This design comes from an exercise in tuning for small area and a short achievable clock period on the open sky130 flow, not from production work. Where RTL was checked, it was by simulation tests only, not by an equivalence proof against the original. Some runs may be left out. An edit can pass the tests and still lose a function that they never use. No functional check of the RTL was part of run 2. Power is estimated from default activity; no workload was simulated.

## flow/design.v in outline (module list and top-level ports)
// module divmodder: 2503 lines
module divmodder #(parameter WIDTH = 32, parameter LATENCY = 4) (
  input clock, input reset,
  input [WIDTH-1:0] in1, input [WIDTH-1:0] in2,
  output [WIDTH-1:0] div, output [WIDTH-1:0] mod);
  // ...
==> flow/flow/run.sh <==
#!/bin/bash
# The standard layout, with plain buf_1 cells as the port buffers
# (instead of the default delay-buffer cells), and timing repair asked
# to leave a setup margin, so that it speeds up the critical paths.
set -euo pipefail
bash standard.sh "BUFFER_PORTS_ARGS=-buffer_cell sky130_fd_sc_hd__buf_1" "SETUP_SLACK_MARGIN=65" finish > standard.log 2>&1
==> flow/standard.sh <==
#!/bin/bash
# synth_recipe.tcl (not shown) runs the flow's synth.tcl, then flattens the netlist and writes it again
# the make line also repeats each setting of config.mk as NAME=value (left out here)
make -C /OpenROAD-flow-scripts/flow DESIGN_CONFIG=/design/flow/config.mk WORK_HOME=/design/flow/orfs CLKGATE_MAP_FILE= SYNTH_SCRIPT=/design/flow/synth_recipe.tcl "${@:-finish}"
==> flow/config.mk <==
export PLATFORM = sky130hd
export DESIGN_NAME = divmodder
export DESIGN_NICKNAME = divmodder
export VERILOG_FILES = /design/flow/design.v
export SDC_FILE = /design/flow/constraint.sdc
export NUM_CORES = 4
export LEC_CHECK = 0
export ABC_AREA = 1
export CAP_MARGIN = 20
export CORE_MARGIN = 2
export CORE_UTILIZATION = 40
export SLEW_MARGIN = 20
==> flow/constraint.sdc <==
create_clock -name core_clock -period 85.0 [get_ports {clock}]
set_input_delay 17.0000 -clock core_clock [delete_from_list [all_inputs] [get_ports {clock}]]
set_output_delay 17.0000 -clock core_clock [all_outputs]
set_load 0.01 [all_outputs]
run_1/met1.png
Supply wires on this layer in gray.
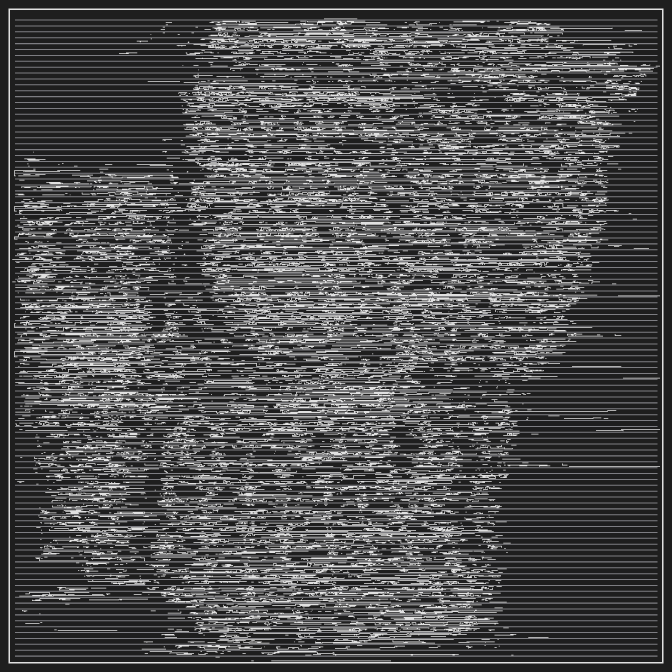
share of all routed wire	48%
nets with wire on the layer	5803
longest straight run	81.0 um
wire length on this layer	46.5 mm
WL final: 97900 um
Via Count: 33200
met1 Usage GRT: 27.7%

run_1/met2.png
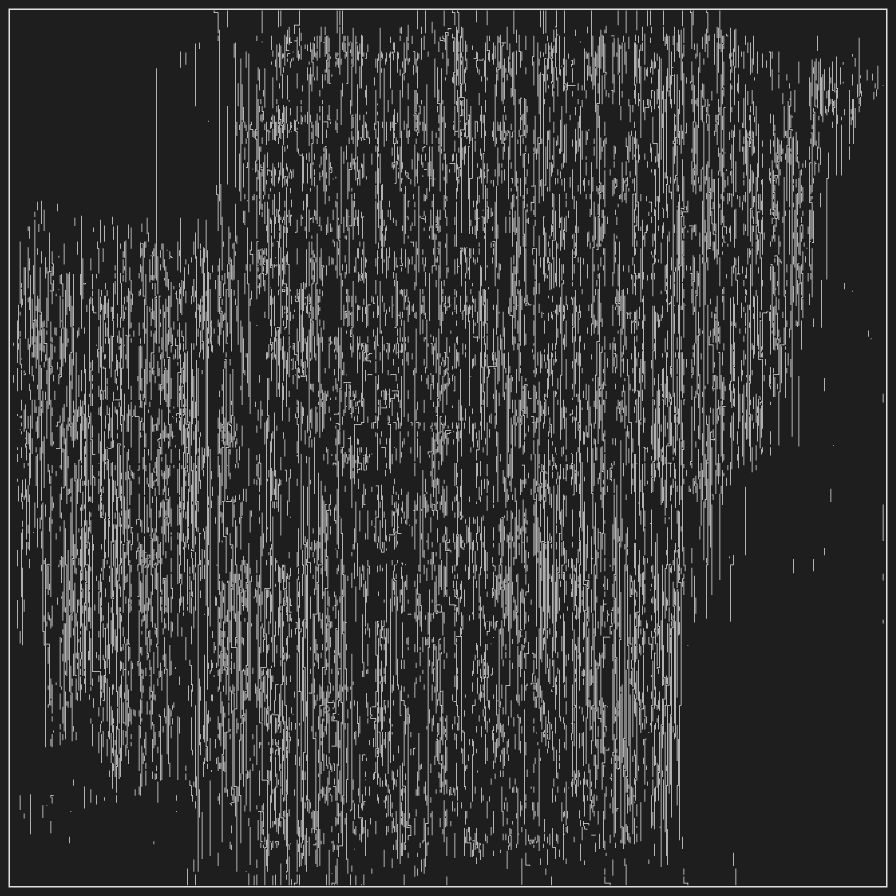
wire length on this layer	45.7 mm
longest straight run	124 um
share of all routed wire	47%
main direction	vertical
met2 usage: 37.4%

run_1/met3.png
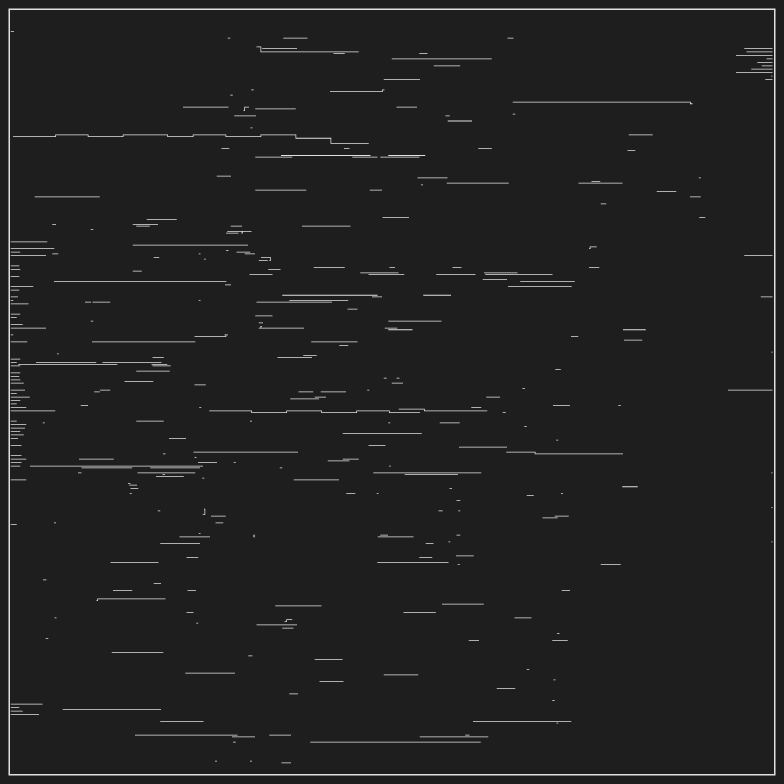
nets with wire on the layer	233
wire length on this layer	3110 um
main direction	horizontal
longest straight run	69.9 um
met3 GRT Util: 1.75%

==> flow_summary.toml, run 1 <==
[yosys]
yosysMostFrequentCell = "nand2_1"
synth_commonest_cells = "nand2_1 (1376), inv_1 (672), nand3_1 (601)"
synth_top_area_share_pct = 18.5
ys_types = 58
ys_seq_elements = 327
ys_seq_area_share_pct = 18.5
syn_avg_cell_area_um2 = 6.86
synth.area.top_cells = "dfxtp_1 (19%), ha_1 (17%), nand2_1 (15%)"
syn_inst = 5147
ys.flop_type = "dfxtp_1"
syn_area_mm2 = 0.0353
synth_edf_count = 0
yosysTopAreaCell = "dfxtp_1"
async_reset_ff_share_pct = 0
yosys_warnings = 1
syn_nets = 5834

[sta]
post-route-period-util_pct = 24.1
finalMaxSlewViolations = 0
fmax_mhz = 48.7
fin_crit_ps = 20510
setup_viol = 0
final.setup_skew_ps = 25.3
grt_setup_unrepaired = "true"
finalSetupTns_ps = 0
hold_viol = 0
relSlewSlack_pct = 47.8
worst_pin_slew_ps = 782

[critical_path]
path_delay_family = "adder cells"
cp.required_ps = 68000
worst_path_largest_cell_delay_ps = 480
worstPathCellList = "inv_2 > ha_4 > inv_2 > fa_2 > nor2_2 > a211oi_2 > o21ai_1 > nand2_1 > nand2_1 > nand2_1 > nand2_2 > a21oi_4 > nor2_4 > buf_4 > o22ai_4 > fa_2 > nand2_1 > o21ai_1 > buf_2"
crit_path_start_kind = "register"
cpMostUsedCell = "nand2_1"
worst_ep_arrival_time_ps = 3510
worst-path-stages = 19
path_class = "register to output pin"
rr_worst_depth = 124
r2r_slack_ps = 66160
crit_buf_inv = 4
crit_path_top_delay_cell = "fa_2"
crit_fanout = 4
end_kind = "output pin"

[route]
first_pass_iters = 7
drt_iter0_markers = 1762
antenna_left = 0
viasPerCell = 5.04
wl_per_cell_um = 14.9
drc = 0

[global_route]
grt_max_degree = 43
grt.busiest_layer = "met2"
grt_usage_pct = 21.2
overflow = 0
grt_pass1_wl_um = 158000
antenna_found_initial = 1
grt_pass1_vias = 31400

[power]
p_total_uw = 655
ir_worst_vdd_mv = 0.0177
cellLeakagePower_uw = 0.0212
powerDensity_mw_per_mm2 = 15.9

[layout]
fin_nets = 6088
area_delta_synth_final_pct = 16.4
drive_gt1_share_pct = 12.1
post-route-util_pct = 47.2
diodes = 0
num-fill-cells = 8835
layout.cells.non_filler = 6588

[clock_network]
cts-htree-levels = 2
clockRootBuffer = "clkbuf_16"
cts.sinks = 327
clk_path_buf_depth = 3
cts.reportedPaths.clkPinSlew_ps = 60
cts_hold_buf = 0
cts_tree = "yes"
clock_latency_ps = 590
cts_buffers = 41

[floorplanning]
die-area_mm2 = 0.0907
core_mm2 = 0.0872
initial_core_util_pct = 40.5
die_h_um = 301
rows = 108
num_io_pins = 130
die_w_um = 301

[placement]
gp_congestion = 0.859
io_buffers = 128
place_inst = 6369
dp_hpwl_um = 75300

[hold_path]
hold_path.class = "register to register"
hold_depth = 0

[outcome]
status = "no timing/DRC/antenna violations"

[job]
maxCapViolCount = 0
==> run 1: what timing repair did <==
action | CTS | global route
resized for setup | 221 | 224
setup endpoints to repair | 109 | 108
buffers inserted | 54 | 69
cloned | 7 | 14
pin swaps | 35 | 57
==> run 1: power by group <==
part / switching, uW / leakage (uW) / internal (uW)
logic: 172 / 0.0177 / 119
registers: 11.3 / 0.00274 / 164
clock network: 73.9 / 0.000711 / 115
total: 257 / 0.0212 / 398
==> run 1: cell type report <==
class,count,area [um2],share of cell area (%)
clock inverter,22,294,0.715
timing repair buffer,278,1960,4.77
inverter,690,2690,6.53
multi-input combinational,4060,27000,65.6
tap,1155,1450,3.51
sequential,327,6600,16.1
clock buffer,53,1150,2.81
timing repair inverter,3,17.5,0.0426
==> run 1: layout by cell type, fill, tap and decap left out, types with 34 or more instances in the layout <==
master / n
ha_1: 482
xor2_1: 141
xnor2_1: 96
or2_2: 91
o21bai_1: 34
o21ai_1: 44
nor2_1: 227
a21oi_1: 253
inv_1: 650
nand2_2: 42
o21ai_0: 78
and2_1: 92
nand2_1: 1339
clkbuf_16: 44
buf_1: 89
nand3_1: 590
buf_4: 121
fa_1: 117
nor3_1: 37
dfxtp_1: 300
a21o_1: 41
==> run 1: routing by layer <==
metal	share of wire, %	wire, um
met2	47	45700
met5	0	0
met3	3.2	3110
met1	47	46500
met4	2.6	2570
==> run 1: per-stage QoR <==
stage / hold slack [ps] / worst slack (ps) / area (um2)
6_report: 326 / 64490 / 41100
3_5_place_dp: 312 / 61640 / 37000
2_1_floorplan: 310 / 64750 / 35400
5_1_grt: 331 / 64250 / 41100
4_1_cts: 326 / 64390 / 39700
3_3_place_gp: 310 / 61730 / 37000
==> run 1: logic make-up after synthesis <==
kind of cell	Yosys count	synth area share, %
compound gates	613	10.0
flops	327	18.5
simple gates	2573	32.2
fa+ha+maj	621	24.7
buf+inv	775	8.59
mux	1	0.0283
xor+xnor	237	5.88
run_1/met4.png
Supply wires on this layer in gray.
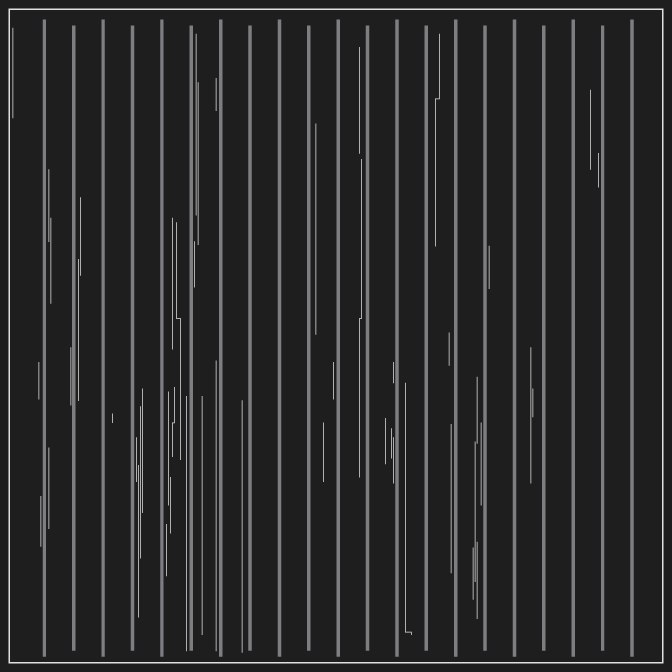

==> inputs of run 2 (changes only) <==
--- a/flow/design.v
+++ b/flow/design.v
@@ -26,5 +26,13 @@
   wire [1:0] q2 = {q1, ge1};
-  wire [2:0] t2 = {r2, in1[29]};
-  wire hi2 = |in2[31:3];
-  wire [2:0] dd2 = in2[2:0];
+  reg [31:0] s1_d;
+  always @(posedge clock) s1_d <= in2;
+  reg [29:0] s1_a;
+  always @(posedge clock) s1_a <= in1[29:0];
+  reg [1:0] s1_r;
+  always @(posedge clock) s1_r <= r2;
+  reg [1:0] s1_q;
+  always @(posedge clock) s1_q <= q2;
+  wire [2:0] t2 = {s1_r, s1_a[29]};
+  wire hi2 = |s1_d[31:3];
+  wire [2:0] dd2 = s1_d[2:0];
   wire [2:0] pg2 = ~(t2 ^ dd2);
@@ -39,12 +47,4 @@
   wire [2:0] r3 = ge2 ? df2 : t2;
-  wire [2:0] q3 = {q2, ge2};
-  reg [31:0] s1_d;
-  always @(posedge clock) s1_d <= in2;
-  reg [28:0] s1_a;
-  always @(posedge clock) s1_a <= in1[28:0];
-  reg [2:0] s1_r;
-  always @(posedge clock) s1_r <= r3;
-  reg [2:0] s1_q;
-  always @(posedge clock) s1_q <= q3;
-  wire [3:0] t3 = {s1_r, s1_a[28]};
+  wire [2:0] q3 = {s1_q, ge2};
+  wire [3:0] t3 = {r3, s1_a[28]};
   wire hi3 = |s1_d[31:4];
@@ -65,3 +65,3 @@
   wire [3:0] r4 = ge3 ? df3 : t3;
-  wire [3:0] q4 = {s1_q, ge3};
+  wire [3:0] q4 = {q3, ge3};
   wire [4:0] t4 = {r4, s1_a[27]};
run_2/met4.png
Supply wires on this layer in gray.
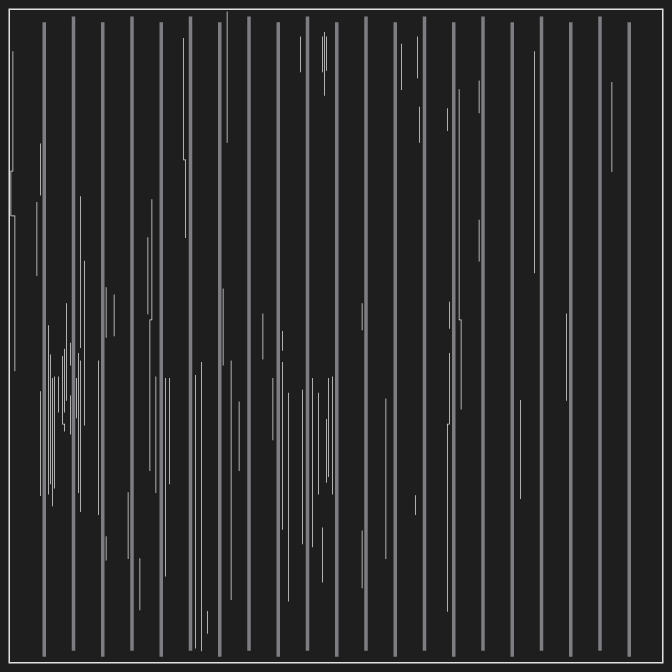
share of all routed wire	3.6%
nets with wire on the layer	55
WL final: 98400 um
Via Count: 33000

run_2/met3.png
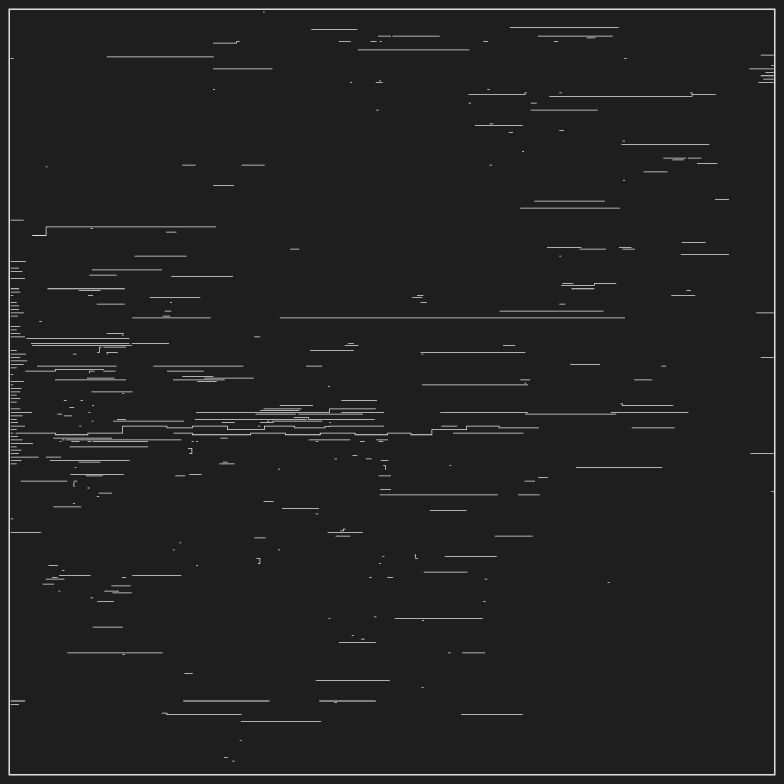
nets with wire on the layer	225
share of all routed wire	3.7%
main direction	horizontal
longest straight run	136 um
wire length on this layer	3620 um
met3 GRT Util: 2.12%

==> run 2 against run 1 <==
Final area up 2.7%. First-iteration DRC count decreased by 9.1%. Sequential cell count down 1. Critical path depth rose by 3. Global-route usage fell by 0.48 points. Utilization rose by 0.60 points. Non-clock buffer count grew 57. Maximum frequency decreased by 0.12%. Power increased by 1.1%. Critical endpoint is now mod[17]. Highest routed layer unchanged.
==> flow_summary.toml, run 2 <==
[outcome]
status = "no timing/DRC/antenna violations"

[layout]
fin_nets = 6090
design_area_mm2 = 0.0422
area_delta_synth_final_pct = 18.5
num-fill-cells = 8867
drive_gt1_share_pct = 15.4
multi_input_area_mm2 = 0.0275
final_cell_mix = "nand2_1 (1231), inv_1 (626), nand3_1 (560)"
final_common_cell = "nand2_1"
ff_latch_area_mm2 = 0.00656

[critical_path]
worst_ep_arrival_time_ps = 3540
crit_path_start_kind = "register"
end_kind = "output pin"
path_class = "register to output pin"
cp.required_ps = 68000
crit_fanout = 7
rr_worst_depth = 121
r2r_slack_ps = 65870

[clock_network]
clockRootBuffer = "clkbuf_16"
cts_buffers = 40
cts.sinks = 326
cts_hold_buf = 0
cts_tree = "yes"
clock_latency_ps = 640
cts-htree-levels = 2
clk_path_buf_depth = 3
cts.reportedPaths.clkPinSlew_ps = 80

[hold_path]
hold_path.class = "register to register"
hold_depth = 0

[yosys]
ys_seq_elements = 326
syn_nets = 5781
async_reset_ff_share_pct = 0
synth_commonest_cells = "nand2_1 (1301), inv_1 (647), nand3_1 (576)"
synthMuxAreaShare_pct = 0.0562
synth_top_area_share_pct = 18.3
ys_types = 69
synthXorXnorAreaFrac_pct = 5.95
syn_avg_cell_area_um2 = 6.99
yosysTopAreaCell = "dfxtp_1"
yosysMostFrequentCell = "nand2_1"
syn_area_mm2 = 0.0356
ys.flop_type = "dfxtp_1"
synth_top_family_by_area = "simple AND/OR/NAND/NOR gates"
synth_compound_area_share_pct = 10.0
yosys_warnings = 1
synth_edf_count = 0
synth.area.top_cells = "dfxtp_1 (18%), ha_1 (17%), nand2_1 (14%)"
syn_inst = 5094
synth_fa_ha_area_share_pct = 24.5
synthSimpleGateAreaFrac_pct = 32.3
ys_seq_area_share_pct = 18.3

[floorplanning]
num_io_pins = 130
core_mm2 = 0.0884
rows = 109
die_w_um = 302
die_h_um = 302
initial_core_util_pct = 40.3
die-area_mm2 = 0.0915

[route]
wl_per_cell_um = 14.9
antenna_left = 0
drc = 0
first_pass_iters = 5
drt_iter0_markers = 1602
viasPerCell = 5.00

[sta]
holdWs_ps = 306
fin_crit_ps = 20540
post-route-period-util_pct = 24.2
finalSetupTns_ps = 0
fmax_mhz = 48.7
setup_viol = 0
relSlewSlack_pct = 44.9
finalMaxSlewViolations = 0
worst_pin_slew_ps = 819
grt_setup_unrepaired = "true"
final.setup_skew_ps = 57.5
hold_viol = 0

[power]
powerDensity_mw_per_mm2 = 15.7
p_clk_share_pct = 26.7
p_int_uw = 400
swShare_pct = 39.6
p_sw_uw = 262
ir_worst_vdd_mv = 0.0185
p_total_uw = 662
cellLeakagePower_uw = 0.0216
combPwrFrac_pct = 46.8
seq_power_share_pct = 26.5

[job]
maxCapViolCount = 0

[global_route]
grt_usage_pct = 20.7
grt_pass1_wl_um = 154000
grt_max_degree = 45
antenna_found_initial = 4
grt_pass1_vias = 31000
overflow = 0

[placement]
dp_hpwl_um = 74200
io_buffers = 128
gp_congestion = 0.882
place_area_mm2 = 0.0372
run 2: cell types whose count changed after synthesis, moves of 22 or more:
cell,change
inv_1,-25
nand2_1,-75
nand2_2,+22
nand3_1,-25
nand3_2,+27
or2_2,-26
run 2: area by class of cell:
class	instances	area share (%)
Multi-Input combinational cell	4009	65.2
Sequential cell	326	15.5
Inverter	686	6.51
Timing Repair Buffer	335	5.93
Tap cell	1165	3.45
Clock buffer	47	2.48
Clock inverter	23	0.729
Timing Repair inverter	5	0.107
Antenna cell	1	0.00593
run 2: worst max-delay path, cell delays in order, from the launching register on:
cell     delay [ps]
dfxtp_2         320
inv_2            50
ha_4            110
inv_2            30
fa_2            330
inv_2            70
nand3_2          60
nand2_2          70
nand3_2          60
nand2_2          80
a21o_1          140
nand2_1          70
nand2_2         100
a21oi_4          80
o21ai_2         170
nand2_2         120
nand2_8         130
inv_4            40
fa_2            350
xor2_1          200
nand2_1          90
o21ai_1          90
buf_2           150
run 2: logic make-up (layout without fill, tap and decap cells):
logic type,after synthesis,after routing
muxes,2,2
other,0,1
AOI/OAI and AO/OA,603,604
xor gates and xnor gates,242,242
buffers and inverters,770,1096
adders and majority gates,621,621
and+or+nand+nor,2530,2540
DFF,326,326
run 2: power by group through the flow:
stage	logic, uW	registers [uW]	clock network [uW]
floorplan	196	174	0
global placement	242	178	0
detailed placement	247	178	0
CTS	281	175	184
global route	352	177	188
finish	310	175	177
run 2: timing repair:
item,in CTS,in global routing
resized for setup,199,333
setup buffers,74,94
endpoints found under the setup margin,102,104
pin swaps,34,103
gates cloned,11,18
run 2: stage by stage:
step / setup WS, ps / utilization [%] / cells
floorplan: 65310 / - / 5094
global placement: 62030 / 42.1 / 6329
detailed placement: 61820 / 42.1 / 6329
CTS: 64520 / 45.1 / 6484
global route: 64280 / 47.8 / 6597
finish: 64460 / 47.8 / 6597
run 2: routing by layer:
metal  share of wire (%)  up-vias  track usage (%)  wire (um)
met4                 3.5        0             6.97       3490
met1                  45    15100             26.4      44300
met5                   0        -                0          0
met2                  48      488             36.5      47000
li1                    -    17300                -          -
met3                 3.7      162             2.12       3620
run_2/met1.png
Supply wires on this layer in gray.
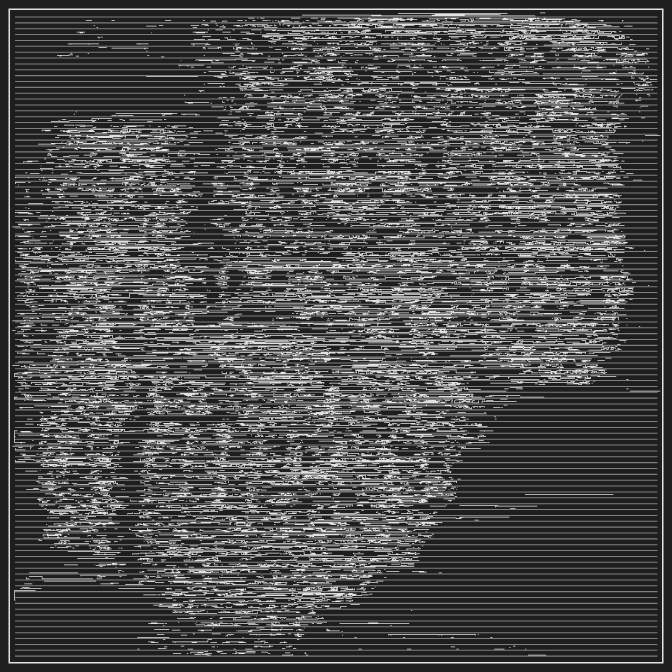

==> inputs of run 3 (changes only) <==
--- a/flow/design.v
+++ b/flow/design.v
@@ -2322,13 +2322,5 @@
   wire [30:0] q31 = {q30, ge30};
-  reg [31:0] s4_d;
-  always @(posedge clock) s4_d <= s3_d;
-  reg [0:0] s4_a;
-  always @(posedge clock) s4_a <= s3_a[0:0];
-  reg [30:0] s4_r;
-  always @(posedge clock) s4_r <= r31;
-  reg [30:0] s4_q;
-  always @(posedge clock) s4_q <= q31;
-  wire [31:0] t31 = {s4_r, s4_a[0]};
+  wire [31:0] t31 = {r31, s3_a[0]};
   wire hi31 = 1'b0;
-  wire [31:0] dd31 = s4_d[31:0];
+  wire [31:0] dd31 = s3_d[31:0];
   wire [31:0] pg31 = ~(t31 ^ dd31);
@@ -2498,6 +2490,11 @@
   wire ge31 = ~bw31[32] & ~hi31;
-  wire [31:0] r32 = ge31 ? df31 : t31;
-  wire [31:0] q32 = {s4_q, ge31};
-  assign div = q32;
-  assign mod = r32;
+  wire [31:0] q32 = {q31, ge31};
+  reg [31:0] s4_t;
+  always @(posedge clock) s4_t <= t31;
+  reg [31:0] s4_df;
+  always @(posedge clock) s4_df <= df31;
+  reg [31:0] s4_q;
+  always @(posedge clock) s4_q <= q32;
+  assign div = s4_q;
+  assign mod = (s4_q[0] ? s4_df : s4_t);
 endmodule
run_3/met1.png
Supply wires on this layer in gray.
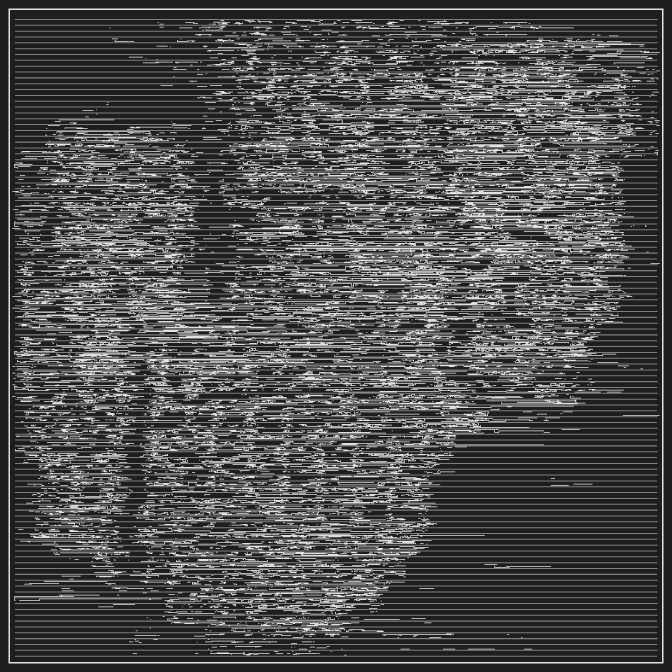
wire length on this layer	45.8 mm
nets with wire on the layer	5814
share of all routed wire	46%
WL final: 99400 um
Via Count: 33100

==> run 3 against run 2 <==
Still clean on timing, DRC and antenna. Global-route usage fell by 0.13 points. First-iteration DRC count rose by 3.1%. Critical path depth rose by 104. Largest cell class unchanged. Highest routed layer unchanged.
==> flow_summary.toml, run 3 <==
[layout]
post-route-util_pct = 48.0
area_delta_synth_final_pct = 18.5
fin_nets = 6078
drive_gt1_share_pct = 17.2
final_cell_mix = "nand2_1 (1228), inv_1 (614), nand3_1 (494)"
final_common_cell = "nand2_1"
diodes = 0

[critical_path]
rr_worst_depth = 126
worst_path_largest_cell_delay_ps = 440
crit_path_top_delay_cell = "fa_1"
worst_ep_arrival_time_ps = 19640
crit_path_start_kind = "register"
cp.required_ps = 85510
end_kind = "register"
path_class = "register to register"
crit_fanout = 8
cpMostUsedCell = "inv_1"
r2r_slack_ps = 65870

[sta]
fmax_mhz = 52.3
finalMaxSlewViolations = 0
holdWs_ps = 324
hold_viol = 0
fin_crit_ps = 19130
relSlewSlack_pct = 50.1
worst_pin_slew_ps = 742
finalSetupTns_ps = 0
grt_setup_unrepaired = "false"
setup_viol = 0
final.setup_skew_ps = 32.5
post-route-period-util_pct = 22.5

[clock_network]
clockRootBuffer = "clkbuf_16"
cts_buffers = 41
cts_hold_buf = 0
cts.sinks = 327
cts.reportedPaths.clkPinSlew_ps = 60
clk_path_buf_depth = 3
cts-htree-levels = 2
clock_latency_ps = 620
cts_tree = "yes"

[yosys]
ys.flop_type = "dfxtp_1"
syn_area_mm2 = 0.0359
ys_seq_area_share_pct = 18.2
syn_avg_cell_area_um2 = 7.06
async_reset_ff_share_pct = 0
ys_types = 70
ys_seq_elements = 327
synth_top_area_share_pct = 18.2
yosysTopAreaCell = "dfxtp_1"
syn_inst = 5083
yosys_warnings = 1
yosysMostFrequentCell = "nand2_1"
synth_edf_count = 0
synth_commonest_cells = "nand2_1 (1286), inv_1 (640), nand3_1 (511)"
syn_nets = 5770
synth.area.top_cells = "dfxtp_1 (18%), ha_1 (17%), nand2_1 (13%)"

[hold_path]
hold_depth = 0
hold_path.class = "register to register"

[route]
wl_per_cell_um = 15.1
antenna_left = 0
drt_iter0_markers = 1651
drc = 0
first_pass_iters = 6
viasPerCell = 5.02

[power]
ir_worst_vdd_mv = 0.0153
powerDensity_mw_per_mm2 = 15.3
cellLeakagePower_uw = 0.0216

[floorplanning]
core_mm2 = 0.0886
num_io_pins = 130
die-area_mm2 = 0.0922
die_h_um = 304
rows = 109
die_w_um = 304
initial_core_util_pct = 40.5

[job]
maxCapViolCount = 0

[global_route]
grt_pass1_wl_um = 157000
grt_pass1_vias = 31500
overflow = 0
antenna_found_initial = 4
grt_max_degree = 42
grt_usage_pct = 20.6

[placement]
dp_hpwl_um = 74600
gp_congestion = 0.895
io_buffers = 128

[outcome]
status = "no timing/DRC/antenna violations"
run_3/met3.png
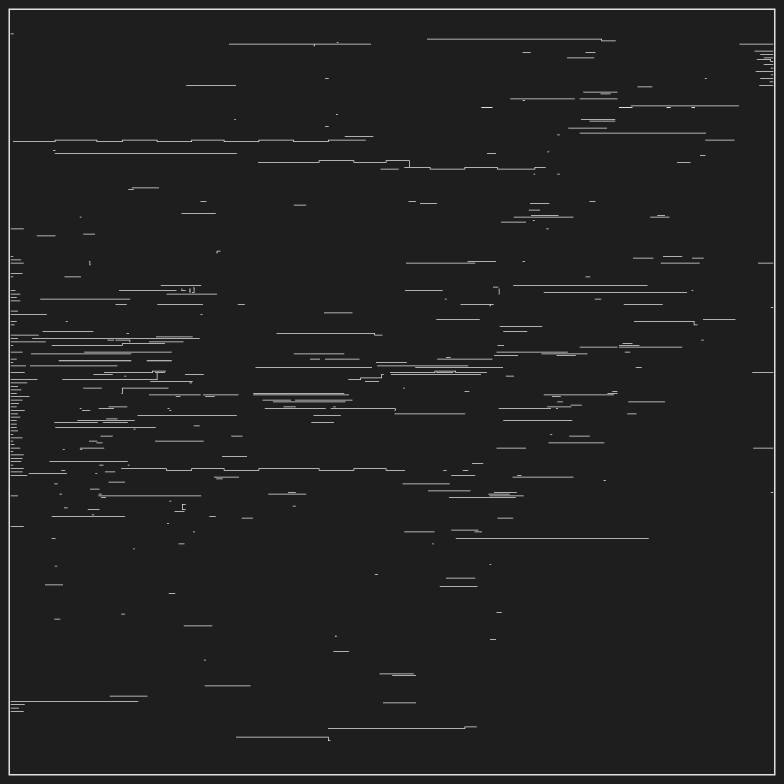
wire length on this layer	4020 um
nets with wire on the layer	256
longest straight run	76.4 um
share of all routed wire	4.0%
main direction	horizontal
met3 GRT Util: 2.42%

## run 3: changes by cell type after synthesis, moves of 12 or more
cell / change
mux2_2: +32
and2_1: -33
nand3_2: +13
nand2_1: -15
nand3_1: -65
nand2_2: +26
or2_2: +31
o21ai_2: +14
xnor2_1: +13
nor2_1: +12
## run 3: stage by stage
stage | setup slack [ps] | instances | area, um2 | total power [uW]
floorplan | 66100 | 5083 | 35900 | 383
global placement | 62090 | 6311 | 37500 | 434
finish | 65870 | 6584 | 42600 | 650
CTS | 65000 | 6452 | 40000 | 639
global route | 64720 | 6584 | 42600 | 704
detailed placement | 61930 | 6311 | 37500 | 440
## run 3: timing repair
item,in CTS,in global routing
pin swaps,20,104
endpoints found under the setup margin,104,71
setup buffers,58,116
gates cloned,12,16
resized for setup,125,358
## run 3: cell type report
class                   instances  area [um2]
inverters                     671        2640
fillers                      8773       46100
well taps                    1165        1460
repair inverters                4        27.5
clock inverters                24         368
clock buffers                  47        1100
flip-flops and latches        327        6610
multi-input cells            4002       27800
repair buffers                344        2590
## run 3: logic make-up (layout without fill, tap and decap cells)
logic type	after synthesis	in the layout	synth area share, %
flip-flops	327	327	18.2
adder cells (fa/ha/maj)	621	621	24.3
buffers and inverters	764	1090	8.61
multiplexers	33	33	1.03
XOR/XNOR	265	265	6.46
AND/OR/NAND/NOR	2478	2488	31.4
AO/OA/AOI/OAI	595	595	9.94
## run 3: critical path, delay by kind of cell, from the launching register on
kind                     cells  cell delay [ps]
AND/OR/NAND/NOR             55             7460
buffers and inverters       31             3160
flip-flops                   1              330
AO/OA/AOI/OAI               23             3380
adder cells (fa/ha/maj)     17             4650
## run 3: per-layer routing
| layer | vias up | GRT usage [%] | wire [um] |
|---|---|---|---|
| met5 | - | 0 | 0 |
| met4 | 0 | 5.43 | 2580 |
| met3 | 133 | 2.42 | 4020 |
| met2 | 552 | 36.3 | 47000 |
| met1 | 15200 | 26.5 | 45800 |
| li1 | 17200 | - | - |
## run 3: power by group
part	internal [uW]	switching [uW]
sequential	172	11.6
combinational	116	162
clock	113	75.9
run_3/met4.png
Supply wires on this layer in gray.
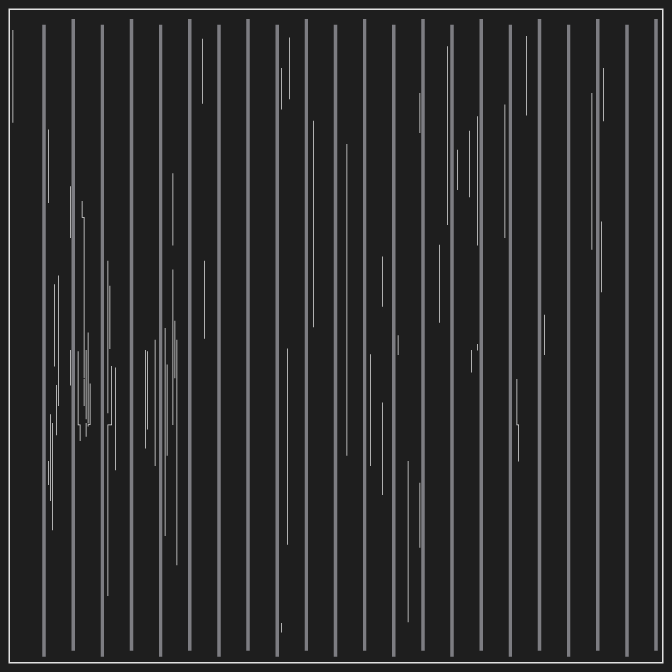

==> inputs of run 4 (changes only) <==
--- a/flow/config.mk
+++ b/flow/config.mk
@@ -11,2 +11,3 @@
 export CORE_UTILIZATION = 40
+export CTS_BUF_LIST = sky130_fd_sc_hd__clkbuf_4 sky130_fd_sc_hd__clkbuf_8
 export SLEW_MARGIN = 20
run_4/met4.png
Supply wires on this layer in gray.
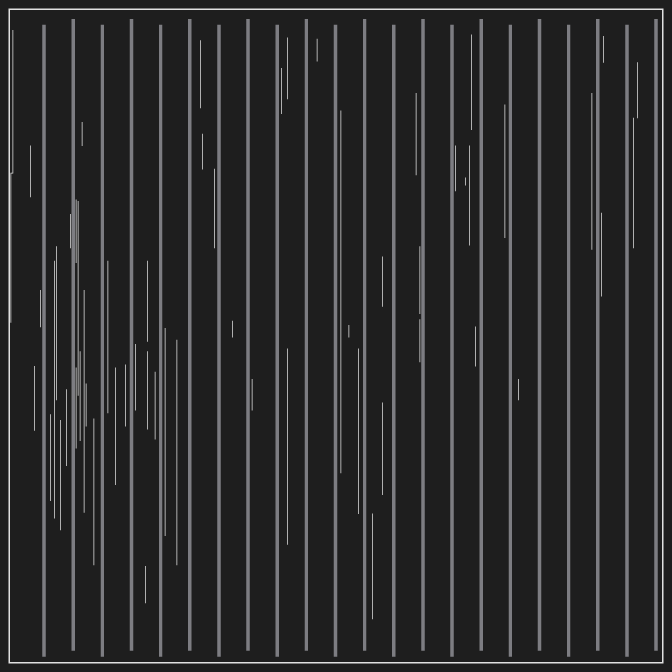
main direction	vertical
wire length on this layer	2580 um
share of all routed wire	2.6%
nets with wire on the layer	39
WL final: 99600 um
Via Count: 33300

run_4/met3.png
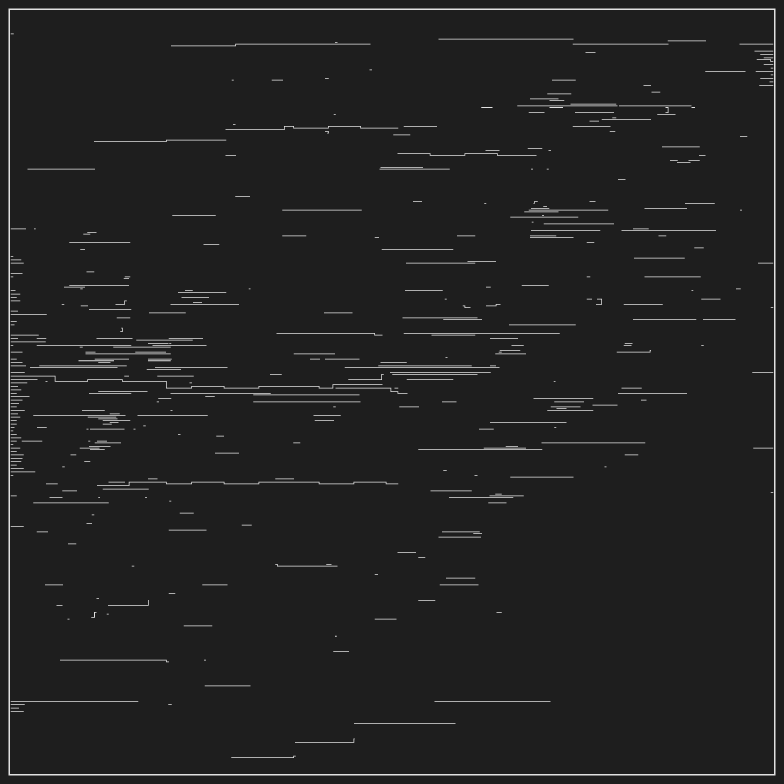
longest straight run	61.6 um
nets with wire on the layer	267

==> run 4 against run 3 <==
First-iteration DRC count rose by 1.5%. Combinational power barely moved. Via count rose by 0.70%. Final cell count rose by 0.70%. Worst hold slack got worse by 3.8 ps. Critical path type unchanged. Critical endpoint is now s2_r[9]$_DFF_P_.
==> flow_summary.toml, run 4 <==
[yosys]
syn_area_mm2 = 0.0359
syn_nets = 5770
synth_edf_count = 0
async_reset_ff_share_pct = 0
yosys_warnings = 1
ys_seq_elements = 327
yosysTopAreaCell = "dfxtp_1"
ys_types = 70
syn_avg_cell_area_um2 = 7.06
ys_seq_area_share_pct = 18.2
syn_inst = 5083
ys.flop_type = "dfxtp_1"
synth.area.top_cells = "dfxtp_1 (18%), ha_1 (17%), nand2_1 (13%)"
synth_top_area_share_pct = 18.2
yosysMostFrequentCell = "nand2_1"
synth_commonest_cells = "nand2_1 (1286), inv_1 (640), nand3_1 (511)"

[placement]
dp_hpwl_um = 74600
dp_slack_ps = 61930
io_buffers = 128
gp_congestion = 0.895

[layout]
fin_nets = 6101
final_common_cell = "nand2_1"
drive_gt1_share_pct = 17.9
final_cell_mix = "nand2_1 (1230), inv_1 (614), nand3_1 (494)"
area_delta_synth_final_pct = 19.1
num-fill-cells = 8779

[clock_network]
clockRootBuffer = "clkbuf_8"
cts_tree = "yes"
clock_latency_ps = 760
cts_hold_buf = 0
cts-htree-levels = 2
clk_path_buf_depth = 3
cts.reportedPaths.clkPinSlew_ps = 60
cts.sinks = 327
cts_buffers = 59

[power]
cellLeakagePower_uw = 0.0217
powerDensity_mw_per_mm2 = 15.2
p_total_uw = 650
ir_worst_vdd_mv = 0.0152

[global_route]
antenna_found_initial = 6
grt_pass1_wl_um = 157000
grt_usage_pct = 20.6
grt_max_degree = 42
grt_pass1_vias = 31600
overflow = 0

[critical_path]
crit_path_top_delay_cell = "fa_1"
worst_ep_arrival_time_ps = 19830
crit_path_start_kind = "register"
rr_worst_depth = 130
crit_fanout = 8
end_kind = "register"
cp.required_ps = 85690
r2r_slack_ps = 65860
worst_path_largest_cell_delay_ps = 440
path_class = "register to register"

[floorplanning]
die_h_um = 304
die-area_mm2 = 0.0922
core_mm2 = 0.0886
die_w_um = 304
rows = 109
num_io_pins = 130
initial_core_util_pct = 40.5

[sta]
final.setup_skew_ps = 72.5
hold_viol = 0
fmax_mhz = 52.2
fin_crit_ps = 19140
finalSetupTns_ps = 0
relSlewSlack_pct = 51.6
worst_pin_slew_ps = 724
grt_setup_unrepaired = "false"
setup_viol = 0
fin_ws_ps = 65860
finalMaxSlewViolations = 0
post-route-period-util_pct = 22.5

[route]
wl_per_cell_um = 15.0
viasPerCell = 5.02
drc = 0
antenna_left = 0
drt_iter0_markers = 1675
first_pass_iters = 8

[outcome]
status = "no timing/DRC/antenna violations"

[hold_path]
hold_depth = 0
hold_path.class = "register to register"

[job]
maxCapViolCount = 0
## run 4: cell counts after synthesis
Identical to the previous run, type by type.
## run 4: metrics by stage
step | cells | instance area, um2 | util (%) | hold slack (ps)
6_report | 6630 | 42800 | 48.2 | 320
4_1_cts | 6489 | 40000 | 45.1 | 325
3_5_place_dp | 6311 | 37500 | 42.3 | 312
2_1_floorplan | 5083 | 35900 | - | 310
5_1_grt | 6630 | 42800 | 48.2 | 330
3_3_place_gp | 6311 | 37500 | 42.3 | 309
## run 4: kinds of logic (layout without fill, tap and decap cells)
group / after synthesis / after routing / synth area share (%)
AND/OR/NAND/NOR: 2478 / 2488 / 31.4
buffers and inverters: 764 / 1133 / 8.61
adder cells (fa/ha/maj): 621 / 621 / 24.3
AO/OA/AOI/OAI: 595 / 595 / 9.94
flip-flops: 327 / 327 / 18.2
XOR/XNOR: 265 / 265 / 6.46
multiplexers: 33 / 33 / 1.03
other: 0 / 3 / 0
## run 4: repair_timing
| action | 4_1_cts | 5_1_grt |
|---|---|---|
| endpoints found under the setup margin | 104 | 71 |
| cloned | 11 | 18 |
| pin swaps | 16 | 105 |
| gates resized for setup | 124 | 359 |
| buffers inserted | 58 | 120 |
## run 4: area by class of cell
class                   instances  area (um2)  share of cell area [%]
clock buffers                  83        1090                    2.56
repair inverters                4        27.5                  0.0644
repair buffers                349        2690                    6.29
flip-flops and latches        327        6610                    15.5
clock inverters                26         449                    1.05
diodes                          3        7.51                  0.0176
inverters                     671        2640                    6.18
multi-input cells            4002       27800                    65.0
well taps                    1165        1460                    3.41
## run 4: report_power, final
part | switching, uW | internal (uW)
Sequential | 11.5 | 172
Combinational | 162 | 116
Clock | 74.3 | 115
Total | 248 | 403
## run 4: worst max-delay path, delay by kind of cell, from the launching register on
family	cells	cell delay (ps)
and+or+nand+nor	59	7280
DFF	1	330
adders and majority gates	18	4870
AOI/OAI and AO/OA	25	3750
buffers and inverters	28	2850
## run 4: layer usage
metal | global-route usage [%] | share of wire [%] | vias to the layer above
met3 | 2.36 | 4.3 | 136
met2 | 36.3 | 47 | 612
li1 | - | - | 17300
met5 | 0 | 0 | -
met1 | 26.5 | 46 | 15300
met4 | 5.46 | 2.6 | 0
run_4/met1.png
Supply wires on this layer in gray.
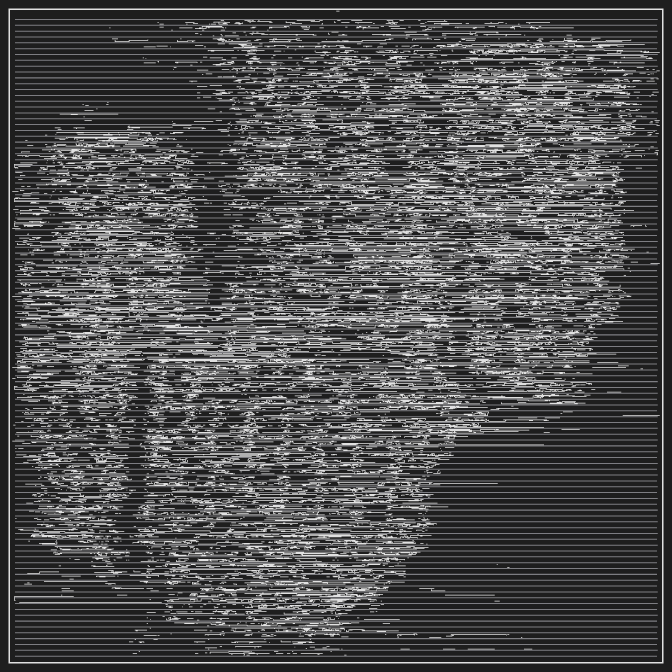

==> inputs of run 5 (changes only) <==
--- a/flow/config.mk
+++ b/flow/config.mk
@@ -11,3 +11,4 @@
 export CORE_UTILIZATION = 40
-export CTS_BUF_LIST = sky130_fd_sc_hd__clkbuf_4 sky130_fd_sc_hd__clkbuf_8
+export CTS_BUF_LIST = sky130_fd_sc_hd__clkbuf_8
+export CTS_CLUSTER_SIZE = 30
 export SLEW_MARGIN = 20
run_5/met1.png
Supply wires on this layer in gray.
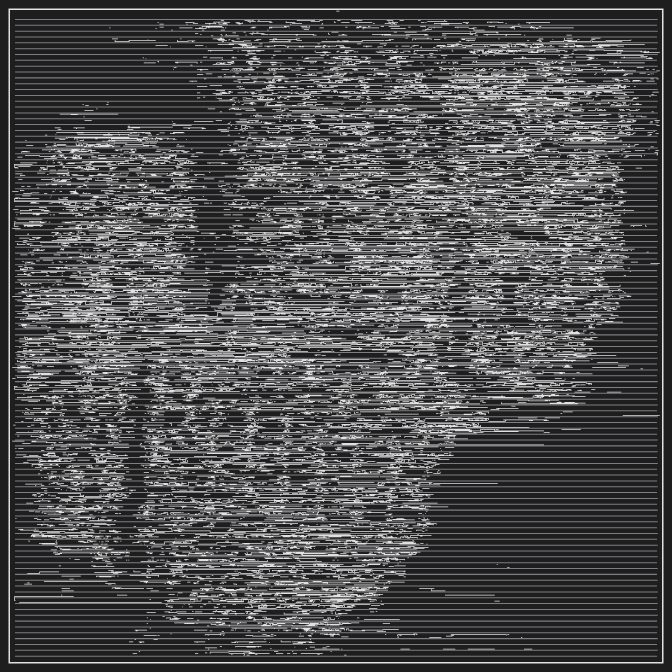
share of all routed wire	46%
main direction	horizontal
nets with wire on the layer	5829
wire length on this layer	45.9 mm

==> run 5 against run 4 <==
Setup slack better by 3.2 ps. Clock skew hardly changed. Final area about the same. Critical path type unchanged. Sequential power barely moved. Sequential cell count did not move. Clock-buffer cell count down 8. Via count hardly changed. Synthesized cell count stayed put.
==> flow_summary.toml, run 5 <==
[floorplanning]
die-area_mm2 = 0.0922
rows = 109
num_io_pins = 130
initial_core_util_pct = 40.5
die_h_um = 304
die_w_um = 304
core_mm2 = 0.0886

[yosys]
ys_types = 70
yosysTopAreaCell = "dfxtp_1"
syn_area_mm2 = 0.0359
yosys_warnings = 1
synth.area.top_cells = "dfxtp_1 (18%), ha_1 (17%), nand2_1 (13%)"
synth_commonest_cells = "nand2_1 (1286), inv_1 (640), nand3_1 (511)"
synth_edf_count = 0
ys_seq_area_share_pct = 18.2
synth_top_area_share_pct = 18.2
ys_seq_elements = 327
ys.flop_type = "dfxtp_1"
syn_inst = 5083
syn_nets = 5770
async_reset_ff_share_pct = 0
yosysMostFrequentCell = "nand2_1"
syn_avg_cell_area_um2 = 7.06

[global_route]
grt_usage_pct = 20.6
grt_pass1_wl_um = 157000
grt_pass1_vias = 31600
overflow = 0
antenna_found_initial = 6
grt_max_degree = 42

[hold_path]
hold_depth = 0
hold_path.class = "register to register"

[critical_path]
cp.required_ps = 85690
worst_ep_arrival_time_ps = 19830
rr_worst_depth = 130
path_class = "register to register"
end_kind = "register"
crit_fanout = 8
r2r_slack_ps = 65860
crit_path_top_delay_cell = "fa_1"
crit_path_start_kind = "register"
worst_path_largest_cell_delay_ps = 440

[power]
cellLeakagePower_uw = 0.0217
ir_worst_vdd_mv = 0.0152
powerDensity_mw_per_mm2 = 15.1

[layout]
final_cell_mix = "nand2_1 (1229), inv_1 (622), nand3_1 (493)"
final_common_cell = "nand2_1"
fin_nets = 6102
area_delta_synth_final_pct = 19.0
design_area_mm2 = 0.0427
layout.cells.non_filler = 6632
drive_gt1_share_pct = 17.8

[clock_network]
clk_path_buf_depth = 3
cts.reportedPaths.clkPinSlew_ps = 60
cts.sinks = 327
clock_latency_ps = 760
cts_buffers = 59
cts-htree-levels = 2
cts_tree = "yes"
cts_hold_buf = 0
clockRootBuffer = "clkbuf_8"

[placement]
place_inst = 6311
place_area_mm2 = 0.0375
gp_congestion = 0.895
io_buffers = 128
dp_slack_ps = 61930
dp_hpwl_um = 74600

[route]
first_pass_iters = 6
drc = 0
viasPerCell = 5.02
drt_iter0_markers = 1698
antenna_left = 0
wl_per_cell_um = 15.0

[outcome]
status = "no timing/DRC/antenna violations"

[sta]
grt_setup_unrepaired = "false"
setup_viol = 0
holdWs_ps = 320
final.setup_skew_ps = 72.3
finalSetupTns_ps = 0
fin_ws_ps = 65860
post-route-period-util_pct = 22.5
relSlewSlack_pct = 49.2
fmax_mhz = 52.3
hold_viol = 0
worst_pin_slew_ps = 761
finalMaxSlewViolations = 0
fin_crit_ps = 19140

[job]
maxCapViolCount = 0
run_5/met2.png
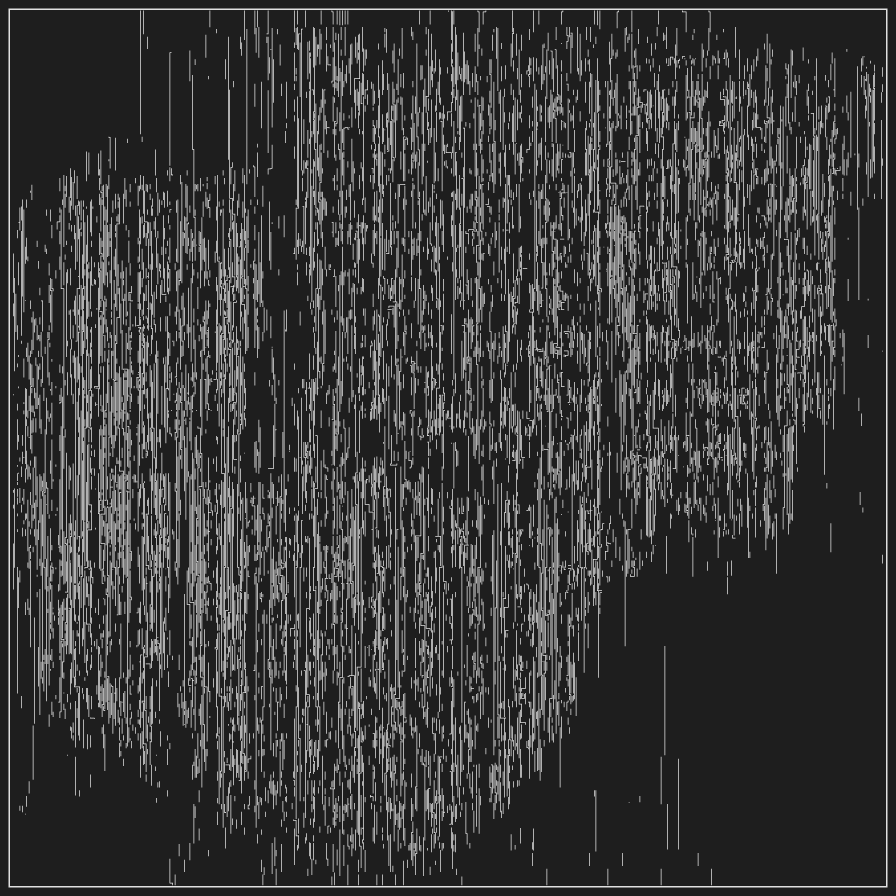
main direction	vertical
longest straight run	87.0 um
nets with wire on the layer	4943
wire length on this layer	47.0 mm
share of all routed wire	47%
met2 usage: 36.2%
WL final: 99500 um
Via Count: 33300

[run 5: changes by cell type in the layout (fill, tap and decap cells not counted), sizes merged]
| cell | previous run | this run |
|---|---|---|
| clkbuf | 95 | 87 |
| diode | 3 | 4 |
| inv | 659 | 667 |
| buf | 336 | 337 |
[run 5: cells by family (layout without fill, tap and decap cells)]
family / after synthesis / in the layout / synth area share (%)
AND/OR/NAND/NOR: 2478 / 2488 / 31.4
buffers and inverters: 764 / 1134 / 8.61
adder cells (fa/ha/maj): 621 / 621 / 24.3
AO/OA/AOI/OAI: 595 / 595 / 9.94
flip-flops: 327 / 327 / 18.2
XOR/XNOR: 265 / 265 / 6.46
multiplexers: 33 / 33 / 1.03
other: 0 / 4 / 0
[run 5: critical path: cells and delay by family (launching register included)]
family,cells,cell delay [ps]
AND/OR/NAND/NOR,59,7280
flip-flops,1,330
AO/OA/AOI/OAI,25,3760
buffers and inverters,28,2840
adder cells (fa/ha/maj),18,4870
[run 5: final cells by class]
| type | instances | area, um2 |
|---|---|---|
| diodes | 4 | 10.0 |
| clock buffers | 75 | 1030 |
| clock inverters | 34 | 479 |
| fillers | 8774 | 45900 |
| inverters | 671 | 2640 |
| multi-input cells | 4002 | 27800 |
| flip-flops and latches | 327 | 6610 |
| well taps | 1165 | 1460 |
| repair buffers | 350 | 2700 |
| repair inverters | 4 | 27.5 |
[run 5: repair_timing]
item                                   4_1_cts  5_1_grt
pin swaps                                   16      108
gates resized for setup                    124      361
endpoints found under the hold margin        0        0
setup endpoints to repair                  104       71
cloned                                      11       18
buffers inserted                            58      121
[run 5: through the flow]
stage	power [uW]	utilization, %
after floorplan	383	-
after detailed placement	440	42.3
after global routing	702	48.2
after global placement	434	42.3
final	647	48.2
after CTS	635	45.1
[run 5: power by group]
part           switching, uW  total (uW)  internal [uW]  leakage [uW]
Clock                   74.4         186            111      0.000774
Combinational            162         278            116        0.0182
Sequential              11.5         184            172       0.00274
Total                    248         647            399        0.0217
[run 5: per-layer routing]
layer | up-vias | routed length, um | global-route usage [%]
li1 | 17300 | - | -
met1 | 15300 | 45900 | 26.5
met2 | 596 | 47000 | 36.2
met3 | 147 | 3990 | 2.36
met4 | 0 | 2660 | 5.47
met5 | - | 0 | 0
run_5/met3.png
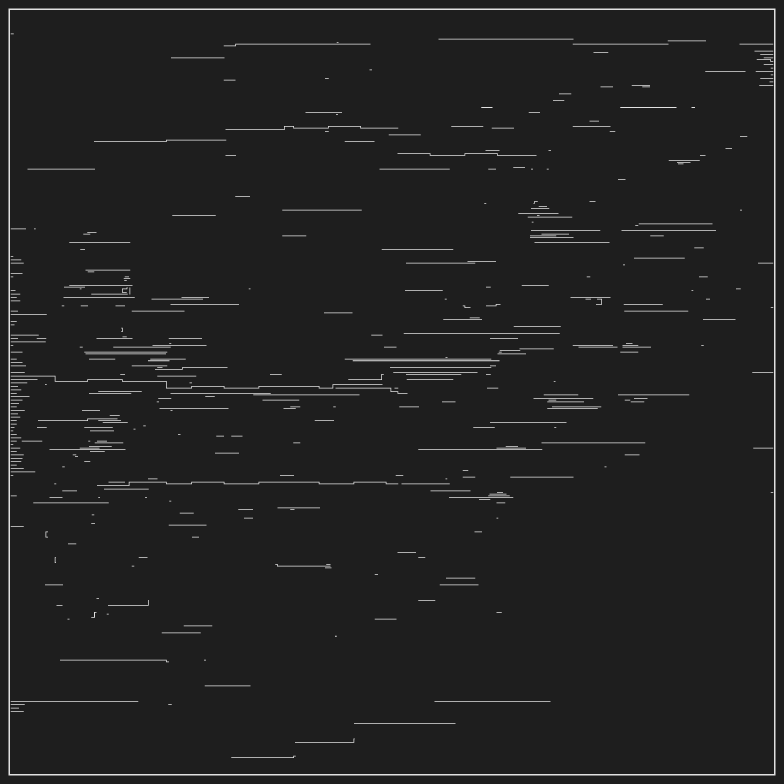

==> inputs of run 6 (changes only) <==
--- a/flow/config.mk
+++ b/flow/config.mk
@@ -10,5 +10,3 @@
 export CORE_MARGIN = 2
-export CORE_UTILIZATION = 40
-export CTS_BUF_LIST = sky130_fd_sc_hd__clkbuf_8
-export CTS_CLUSTER_SIZE = 30
+export CORE_UTILIZATION = 55
 export SLEW_MARGIN = 20
run_6/met3.png
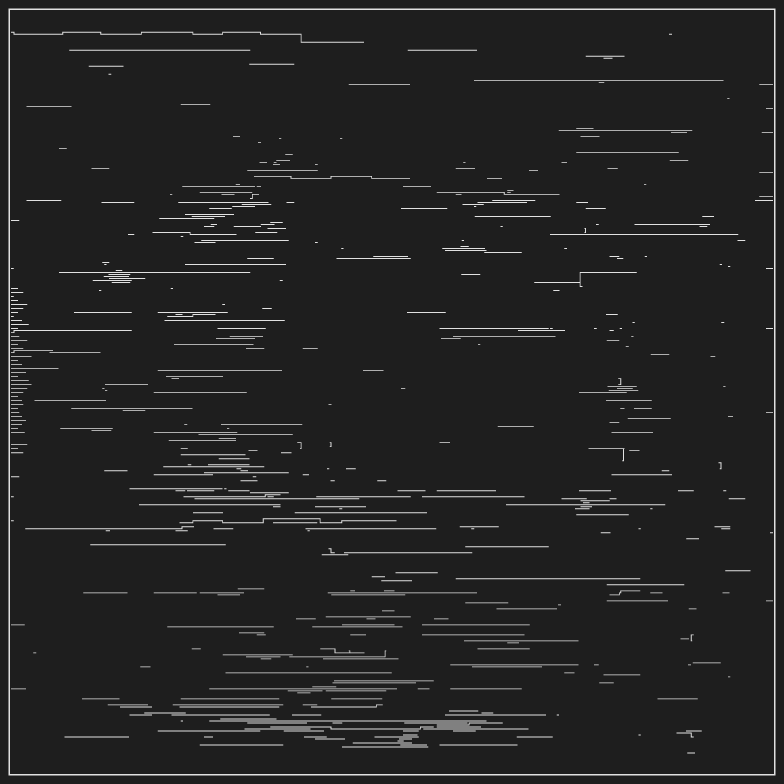
share of all routed wire	5.3%
longest straight run	93.8 um

==> run 6 against run 5 <==
Via count up 1.2%. Largest cell class unchanged. Die area down 27%. Sequential cell count unchanged. Worst hold slack better by 0.73 ps. Power down 2.6%. Utilization up 17 points. Critical path type is now register to output pin. Setup slack worse by 94 ps. Largest power group unchanged. Still clean.
==> flow_summary.toml, run 6 <==
[power]
p_clk_share_pct = 26.9
combPwrFrac_pct = 43.8
ir_worst_vdd_mv = 0.0188
p_int_uw = 386
p_sw_uw = 244
powerDensity_mw_per_mm2 = 15.0
seq_power_share_pct = 29.3
swShare_pct = 38.7
cellLeakagePower_uw = 0.0216

[sta]
grt_setup_unrepaired = "false"
final.setup_skew_ps = 21.7
finalMaxSlewViolations = 0
relSlewSlack_pct = 38.4
fmax_mhz = 52.0
fin_ws_ps = 65770
worst_pin_slew_ps = 916
finalSetupTns_ps = 0
post-route-period-util_pct = 22.6
hold_viol = 0
setup_viol = 0
fin_crit_ps = 19230

[placement]
dp_hpwl_um = 76300
io_buffers = 128
gp_congestion = 0.886
dp_slack_ps = 61530
place_inst = 6004
place_area_mm2 = 0.0371

[global_route]
overflow = 0
grt_usage_pct = 29.0
antenna_found_initial = 6
grt_pass1_vias = 30900
grt_pass1_wl_um = 157000
grt_max_degree = 69

[route]
drc = 0
antenna_left = 0
first_pass_iters = 6
drt_iter0_markers = 2011
vias = 33700
drt-total-wl_um = 103000
viasPerCell = 5.36
wl_per_cell_um = 16.4

[critical_path]
crit_path_start_kind = "register"
crit_fanout = 20
worst_ep_arrival_time_ps = 2230
r2r_slack_ps = 65940
rr_worst_depth = 122
end_kind = "output pin"
cp.required_ps = 68000
path_class = "register to output pin"

[floorplanning]
die_w_um = 260
num_io_pins = 130
rows = 93
die-area_mm2 = 0.0673
die_h_um = 260
core_mm2 = 0.0645
initial_core_util_pct = 55.7

[yosys]
syn_inst = 5083
ys.flop_type = "dfxtp_1"
yosysTopAreaCell = "dfxtp_1"
syn_avg_cell_area_um2 = 7.06
yosys_warnings = 1
async_reset_ff_share_pct = 0
ys_seq_area_share_pct = 18.2
synth_top_area_share_pct = 18.2
synth.area.top_cells = "dfxtp_1 (18%), ha_1 (17%), nand2_1 (13%)"
syn_area_mm2 = 0.0359
ys_types = 70
syn_nets = 5770
synth_edf_count = 0
ys_seq_elements = 327
synth_commonest_cells = "nand2_1 (1286), inv_1 (640), nand3_1 (511)"
yosysMostFrequentCell = "nand2_1"

[layout]
drive_gt1_share_pct = 16.6
area_delta_synth_final_pct = 17.0
design_area_mm2 = 0.0420
layout.cells.non_filler = 6282
fin_nets = 6086
final_common_cell = "nand2_1"
final_cell_mix = "nand2_1 (1235), inv_1 (612), nand3_1 (498)"

[clock_network]
clk_path_buf_depth = 3
cts_tree = "yes"
cts_buffers = 39
cts.sinks = 327
clock_latency_ps = 590
clockRootBuffer = "clkbuf_16"
cts.reportedPaths.clkPinSlew_ps = 60
cts-htree-levels = 2

[outcome]
status = "no timing/DRC/antenna violations"

[hold_path]
hold_path.class = "register to register"
hold_depth = 0

[job]
maxCapViolCount = 0
run_6/met2.png
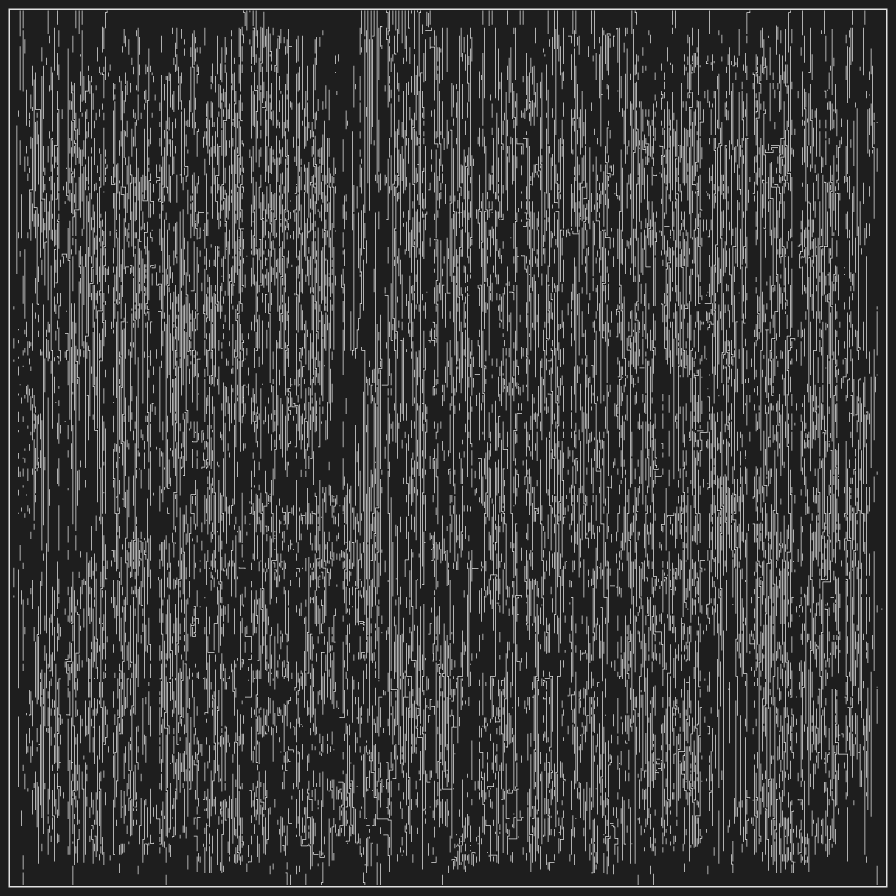
wire length on this layer	49.2 mm
nets with wire on the layer	4959
share of all routed wire	48%
main direction	vertical

==> run 6: power groups by stage <==
stage               registers (uW)  clock network (uW)  logic (uW)
floorplan                      183                   0         201
global route                   186                 180         315
finish                         184                 170         276
CTS                            185                 174         258
global placement               187                   0         250
detailed placement             188                   0         253
==> run 6: repair_timing <==
item,CTS,global route
hold buffers,0,0
cloned,10,23
setup buffers,50,126
endpoints found under the setup margin,104,70
pin swaps,15,107
hold endpoints to repair,0,0
gates resized for setup,134,297
==> run 6: cells by family after synthesis <==
kind of cell	after synthesis	synth area share, %
AND/OR/NAND/NOR	2478	31.4
multiplexers	33	1.03
buffers and inverters	764	8.61
flip-flops	327	18.2
XOR/XNOR	265	6.46
adder cells (fa/ha/maj)	621	24.3
AO/OA/AOI/OAI	595	9.94
==> run 6: per-layer routing <==
| metal | share of wire, % | up-vias | GRT usage, % |
|---|---|---|---|
| li1 | - | 17200 | - |
| met1 | 45 | 15500 | 38.4 |
| met2 | 48 | 759 | 50.1 |
| met3 | 5.3 | 160 | 3.29 |
| met4 | 2.4 | 0 | 7.69 |
| met5 | 0 | - | 0 |
==> run 6: area by class of cell <==
class / instances / area (um2)
clock inverters: 20 / 211
clock buffers: 48 / 1080
repair inverters: 2 / 12.5
repair buffers: 355 / 2790
inverters: 671 / 2630
fillers: 5959 / 22400
multi-input cells: 4003 / 27600
diodes: 1 / 2.50
well taps: 855 / 1070
flip-flops and latches: 327 / 6610
==> run 6: critical path, cell delays in order, from the launching register on <==
cell	delay, ps
dfxtp_1	710
buf_4	380
mux2_2	420
buf_1	140
==> run 6: metrics by stage <==
step	power (uW)	utilization [%]	hold slack, ps
2_1_floorplan	383	-	310
3_3_place_gp	437	57.6	310
3_5_place_dp	441	57.6	312
4_1_cts	618	61.1	322
5_1_grt	682	65.2	324
6_report	630	65.2	321
run_6/met1.png
Supply wires on this layer in gray.
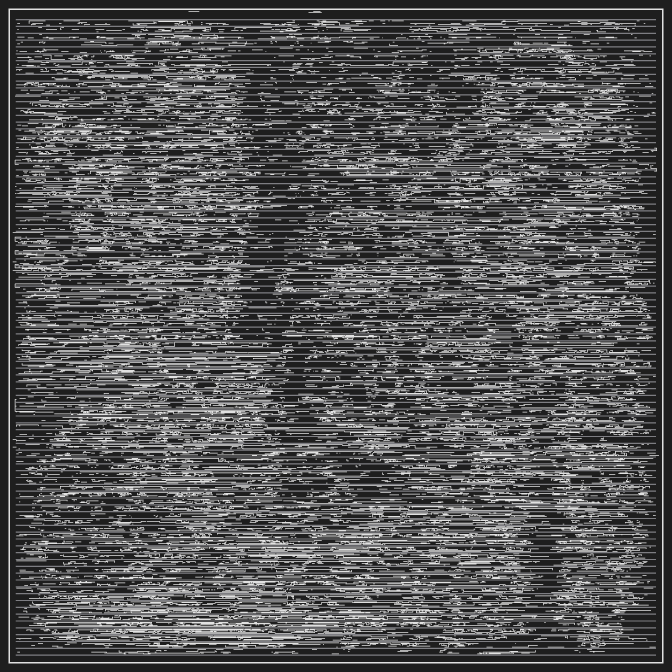

==> inputs of run 7 (changes only) <==
--- a/flow/config.mk
+++ b/flow/config.mk
@@ -7,3 +7,2 @@
 export LEC_CHECK = 0
-export ABC_AREA = 1
 export CAP_MARGIN = 20
run_7/met1.png
Supply wires on this layer in gray.
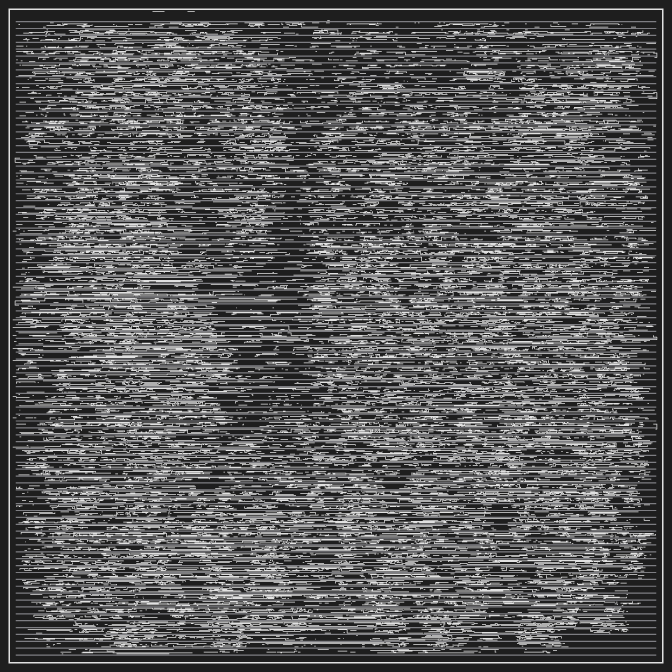
main direction	horizontal
longest straight run	59.3 um
share of all routed wire	40%
nets with wire on the layer	5433
wire length on this layer	52.0 mm

==> run 7 against run 6 <==
Largest cell class unchanged. Synthesized area decreased by 1.5%. Die area decreased by 1.5%. Routed wire length increased by 25%. Global-route usage increased by 5.5 points. Critical path depth increased by 104. First-iteration DRC count increased by 44%. Still clean. Setup slack got worse by 2400 ps. Clock skew increased by 7.0 ps. Via count increased by 8.3%. Register-to-register slack got worse by 2500 ps. Worst hold slack got worse by 1.5 ps. Combinational power increased by 42%.
==> flow_summary.toml, run 7 <==
[sta]
post-route-period-util_pct = 25.4
final.setup_skew_ps = 28.7
grt_setup_unrepaired = "true"
fmax_mhz = 46.3
worst_pin_slew_ps = 953
setup_viol = 0
hold_viol = 0
fin_crit_ps = 21580

[yosys]
syn_nets = 4855
syn_area_mm2 = 0.0354
ys_seq_elements = 327
syn_avg_cell_area_um2 = 8.48
yosysMostFrequentCell = "ha_1"
syn_inst = 4168
yosysTopAreaCell = "dfxtp_1"
ys_types = 117
async_reset_ff_share_pct = 0
synth_edf_count = 0

[global_route]
antenna_found_initial = 6
overflow = 0

[critical_path]
r2r_slack_ps = 63420
cp.required_ps = 85540
crit_path_top_delay_cell = "or4_4"
crit_fanout = 8
rr_worst_depth = 107
cpMostUsedCell = "a21oi_4"
path_class = "register to register"
worst_path_largest_cell_delay_ps = 560
crit_path_start_kind = "register"

[clock_network]
cts.reportedPaths.clkPinSlew_ps = 60
clockRootBuffer = "clkbuf_16"
clk_path_buf_depth = 3
cts_hold_buf = 0
clock_latency_ps = 610
cts_buffers = 39

[power]
seq_power_share_pct = 24.6
p_clk_share_pct = 23.7
powerDensity_mw_per_mm2 = 15.2
ir_worst_vdd_mv = 0.0178
p_total_uw = 761
p_sw_uw = 294
p_int_uw = 467

[route]
antenna_left = 0
viasPerCell = 6.26
wl_per_cell_um = 22.1
drt-total-wl_um = 129000
drc = 0
first_pass_iters = 8

[floorplanning]
die_h_um = 258
num_io_pins = 130
die_w_um = 258
initial_core_util_pct = 55.8

[layout]
final_common_cell = "buf_4"
drive_gt1_share_pct = 34.6
design_area_mm2 = 0.0500
final_cell_mix = "buf_4 (547), ha_1 (384), dfxtp_1 (288)"
fin_nets = 5636

[hold_path]
hold_path.class = "register to register"
hold_depth = 0

[placement]
io_buffers = 128

[outcome]
status = "no timing/DRC/antenna violations"
run_7/met3.png
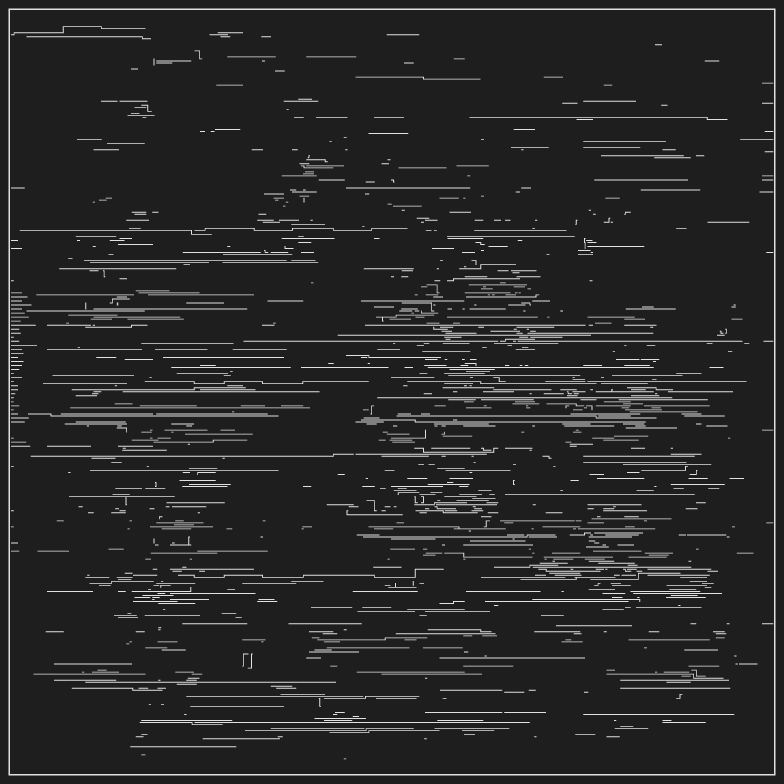
main direction	horizontal
wire length on this layer	10100 um
nets with wire on the layer	608

-- run 7: changes by cell type after synthesis, sizes merged, moves of 78 or more --
cell / delta
mux2: +78
nand3: -489
nand2: -1067
nand2b: +83
a21o: +82
inv: -351
or2: -85
mux2i: +92
-- run 7: cell families after synthesis --
| group | synth area share, % |
|---|---|
| compound gates | 23.2 |
| xor+xnor | 6.81 |
| fa+ha+maj | 24.7 |
| buf+inv | 4.94 |
| flops | 18.5 |
| mux | 6.17 |
| simple gates | 15.7 |
-- run 7: cell type report --
type / instances / area [um2] / area share [%]
repair inverters: 10 / 100 / 0.200
flip-flops and latches: 327 / 6660 / 13.3
inverters: 327 / 1450 / 2.90
repair buffers: 819 / 6740 / 13.5
clock buffers: 50 / 1080 / 2.15
diodes: 3 / 7.51 / 0.0150
well taps: 846 / 1060 / 2.12
clock inverters: 21 / 285 / 0.570
multi-input cells: 3425 / 32700 / 65.3
-- run 7: power groups by stage --
stage	clock, uW	combinational [uW]	sequential (uW)
after floorplan	0	230	184
after global placement	0	283	189
after detailed placement	0	286	190
after CTS	183	339	186
after global routing	190	428	189
final	180	393	187
-- run 7: per-layer routing --
metal	track usage, %	wire length (um)
met1	44.4	52000
met2	57.8	60000
met3	5.97	10100
met5	0	0
met4	13.3	6610
-- run 7: worst max-delay path, delay by kind of cell (launching register included) --
family	cells	cell delay, ps
compound gates	56	12090
simple gates	19	3250
buf+inv	20	2760
fa+ha+maj	10	2560
mux	2	430
flops	1	370
-- run 7: what timing repair did --
item / in CTS / in global routing
gates resized for setup: 607 / 535
endpoints found under the setup margin: 107 / 95
hold endpoints to repair: 0 / 0
pin swaps: 251 / 363
setup buffers: 415 / 219
cloned: 33 / 8
-- run 7: stage by stage --
step | setup slack, ps | hold slack (ps) | cells | util, %
after floorplan | 64790 | 310 | 4168 | -
after global placement | 58020 | 310 | 5079 | 59.3
after detailed placement | 58040 | 312 | 5079 | 59.3
after CTS | 64140 | 322 | 5598 | 72.0
after global routing | 62830 | 330 | 5825 | 79.0
final | 63420 | 320 | 5828 | 79.0
run_7/met4.png
Supply wires on this layer in gray.
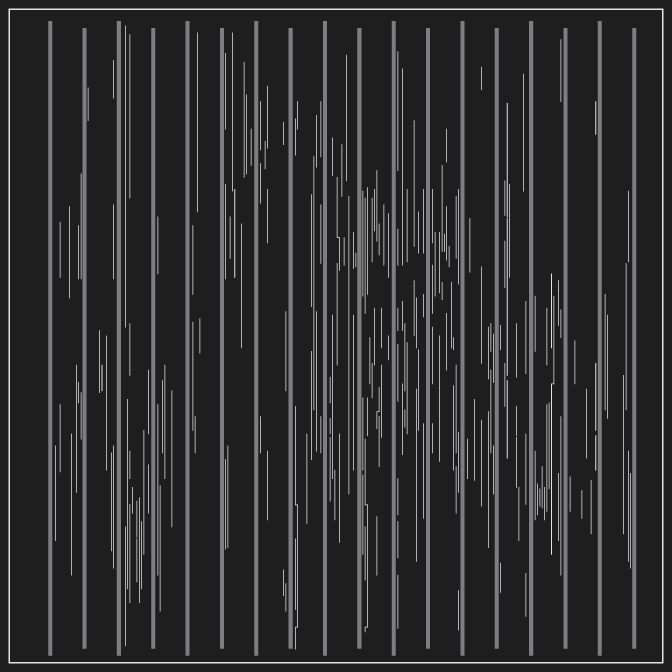

==> inputs of run 8 (changes only) <==
--- a/flow/config.mk
+++ b/flow/config.mk
@@ -7,5 +7,6 @@
 export LEC_CHECK = 0
-export CAP_MARGIN = 20
+export ABC_AREA = 1
+export CAP_MARGIN = 0
 export CORE_MARGIN = 2
 export CORE_UTILIZATION = 55
-export SLEW_MARGIN = 20
+export SLEW_MARGIN = 0
run_8/met4.png
Supply wires on this layer in gray.
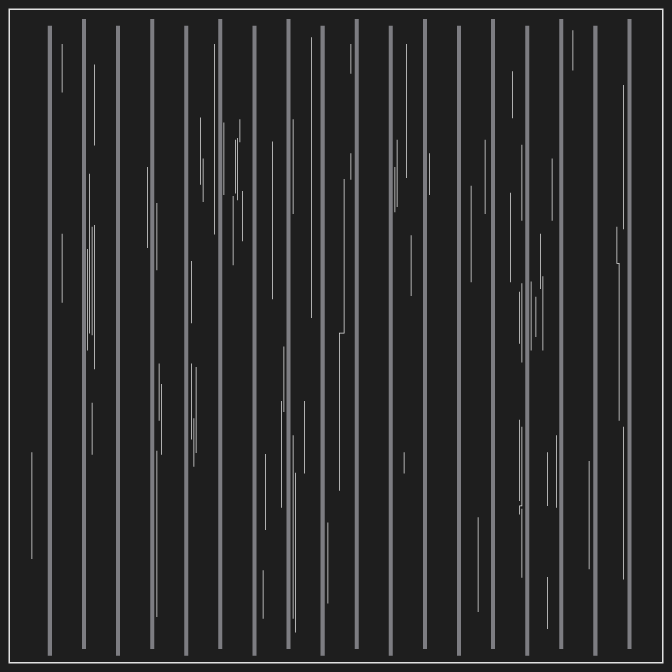
longest straight run	112 um
share of all routed wire	2.4%
nets with wire on the layer	54
main direction	vertical

==> run 8 against run 7 <==
Still clean on timing, DRC and antenna. Clock-buffer cell count fell by 2. Sequential power barely moved. Register-to-register slack improved by 2500 ps. Synthesized cell count rose by 22%. Utilization fell by 14 points. First-iteration DRC count fell by 30%. Setup slack improved by 2400 ps. Final area fell by 16%. Largest power group unchanged.
==> flow_summary.toml, run 8 <==
[critical_path]
cp.required_ps = 68000
crit_path_start_kind = "register"
crit_path_top_delay_cell = "dfxtp_1"
rr_worst_depth = 122
r2r_slack_ps = 65940
crit_fanout = 20
worstPathCellList = "buf_4 > mux2_2 > buf_1"
path_class = "register to output pin"
worst_path_largest_cell_delay_ps = 710
end_kind = "output pin"
worst_ep_arrival_time_ps = 2230

[yosys]
synth_fa_ha_area_share_pct = 24.3
syn_area_mm2 = 0.0359
synth.area.top_cells = "dfxtp_1 (18%), ha_1 (17%), nand2_1 (13%)"
synth_commonest_cells = "nand2_1 (1286), inv_1 (640), nand3_1 (511)"
synthMuxAreaShare_pct = 1.03
yosys_warnings = 1
syn_avg_cell_area_um2 = 7.06
ys_types = 70
yosysTopAreaCell = "dfxtp_1"
syn_nets = 5770
yosysMostFrequentCell = "nand2_1"
synth_top_area_share_pct = 18.2
ys_seq_area_share_pct = 18.2
synthXorXnorAreaFrac_pct = 6.46
synth_compound_area_share_pct = 9.94
syn_inst = 5083
async_reset_ff_share_pct = 0
synth_top_family_by_area = "simple AND/OR/NAND/NOR gates"
synthSimpleGateAreaFrac_pct = 31.4
ys_seq_elements = 327
synth_edf_count = 0
ys.flop_type = "dfxtp_1"

[clock_network]
clock_latency_ps = 590
cts.sinks = 327
cts_hold_buf = 0
clk_path_buf_depth = 3
cts.reportedPaths.clkPinSlew_ps = 60
cts-htree-levels = 2
cts_tree = "yes"
cts_buffers = 39
clockRootBuffer = "clkbuf_16"

[route]
viasPerCell = 5.36
vias = 33700
antenna_left = 0
drt-total-wl_um = 103000
drc = 0
drt_iter0_markers = 2011
first_pass_iters = 6
wl_per_cell_um = 16.4

[placement]
dp_hpwl_um = 76300
gp_congestion = 0.886
io_buffers = 128

[sta]
fmax_mhz = 52.0
relSlewSlack_pct = 38.4
fin_crit_ps = 19230
grt_setup_unrepaired = "false"
final.setup_skew_ps = 21.7
hold_viol = 0
post-route-period-util_pct = 22.6
worst_pin_slew_ps = 916
finalMaxSlewViolations = 0
setup_viol = 0
finalSetupTns_ps = 0

[layout]
post-route-util_pct = 65.2
multi_input_area_mm2 = 0.0276
final_common_cell = "nand2_1"
fin_nets = 6086
final_cell_mix = "nand2_1 (1235), inv_1 (612), nand3_1 (498)"
area_delta_synth_final_pct = 17.0
num-fill-cells = 5959
drive_gt1_share_pct = 16.6
ff_latch_area_mm2 = 0.00661

[global_route]
grt_max_degree = 69
gr-usage-met3_pct = 3.29
antenna_found_initial = 6
grt_usage_pct = 29.0
grt.busiest_layer = "met2"
grt_pass1_vias = 30900
grt_pass1_wl_um = 157000
grt_util_met2_pct = 50.1
overflow = 0
gr-usage-met1_pct = 38.4

[job]
maxCapViolCount = 0

[power]
cellLeakagePower_uw = 0.0216
p_int_uw = 386
ir_worst_vdd_mv = 0.0188
p_sw_uw = 244
p_clk_share_pct = 26.9
combPwrFrac_pct = 43.8
seq_power_share_pct = 29.3
swShare_pct = 38.7
powerDensity_mw_per_mm2 = 15.0

[floorplanning]
num_io_pins = 130
initial_core_util_pct = 55.7
die-area_mm2 = 0.0673
die_w_um = 260
core_mm2 = 0.0645
rows = 93
die_h_um = 260

[hold_path]
hold_path.class = "register to register"
hold_depth = 0

[outcome]
status = "no timing/DRC/antenna violations"
-- run 8: cell count changes after synthesis, sizes merged, moves of 56 or more --
cell	previous run	this run
nand2	284	1351
nand3	72	561
inv	317	668
mux2i	93	1
or2	30	115
nand2b	83	0
a21o	120	38
mux2	110	32
o21a	80	4
xnor2	159	97
nor3	108	47
clkbuf	67	8
o21ai	228	172
-- run 8: stage by stage --
step | instances | area (um2) | worst slack, ps | power, uW | hold slack, ps
2_1_floorplan | 5083 | 35900 | 66100 | 383 | 310
3_3_place_gp | 6004 | 37100 | 61550 | 437 | 310
3_5_place_dp | 6004 | 37100 | 61530 | 441 | 312
4_1_cts | 6132 | 39400 | 65000 | 618 | 322
5_1_grt | 6281 | 42000 | 64720 | 682 | 324
6_report | 6282 | 42000 | 65770 | 630 | 321
-- run 8: repair_timing --
action                                  4_1_cts  5_1_grt
setup buffers                                50      126
gates resized for setup                     134      297
endpoints found under the setup margin      104       70
pin swaps                                    15      107
gates cloned                                 10       23
-- run 8: area by class of cell --
type                            count  share of cell area, %
Antenna cell                        1                0.00595
Clock buffer                       48                   2.57
Clock inverter                     20                  0.503
Inverter                          671                   6.27
Multi-Input combinational cell   4003                   65.7
Sequential cell                   327                   15.7
Tap cell                          855                   2.55
Timing Repair Buffer              355                   6.65
Timing Repair inverter              2                 0.0298
-- run 8: power by group through the flow --
| stage | combinational (uW) | clock (uW) | sequential, uW |
|---|---|---|---|
| 6_report | 276 | 170 | 184 |
| 5_1_grt | 315 | 180 | 186 |
| 4_1_cts | 258 | 174 | 185 |
| 3_5_place_dp | 253 | 0 | 188 |
| 3_3_place_gp | 250 | 0 | 187 |
| 2_1_floorplan | 201 | 0 | 183 |
-- run 8: logic make-up after synthesis --
kind of cell	Yosys count
simple gates	2478
flops	327
buf+inv	764
mux	33
xor+xnor	265
compound gates	595
fa+ha+maj	621
-- run 8: metal layers --
metal,routed length (um),part of all wire (%)
met1,46000,45
met2,49200,48
met3,5500,5.3
met4,2470,2.4
met5,0,0
-- run 8: worst max-delay path: cells and delay by family, from the launching register on --
family	cells	cell delay, ps
flops	1	710
mux	1	420
buf+inv	2	520
==> inputs of run 9 (changes only) <==
--- a/flow/flow/run.sh
+++ b/flow/flow/run.sh
@@ -5,2 +5,2 @@
 set -euo pipefail
-bash standard.sh "BUFFER_PORTS_ARGS=-buffer_cell sky130_fd_sc_hd__buf_1" "SETUP_SLACK_MARGIN=65" finish > standard.log 2>&1
+bash standard.sh "BUFFER_PORTS_ARGS=-buffer_cell sky130_fd_sc_hd__buf_1" "SETUP_SLACK_MARGIN=67" finish > standard.log 2>&1
--- a/flow/config.mk
+++ b/flow/config.mk
@@ -8,5 +8,5 @@
 export ABC_AREA = 1
-export CAP_MARGIN = 0
+export CAP_MARGIN = 20
 export CORE_MARGIN = 2
-export CORE_UTILIZATION = 55
-export SLEW_MARGIN = 0
+export CORE_UTILIZATION = 40
+export SLEW_MARGIN = 20
run_9/met3.png
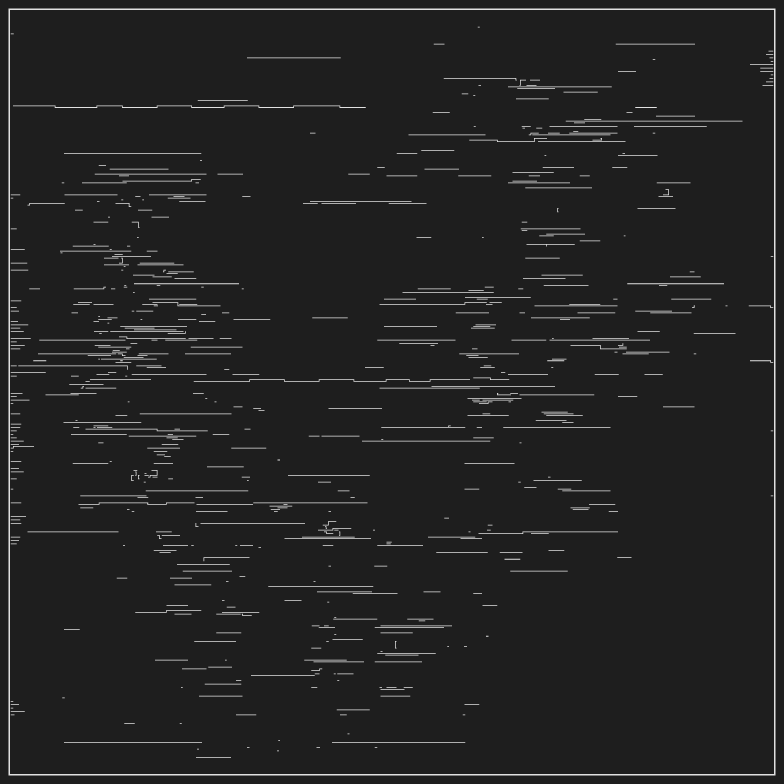
longest straight run	69.9 um
share of all routed wire	4.9%
nets with wire on the layer	398

run_9/met2.png
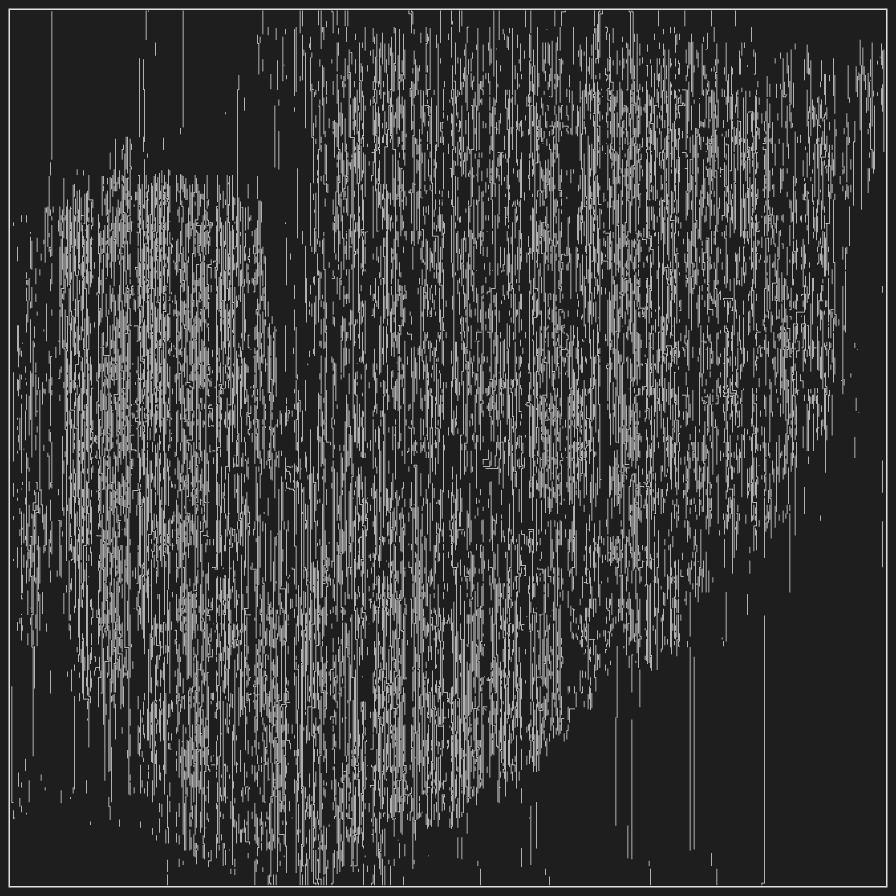
main direction	vertical
longest straight run	96.9 um
wire length on this layer	56.3 mm
nets with wire on the layer	5412
share of all routed wire	48%

==> run 9 against run 8 <==
Clock power grew 6%. Via count rose by 7.1%. Synthesized cell count unchanged. Clock skew up 9.5 ps. Worst hold slack worse by 4.5 ps. Clock-buffer cell count grew 2. Non-clock buffer count is 313 higher. Sequential cell count stayed put. Sequential share of layout area fell by 2.3 points.
==> flow_summary.toml, run 9 <==
[outcome]
status = "no timing/DRC/antenna violations"

[sta]
grt_setup_unrepaired = "true"
setup_viol = 0
holdWs_ps = 317
post-route-period-util_pct = 22.6
worst_pin_slew_ps = 877
fmax_mhz = 52.0
finalSetupTns_ps = 0
fin_crit_ps = 19230
final.setup_skew_ps = 31.1
finalMaxSlewViolations = 0
hold_viol = 0
fin_ws_ps = 65770
relSlewSlack_pct = 41.5

[yosys]
ys_seq_elements = 327
ys.flop_type = "dfxtp_1"
syn_avg_cell_area_um2 = 7.06
syn_inst = 5083
yosys_warnings = 1
synth.area.top_cells = "dfxtp_1 (18%), ha_1 (17%), nand2_1 (13%)"
yosysTopAreaCell = "dfxtp_1"
synth_top_area_share_pct = 18.2
syn_area_mm2 = 0.0359
synth_edf_count = 0
ys_types = 70
ys_seq_area_share_pct = 18.2
async_reset_ff_share_pct = 0
syn_nets = 5770
yosysMostFrequentCell = "nand2_1"
synth_commonest_cells = "nand2_1 (1286), inv_1 (640), nand3_1 (511)"

[critical_path]
path_delay_family = "simple AND/OR/NAND/NOR gates"
end_kind = "register"
cp.required_ps = 85590
crit_fanout = 8
worst_ep_arrival_time_ps = 19820
worst-path-stages = 136
worst_path_largest_cell_delay_ps = 450
path_class = "register to register"
crit_path_start_kind = "register"
cpMostUsedCell = "buf_4"
r2r_slack_ps = 65770
crit_path_top_delay_cell = "fa_1"
crit_buf_inv = 45
rr_worst_depth = 136

[placement]
dp_hpwl_um = 76300
place_area_mm2 = 0.0377
gp_congestion = 0.887
dp_slack_ps = 61880
place_inst = 6313
io_buffers = 128

[power]
seq_power_share_pct = 25.3
powerDensity_mw_per_mm2 = 14.7
p_sw_uw = 284
ir_worst_vdd_mv = 0.0178
p_clk_share_pct = 24.6
swShare_pct = 39.0
cellLeakagePower_uw = 0.0245
p_int_uw = 445
combPwrFrac_pct = 50.1

[route]
viasPerCell = 5.22
first_pass_iters = 5
drt_iter0_markers = 2271
drt-total-wl_um = 118000
vias = 36100
drc = 0
antenna_left = 0
wl_per_cell_um = 17.0

[global_route]
overflow = 0
grt_max_degree = 56
antenna_found_initial = 2
grt_pass1_vias = 33400
grt_pass1_wl_um = 173000
grt_usage_pct = 23.1

[layout]
drive_gt1_share_pct = 32.4
layout.cells.non_filler = 6920
fin_nets = 6410
design_area_mm2 = 0.0495
area_delta_synth_final_pct = 37.8
final_common_cell = "nand2_1"
final_cell_mix = "nand2_1 (1094), inv_1 (549), nand3_1 (445)"

[hold_path]
hold_path.class = "register to register"
hold_depth = 0

[floorplanning]
die_h_um = 304
die_w_um = 304
rows = 109
num_io_pins = 130
die-area_mm2 = 0.0922
core_mm2 = 0.0886
initial_core_util_pct = 40.5

[clock_network]
clock_latency_ps = 650
cts.reportedPaths.clkPinSlew_ps = 60
clk_path_buf_depth = 3
cts.sinks = 327
cts_tree = "yes"
cts_hold_buf = 0
clockRootBuffer = "clkbuf_16"
cts-htree-levels = 2
cts_buffers = 41

[job]
maxCapViolCount = 0
run 9: through the flow:
step / total power [uW] / utilization (%)
after CTS: 673 / 50.0
after global routing: 782 / 55.8
final: 729 / 55.8
after detailed placement: 441 / 42.6
after floorplan: 386 / -
after global placement: 436 / 42.6
run 9: power by group through the flow:
stage	sequential [uW]	combinational, uW	clock [uW]
finish	184	365	180
global route	186	404	192
CTS	183	303	186
detailed placement	189	252	0
global placement	188	248	0
floorplan	183	203	0
run 9: cell families (layout without fill, tap and decap cells):
logic type      after synthesis  after routing  share of synthesized area, %
simple gates               2478           2491                          31.4
buf+inv                     764           1422                          8.61
fa+ha+maj                   621            621                          24.3
compound gates              595            595                          9.94
flops                       327            327                          18.2
xor+xnor                    265            265                          6.46
mux                          33             33                          1.03
other cells                   0              1                             0
run 9: layer usage:
layer | vias to the layer above | track usage (%) | share of wire [%]
met2 | 941 | 40.6 | 48
met5 | - | 0 | 0
met3 | 253 | 2.40 | 4.9
met1 | 17000 | 29.5 | 44
met4 | 0 | 7.39 | 3.6
li1 | 17900 | - | -
run 9: area by class of cell:
type	instances	area [um2]
multi-input cells	4005	31000
repair inverters	9	70.1
flip-flops and latches	327	6670
diodes	1	2.50
clock buffers	50	1070
well taps	1165	1460
clock inverters	24	325
repair buffers	668	6140
fillers	7981	39200
inverters	671	2740
run 9: timing repair:
item | CTS | global route
endpoints found under the setup margin | 173 | 142
resized for setup | 649 | 747
pin swaps | 206 | 347
buffers inserted | 283 | 201
cloned | 34 | 14
run_9/met1.png
Supply wires on this layer in gray.
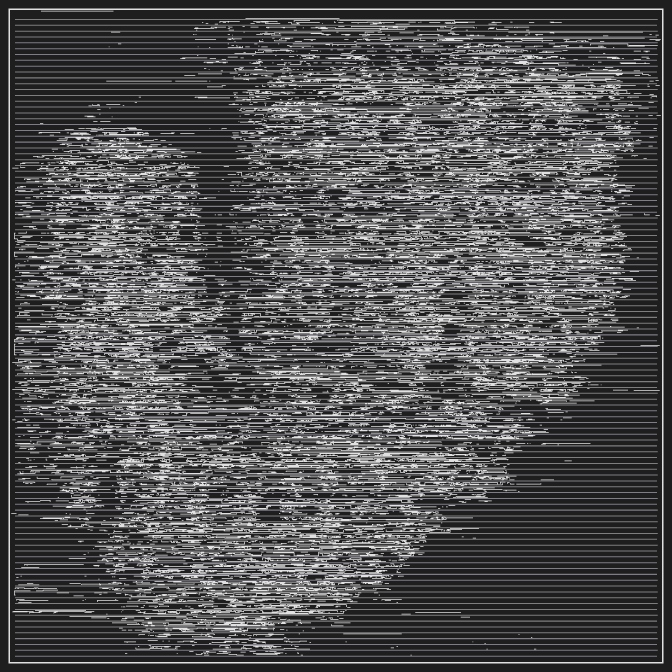

==> inputs of run 10 (changes only) <==
--- a/flow/flow/run.sh
+++ b/flow/flow/run.sh
@@ -5,2 +5,2 @@
 set -euo pipefail
-bash standard.sh "BUFFER_PORTS_ARGS=-buffer_cell sky130_fd_sc_hd__buf_1" "SETUP_SLACK_MARGIN=67" finish > standard.log 2>&1
+bash standard.sh "BUFFER_PORTS_ARGS=-buffer_cell sky130_fd_sc_hd__buf_1" "SETUP_SLACK_MARGIN=66" finish > standard.log 2>&1
--- a/flow/config.mk
+++ b/flow/config.mk
@@ -10,3 +10,3 @@
 export CORE_MARGIN = 2
-export CORE_UTILIZATION = 40
+export CORE_UTILIZATION = 55
 export SLEW_MARGIN = 20
run_10/met1.png
Supply wires on this layer in gray.
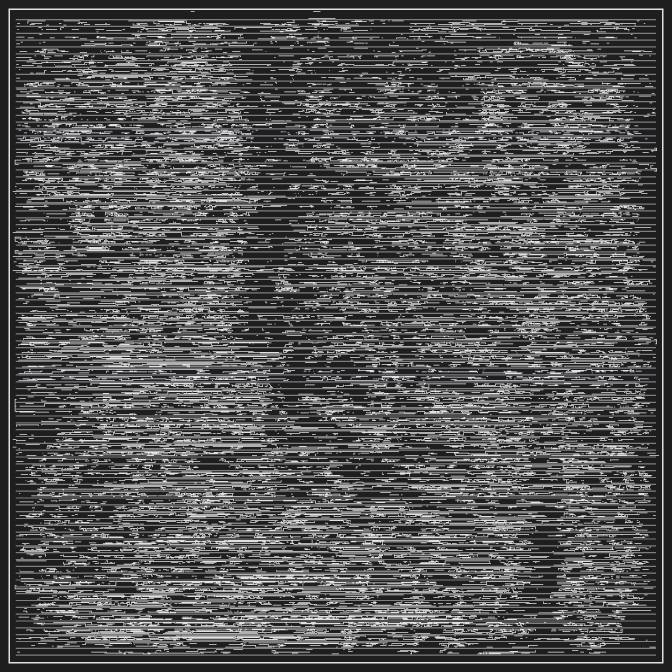
share of all routed wire	44%
wire length on this layer	47.1 mm
main direction	horizontal
longest straight run	67.9 um
Via Count: 34400
met1 Usage GRT: 39.7%
WL final: 107000 um

run_10/met2.png
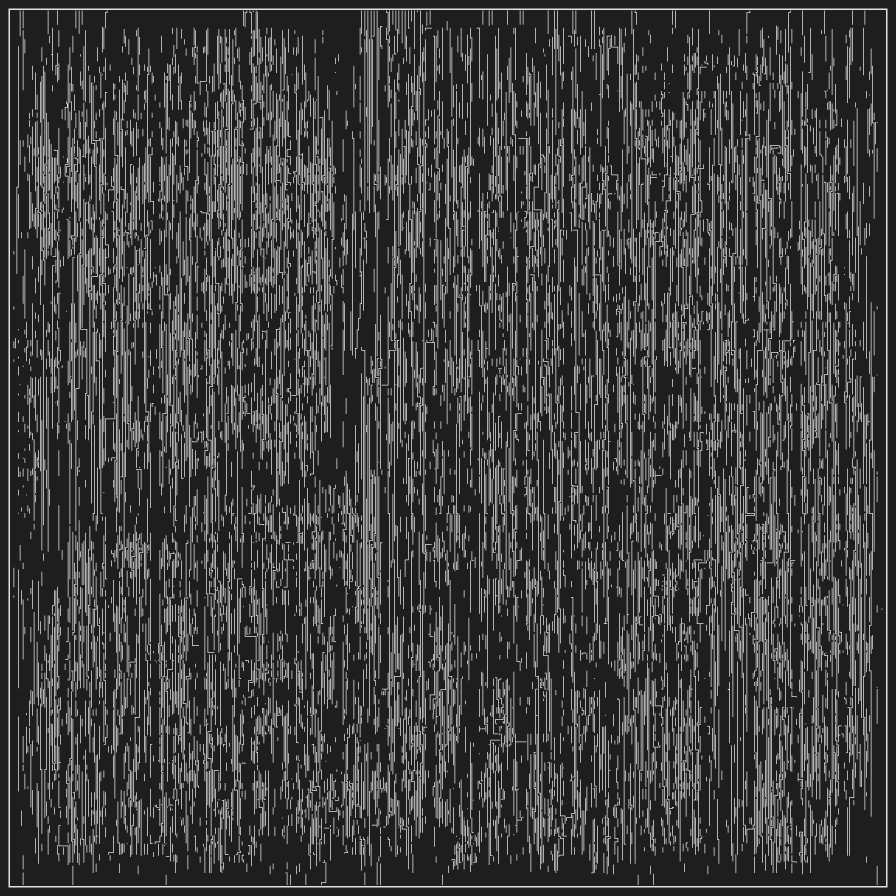
main direction	vertical
wire length on this layer	51.3 mm
nets with wire on the layer	5118
met2 usage: 51.5%

==> run 10 against run 9 <==
Still clean on timing, DRC and antenna. Maximum frequency grew 2.2%. Non-clock buffer count down 225. Combinational power shrank about 20%. Synthesized area unchanged. Critical path type is now register to output pin. Largest power group unchanged.
==> flow_summary.toml, run 10 <==
[outcome]
status = "no timing/DRC/antenna violations"

[layout]
fin_nets = 6175
area_delta_synth_final_pct = 23.0
final_common_cell = "nand2_1"
final_cell_mix = "nand2_1 (1189), inv_1 (586), nand3_1 (476)"
drive_gt1_share_pct = 22.0
layout.cells.non_filler = 6371

[global_route]
grt_usage_pct = 30.0
grt_max_degree = 42
grt_pass1_vias = 31400
overflow = 0
grt_pass1_wl_um = 162000
antenna_found_initial = 7

[clock_network]
clock_latency_ps = 590
cts_hold_buf = 0
cts.sinks = 327
clockRootBuffer = "clkbuf_16"
cts_tree = "yes"
cts.reportedPaths.clkPinSlew_ps = 70
clk_path_buf_depth = 3
cts_buffers = 39
cts-htree-levels = 2

[yosys]
synth_top_family_by_area = "simple AND/OR/NAND/NOR gates"
yosys_warnings = 1
synthXorXnorAreaFrac_pct = 6.46
yosysTopAreaCell = "dfxtp_1"
yosysMostFrequentCell = "nand2_1"
synth_fa_ha_area_share_pct = 24.3
async_reset_ff_share_pct = 0
ys_seq_elements = 327
synth.area.top_cells = "dfxtp_1 (18%), ha_1 (17%), nand2_1 (13%)"
synth_edf_count = 0
syn_avg_cell_area_um2 = 7.06
synthSimpleGateAreaFrac_pct = 31.4
ys.flop_type = "dfxtp_1"
synth_top_area_share_pct = 18.2
syn_area_mm2 = 0.0359
synth_compound_area_share_pct = 9.94
ys_types = 70
syn_inst = 5083
ys_seq_area_share_pct = 18.2
syn_nets = 5770
synth_commonest_cells = "nand2_1 (1286), inv_1 (640), nand3_1 (511)"
synthMuxAreaShare_pct = 1.03

[critical_path]
cp.required_ps = 68000
rr_worst_depth = 127
crit_path_start_kind = "register"
crit_buf_inv = 2
crit_path_top_delay_cell = "dfxtp_4"
worst_path_largest_cell_delay_ps = 460
worst-path-stages = 3
r2r_slack_ps = 66230
path_delay_family = "flip-flops"
end_kind = "output pin"
worstPathCellList = "buf_6 > mux2_2 > buf_1"
path_class = "register to output pin"
worst_ep_arrival_time_ps = 1820
crit_fanout = 20

[route]
drc = 0
viasPerCell = 5.40
drt_iter0_markers = 2077
first_pass_iters = 5
antenna_left = 0
wl_per_cell_um = 16.8

[sta]
setup_viol = 0
worst_pin_slew_ps = 852
hold_viol = 0
final.setup_skew_ps = 21.1
finalMaxSlewViolations = 0
fin_ws_ps = 66180
finalSetupTns_ps = 0
grt_setup_unrepaired = "true"
fmax_mhz = 53.1
post-route-period-util_pct = 22.1
relSlewSlack_pct = 42.7
fin_crit_ps = 18820

[floorplanning]
die_w_um = 260
die_h_um = 260
initial_core_util_pct = 55.7
die-area_mm2 = 0.0673
num_io_pins = 130
core_mm2 = 0.0645
rows = 93

[placement]
dp_slack_ps = 61530
gp_congestion = 0.886
dp_hpwl_um = 76300
place_inst = 6004
io_buffers = 128

[hold_path]
hold_depth = 0
hold_path.class = "register to register"

[power]
ir_worst_vdd_mv = 0.0187
p_total_uw = 647
cellLeakagePower_uw = 0.0222
powerDensity_mw_per_mm2 = 14.7

[job]
maxCapViolCount = 0
==> run 10: cells by family after synthesis <==
group | after synthesis
simple gates | 2478
xor+xnor | 265
buf+inv | 764
fa+ha+maj | 621
compound gates | 595
mux | 33
flops | 327
==> run 10: final cells by class <==
class	count	area [um2]
multi-input combinational	4003	28800
fill	5668	20300
sequential	327	6640
timing repair buffer	443	3660
inverter	671	2670
clock buffer	48	1080
tap	855	1070
clock inverter	20	211
timing repair inverter	3	21.3
antenna	1	2.50
==> run 10: metrics by stage <==
stage | area (um2) | util [%] | hold WS [ps]
2_1_floorplan | 35900 | - | 310
3_3_place_gp | 37100 | 57.6 | 310
3_5_place_dp | 37100 | 57.6 | 312
4_1_cts | 40300 | 62.5 | 322
5_1_grt | 44200 | 68.5 | 324
6_report | 44200 | 68.5 | 319
==> run 10: timing repair <==
| item | CTS | global route |
|---|---|---|
| setup endpoints to repair | 126 | 74 |
| gates resized for setup | 226 | 529 |
| cloned | 22 | 16 |
| endpoints found under the hold margin | 0 | 0 |
| pin swaps | 42 | 192 |
| setup buffers | 83 | 177 |
==> run 10: worst register-to-register path, delay by kind of cell, from the launching register on <==
kind                     cells  cell delay [ps]
AND/OR/NAND/NOR             61             6970
adder cells (fa/ha/maj)     18             5290
AO/OA/AOI/OAI               23             3850
buffers and inverters       25             2250
flip-flops                   1              340
==> run 10: power by group <==
part	internal (uW)	switching (uW)	leakage, uW
Clock	99.7	70.1	0.000630
Sequential	172	12.4	0.00274
Combinational	124	169	0.0189
==> run 10: layer usage <==
layer  GRT usage (%)  part of all wire [%]
met5               0                     0
met4            7.71                   2.6
met3            3.85                   5.7
met2            51.5                    48
met1            39.7                    44
run_10/met3.png
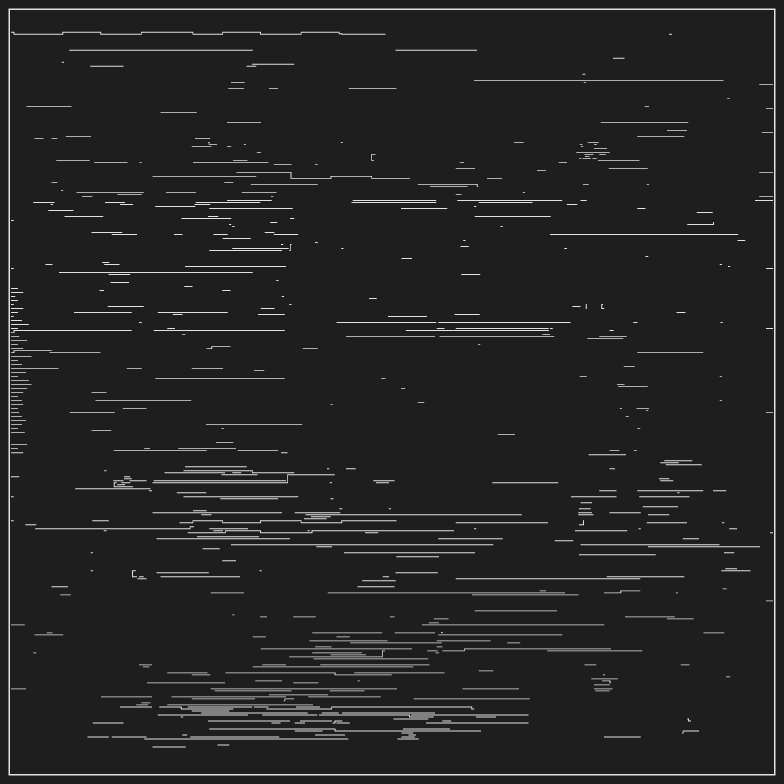

==> inputs of run 11 (changes only) <==
--- a/flow/flow/run.sh
+++ b/flow/flow/run.sh
@@ -5,2 +5,2 @@
 set -euo pipefail
-bash standard.sh "BUFFER_PORTS_ARGS=-buffer_cell sky130_fd_sc_hd__buf_1" "SETUP_SLACK_MARGIN=66" finish > standard.log 2>&1
+bash standard.sh "BUFFER_PORTS_ARGS=-buffer_cell sky130_fd_sc_hd__buf_1" "SETUP_SLACK_MARGIN=64.5" finish > standard.log 2>&1
--- a/flow/config.mk
+++ b/flow/config.mk
@@ -10,3 +10,3 @@
 export CORE_MARGIN = 2
-export CORE_UTILIZATION = 55
+export CORE_UTILIZATION = 70
 export SLEW_MARGIN = 20
run_11/met3.png
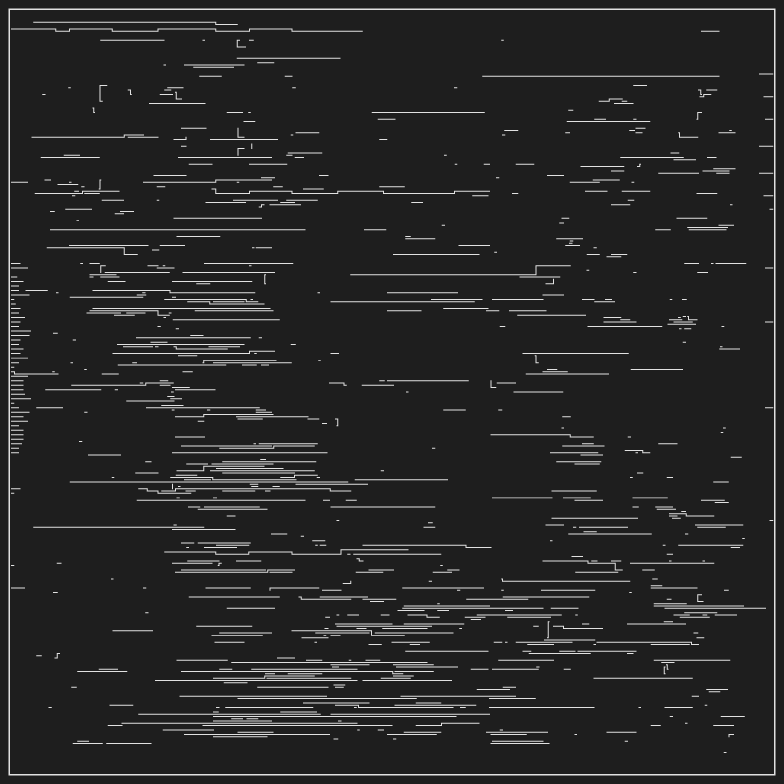
wire length on this layer	7070 um
nets with wire on the layer	428
share of all routed wire	7.0%
longest straight run	83.7 um
main direction	horizontal

==> run 11 against run 10 <==
Final area is 7.7% lower. Critical endpoint is now s2_r[13]$_DFF_P_. Critical path type is now register to register. Worst hold slack better by 2.6 ps. Maximum frequency is 4.3% lower. Combinational power is 6% lower. Register-to-register slack worse by 900 ps. Clock-buffer cell count is 4 lower. Sequential power hardly changed. Synthesized area stayed put. Synthesized cell count stayed put.
==> flow_summary.toml, run 11 <==
[outcome]
status = "no timing/DRC/antenna violations"

[yosys]
synth_top_area_share_pct = 18.2
synth.area.top_cells = "dfxtp_1 (18%), ha_1 (17%), nand2_1 (13%)"
yosysMostFrequentCell = "nand2_1"
yosys_warnings = 1
syn_nets = 5770
synth_commonest_cells = "nand2_1 (1286), inv_1 (640), nand3_1 (511)"
yosysTopAreaCell = "dfxtp_1"
syn_avg_cell_area_um2 = 7.06
ys_seq_elements = 327
ys_seq_area_share_pct = 18.2
syn_inst = 5083
synth_edf_count = 0
syn_area_mm2 = 0.0359
ys_types = 70
ys.flop_type = "dfxtp_1"
async_reset_ff_share_pct = 0

[sta]
final.setup_skew_ps = 26.9
relSlewSlack_pct = 28.2
fin_ws_ps = 65330
setup_viol = 0
finalMaxSlewViolations = 0
grt_setup_unrepaired = "false"
fmax_mhz = 50.8
fin_crit_ps = 19670
hold_viol = 0
finalSetupTns_ps = 0
holdWs_ps = 322
post-route-period-util_pct = 23.1
worst_pin_slew_ps = 1070

[layout]
multi_input_area_mm2 = 0.0272
drive_gt1_share_pct = 14.2
layout.cells.non_filler = 6056
area_delta_synth_final_pct = 13.6
final_cell_mix = "nand2_1 (1257), inv_1 (624), nand3_1 (503)"
num-fill-cells = 3748
post-route-util_pct = 80.0
final_common_cell = "nand2_1"
fin_nets = 6033
ff_latch_area_mm2 = 0.00659

[hold_path]
hold_depth = 0
hold_path.class = "register to register"

[global_route]
grt_pass1_wl_um = 154000
grt_max_degree = 69
antenna_found_initial = 7
grt_usage_pct = 35.4
grt_pass1_vias = 31600
overflow = 0

[floorplanning]
die_w_um = 230
rows = 83
die-area_mm2 = 0.0531
initial_core_util_pct = 70.4
num_io_pins = 130
die_h_um = 230
core_mm2 = 0.0510

[clock_network]
cts_buffers = 37
cts.sinks = 327
clockRootBuffer = "clkbuf_16"
cts.reportedPaths.clkPinSlew_ps = 60
cts-htree-levels = 2
clk_path_buf_depth = 3
clock_latency_ps = 580
cts_tree = "yes"

[job]
maxCapViolCount = 0

[critical_path]
crit_path_top_delay_cell = "fa_1"
r2r_slack_ps = 65330
worst_ep_arrival_time_ps = 20190
rr_worst_depth = 127
cpMostUsedCell = "inv_1"
crit_path_start_kind = "register"
end_kind = "register"
crit_fanout = 9
worst_path_largest_cell_delay_ps = 420
cp.required_ps = 85520
path_class = "register to register"

[route]
wl_per_cell_um = 16.6
antenna_left = 0
drt_iter0_markers = 2373
viasPerCell = 5.71
first_pass_iters = 6
drc = 0

[placement]
dp_slack_ps = 61670
dp_hpwl_um = 72300
gp_congestion = 0.956
place_inst = 5827
io_buffers = 128

[power]
powerDensity_mw_per_mm2 = 15.3
cellLeakagePower_uw = 0.0211
ir_worst_vdd_mv = 0.0160
run_11/met4.png
Supply wires on this layer in gray.
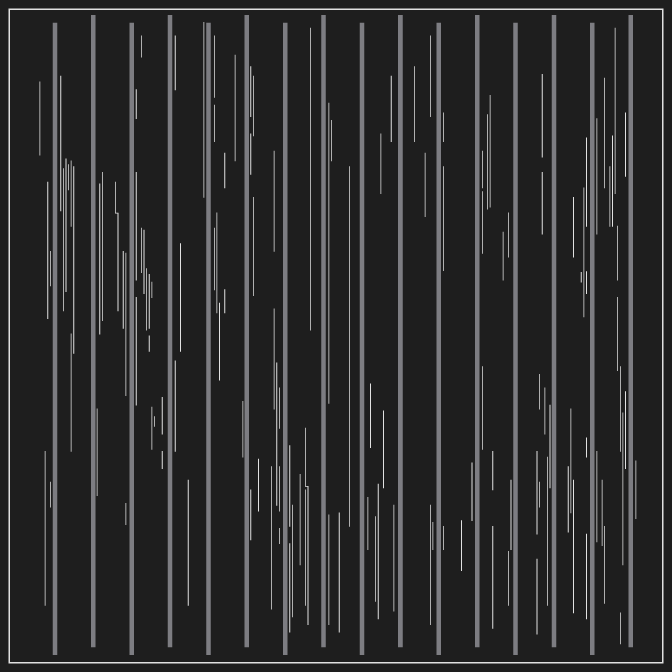
main direction	vertical
share of all routed wire	4.0%
longest straight run	127 um
nets with wire on the layer	104
wire length on this layer	4000 um
Via Count: 34600
WL final: 101000 um

## run 11: cell count changes in the layout (fill, tap and decap cells not counted), sizes merged
cell	delta
buf	-133
bufbuf	-7
clkbuf	-5
inv	+4
bufinv	-1
clkinv	+1
clkinvlp	+1
diode	+1
nand3	-1
nand3b	+1
nor3	-1
## run 11: area by class of cell
type | count | share of cell area (%)
Clock buffer | 44 | 2.43
Clock inverter | 23 | 0.614
Tap cell | 680 | 2.09
Inverter | 671 | 6.41
Sequential cell | 327 | 16.2
Multi-Input combinational cell | 4002 | 66.8
Timing Repair inverter | 5 | 0.0706
Timing Repair Buffer | 302 | 5.44
Antenna cell | 2 | 0.0123
## run 11: cell families after synthesis
family	Yosys count	synth area share (%)
adders and majority gates	621	24.3
xor gates and xnor gates	265	6.46
AOI/OAI and AO/OA	595	9.94
and+or+nand+nor	2478	31.4
DFF	327	18.2
buffers and inverters	764	8.61
muxes	33	1.03
## run 11: report_power, final
part / total (uW) / internal [uW] / switching (uW)
Clock: 164 / 92.0 / 72.4
Sequential: 185 / 172 / 12.8
Combinational: 274 / 112 / 162
## run 11: what timing repair did
| item | 4_1_cts | 5_1_grt |
|---|---|---|
| gates resized for setup | 81 | 226 |
| pin swaps | 9 | 65 |
| cloned | 9 | 19 |
| setup buffers | 32 | 100 |
| hold buffers | 0 | 0 |
| endpoints found under the setup margin | 103 | 70 |
## run 11: routing by layer
layer,global-route usage [%],part of all wire [%]
met2,61.5,48
met3,4.67,7.0
met5,0,0
met1,44.7,41
met4,13.4,4.0
## run 11: through the flow
| stage | instance area, um2 | power (uW) |
|---|---|---|
| 6_report | 40800 | 623 |
| 5_1_grt | 40800 | 667 |
| 4_1_cts | 38800 | 608 |
| 3_5_place_dp | 36900 | 440 |
| 3_3_place_gp | 36900 | 432 |
| 2_1_floorplan | 35900 | 383 |
## run 11: critical path, delay by kind of cell, from the launching register on
family	cells	cell delay, ps
buffers and inverters	23	2340
adders and majority gates	18	5100
DFF	1	310
AOI/OAI and AO/OA	20	3170
and+or+nand+nor	66	8640
run_11/met2.png
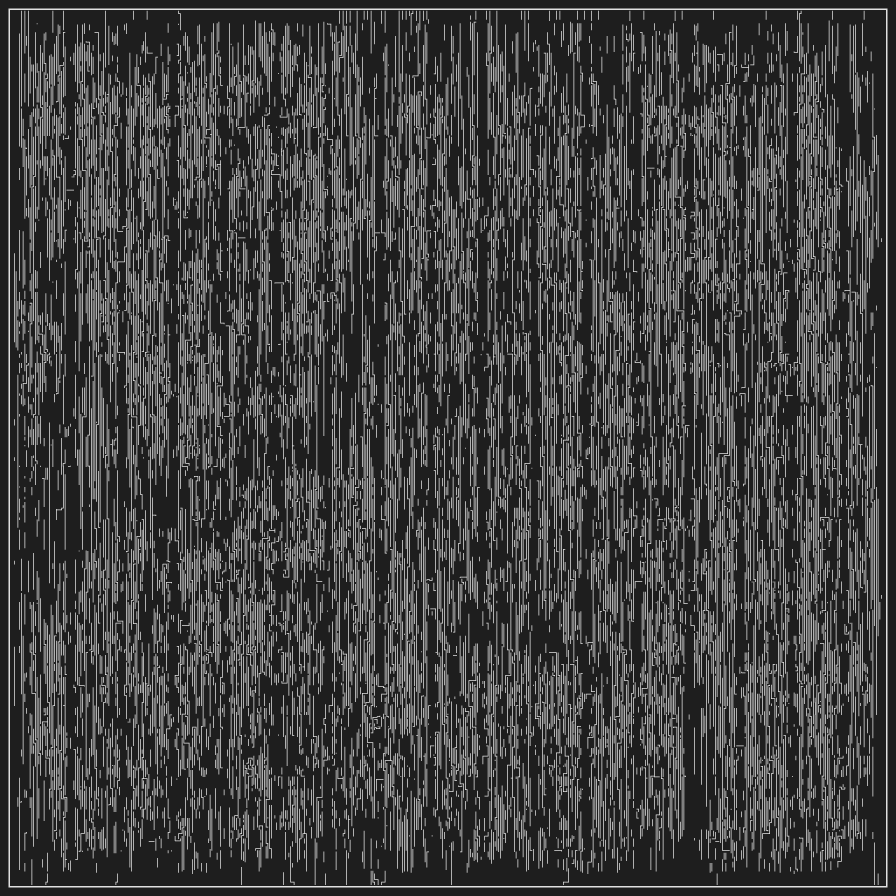

==> inputs of run 12 (changes only) <==
--- a/flow/config.mk
+++ b/flow/config.mk
@@ -10,3 +10,3 @@
 export CORE_MARGIN = 2
-export CORE_UTILIZATION = 70
+export CORE_UTILIZATION = 55
 export SLEW_MARGIN = 20
run_12/met2.png
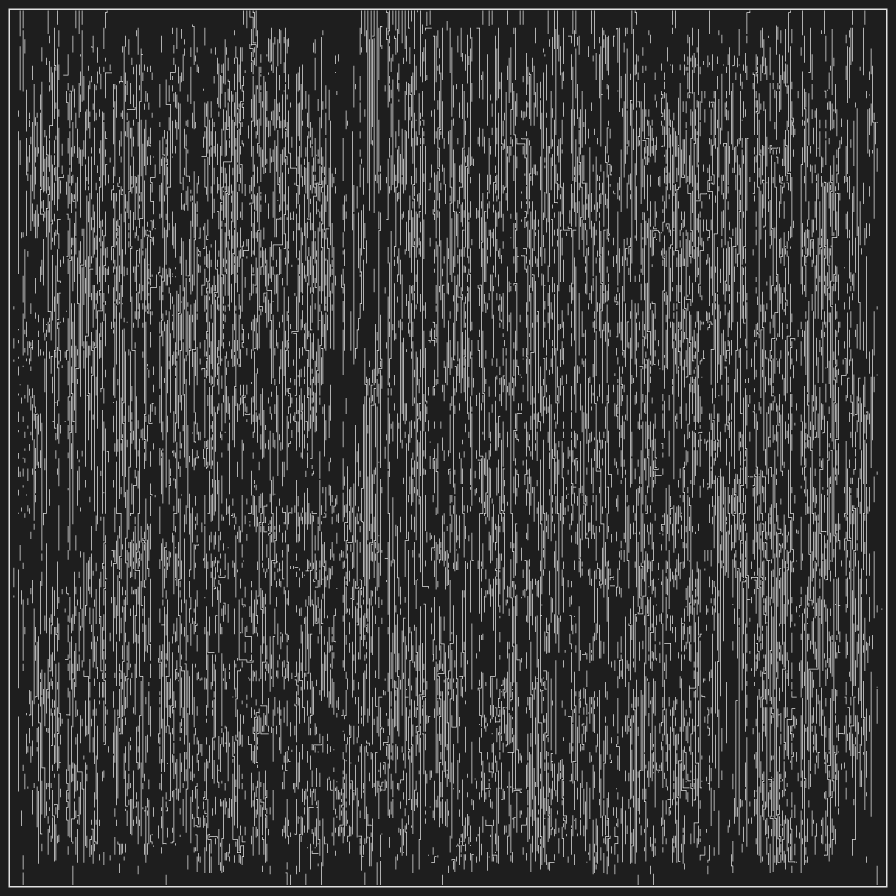
main direction	vertical
nets with wire on the layer	4892

==> run 12 against run 11 <==
Highest routed layer unchanged. Sequential cell count stayed put. Clock-buffer cell count is 4 higher. Critical path depth is 2 lower. Critical path type unchanged. Largest power group unchanged. Synthesized cell count stayed put. Synthesized area stayed put. Final cell count is 2.9% higher. Still clean on timing, DRC and antenna. Sequential power hardly changed. Worst hold slack better by 0.56 ps. Non-clock buffer count is 4 higher. Combinational power is 2% lower. Power hardly changed. Final area is 0.71% higher.
==> flow_summary.toml, run 12 <==
[outcome]
status = "no timing/DRC/antenna violations"

[hold_path]
hold_path.class = "register to register"
hold_depth = 0

[sta]
finalSetupTns_ps = 0
finalMaxSlewViolations = 0
fmax_mhz = 51.5
relSlewSlack_pct = 34.3
fin_crit_ps = 19400
setup_viol = 0
worst_pin_slew_ps = 976

[critical_path]
end_kind = "register"
worst_path_largest_cell_delay_ps = 420
r2r_slack_ps = 65600
crit_path_top_delay_cell = "fa_1"
worst_ep_arrival_time_ps = 19920
cp.required_ps = 85520

[floorplanning]
core_mm2 = 0.0645
initial_core_util_pct = 55.7
die_w_um = 260
die_h_um = 260

[global_route]
grt_pass1_vias = 30700
grt_usage_pct = 28.8
grt_max_degree = 69
overflow = 0

[placement]
io_buffers = 128
dp_hpwl_um = 76300

[yosys]
async_reset_ff_share_pct = 0
ys.flop_type = "dfxtp_1"
ys_types = 70
synth_top_family_by_area = "simple AND/OR/NAND/NOR gates"
syn_avg_cell_area_um2 = 7.06
ys_seq_area_share_pct = 18.2
synth_commonest_cells = "nand2_1 (1286), inv_1 (640), nand3_1 (511)"
synthSimpleGateAreaFrac_pct = 31.4
synthXorXnorAreaFrac_pct = 6.46
yosysMostFrequentCell = "nand2_1"
yosysTopAreaCell = "dfxtp_1"
synthMuxAreaShare_pct = 1.03
synth_fa_ha_area_share_pct = 24.3

[clock_network]
clockRootBuffer = "clkbuf_16"
clk_path_buf_depth = 3
clock_latency_ps = 580
cts_buffers = 39

[job]
maxCapViolCount = 0

[layout]
final_common_cell = "nand2_1"
design_area_mm2 = 0.0411
post-route-util_pct = 63.7
final_cell_mix = "nand2_1 (1257), inv_1 (624), nand3_1 (503)"

[power]
cellLeakagePower_uw = 0.0212
ir_worst_vdd_mv = 0.0188
seq_power_share_pct = 29.6
swShare_pct = 38.6
powerDensity_mw_per_mm2 = 15.2

[route]
antenna_left = 0
run_12/met3.png
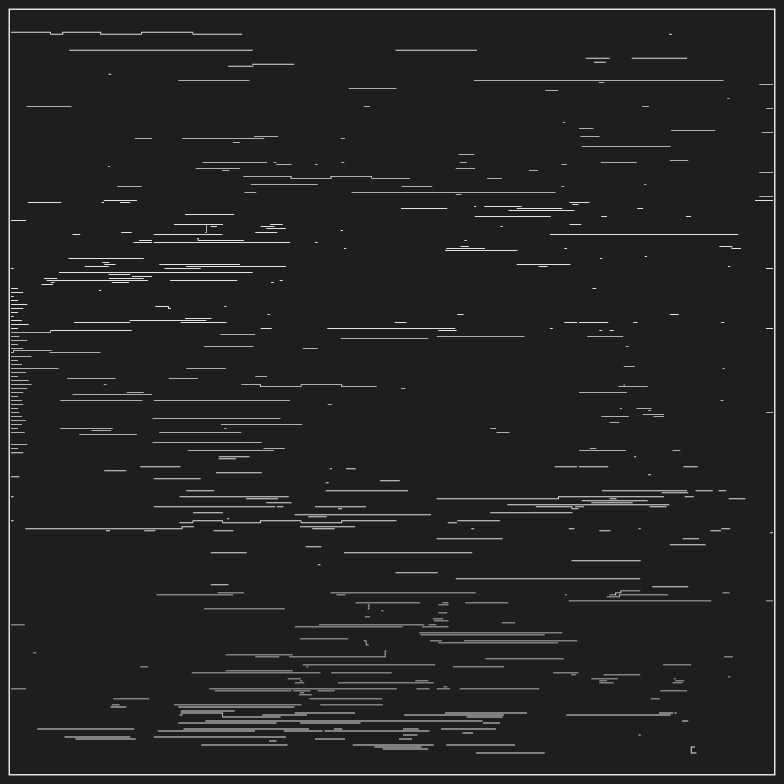
share of all routed wire	5.4%
nets with wire on the layer	302
longest straight run	93.8 um
met3 GRT Util: 3.23%
WL final: 101000 um

-- run 12: repair_timing --
item / 4_1_cts / 5_1_grt
resized for setup: 88 / 222
cloned: 6 / 19
hold endpoints to repair: 0 / 0
buffers inserted: 42 / 93
endpoints found under the setup margin: 76 / 69
pin swaps: 8 / 66
-- run 12: kinds of logic after synthesis --
kind of cell,Yosys count
and+or+nand+nor,2478
buffers and inverters,764
adders and majority gates,621
AOI/OAI and AO/OA,595
DFF,327
xor gates and xnor gates,265
muxes,33
-- run 12: critical path: cells and delay by family, from the launching register on --
family,cells,cell delay [ps]
fa+ha+maj,18,4840
compound gates,22,3660
simple gates,65,8450
buf+inv,20,2050
flops,1,310
-- run 12: final cells by class --
cell class,count,area (um2)
multi-input cells,4003,27200
fillers,6101,23400
flip-flops and latches,327,6600
inverters,671,2620
repair buffers,306,2240
clock buffers,48,1080
well taps,855,1070
clock inverters,20,211
repair inverters,2,15.0
diodes,1,2.50
-- run 12: power groups by stage --
| stage | Combinational [uW] | Sequential (uW) | Clock, uW |
|---|---|---|---|
| floorplan | 201 | 183 | 0 |
| global placement | 250 | 187 | 0 |
| detailed placement | 253 | 188 | 0 |
| CTS | 257 | 185 | 174 |
| global route | 308 | 186 | 180 |
| finish | 269 | 185 | 170 |
-- run 12: metal layers --
| layer | vias to the layer above | GRT usage [%] | part of all wire, % |
|---|---|---|---|
| met4 | 0 | 7.33 | 2.5 |
| li1 | 17200 | - | - |
| met5 | - | 0 | 0 |
| met3 | 166 | 3.23 | 5.4 |
| met2 | 718 | 49.8 | 47 |
| met1 | 15300 | 38.1 | 45 |
-- run 12: metrics by stage --
step | std cells | total power, uW | hold slack (ps)
floorplan | 5083 | 383 | 310
global placement | 6004 | 437 | 310
detailed placement | 6004 | 441 | 312
CTS | 6120 | 616 | 322
global route | 6232 | 674 | 324
finish | 6233 | 623 | 322

## Gallery

Signal wires on met2.
shot_01.png
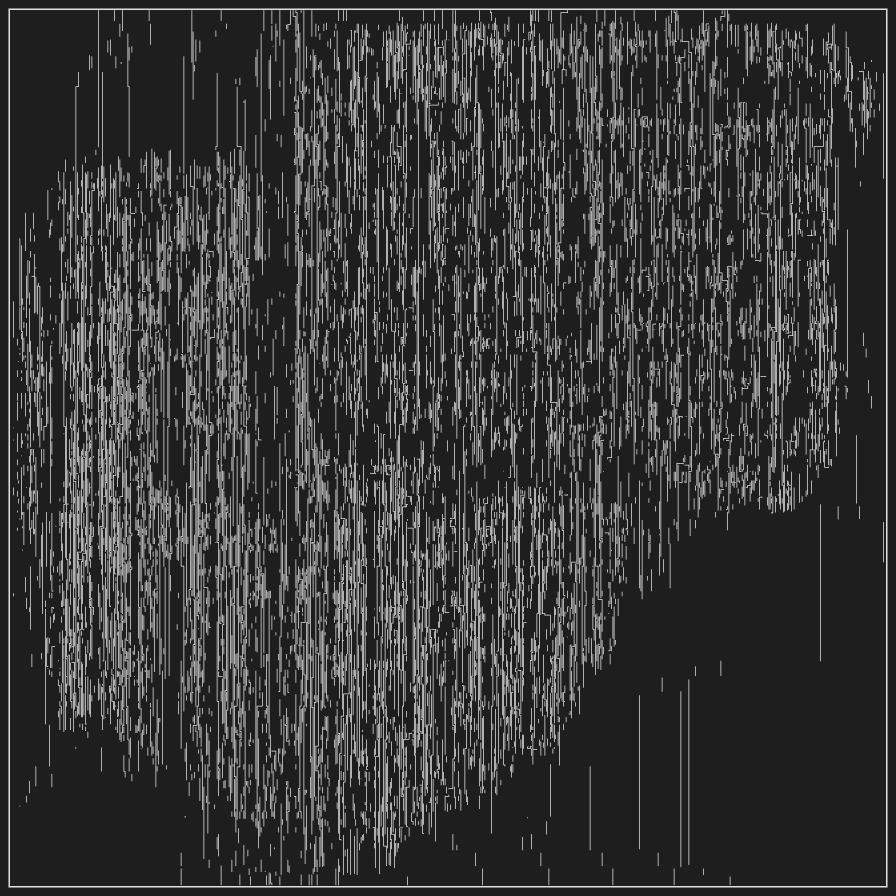
shot_02.png
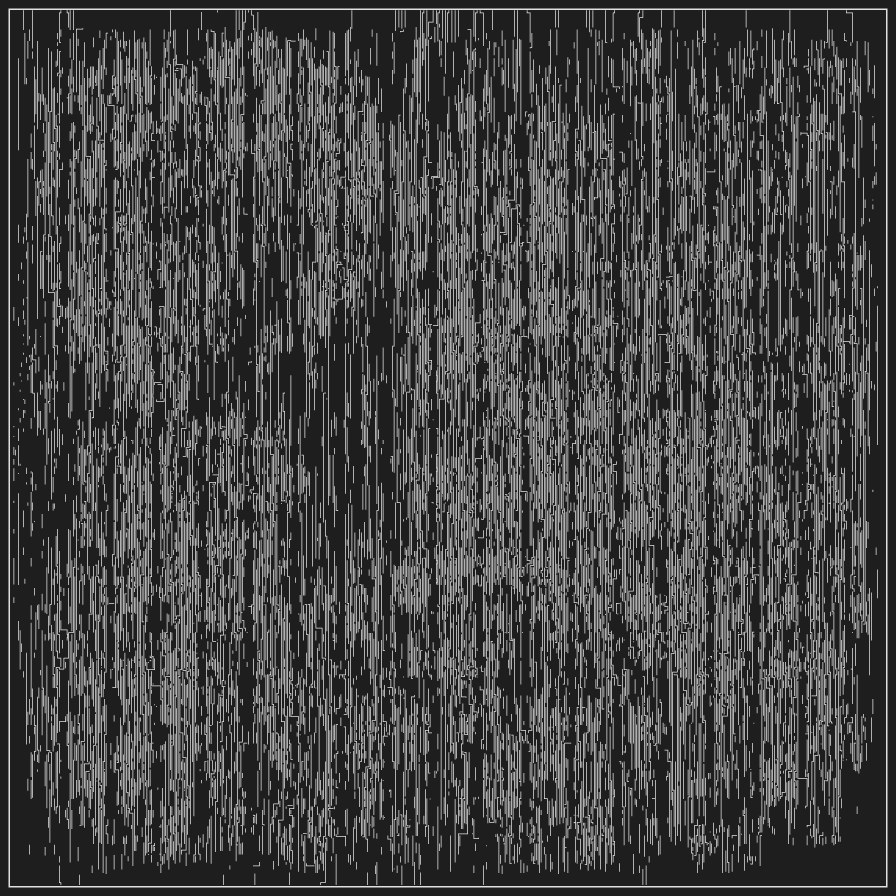
For run 2, see shot_01.png.
For run 7, see shot_02.png.

Key to shot_02.png:
share of all routed wire	47%
nets with wire on the layer	5023


## Gallery

Met4 routing.
Supply wires on this layer in gray.
panel A
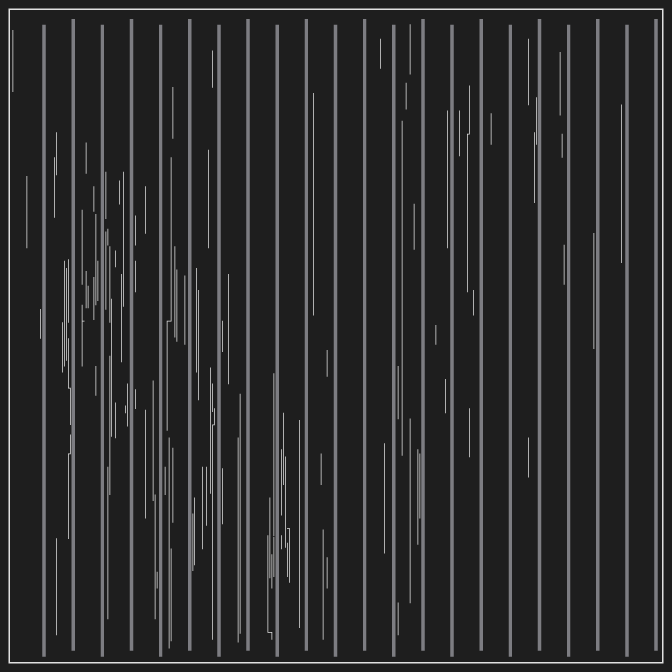
panel B
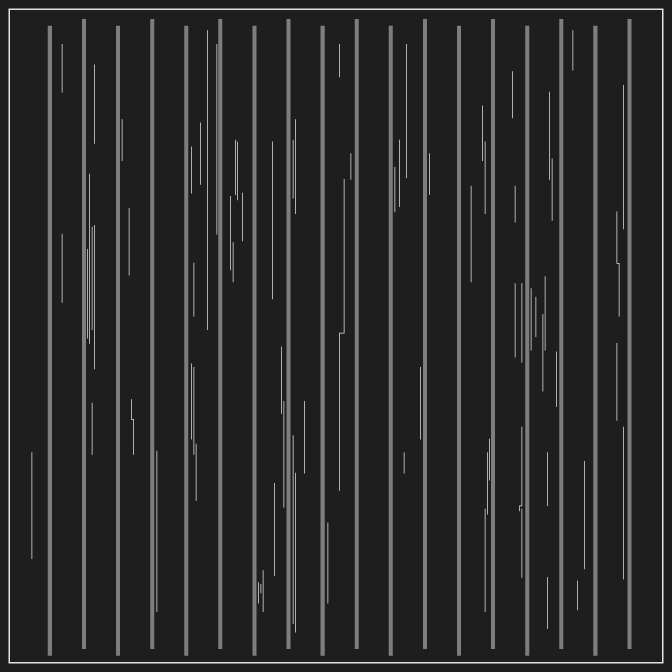
panel C
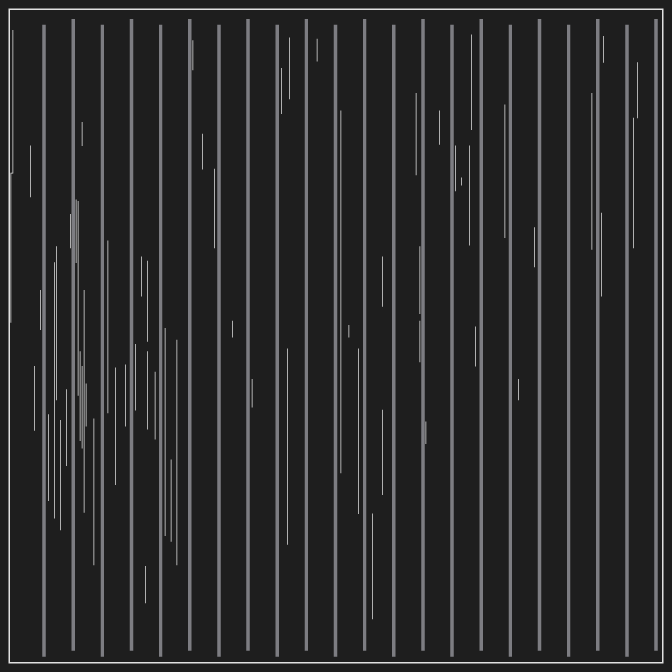
For run 5, see panel C.
For run 12, see panel B.
For run 9, see panel A.

Check on run 12: ideal ports give 65.600 ns setup slack; a clkbuf_16 on the clock port and buf_2 on the inputs give 65.600 ns; moving port delays by the midpoint clock arrival (0.635 ns) as well gives 65.259 ns.
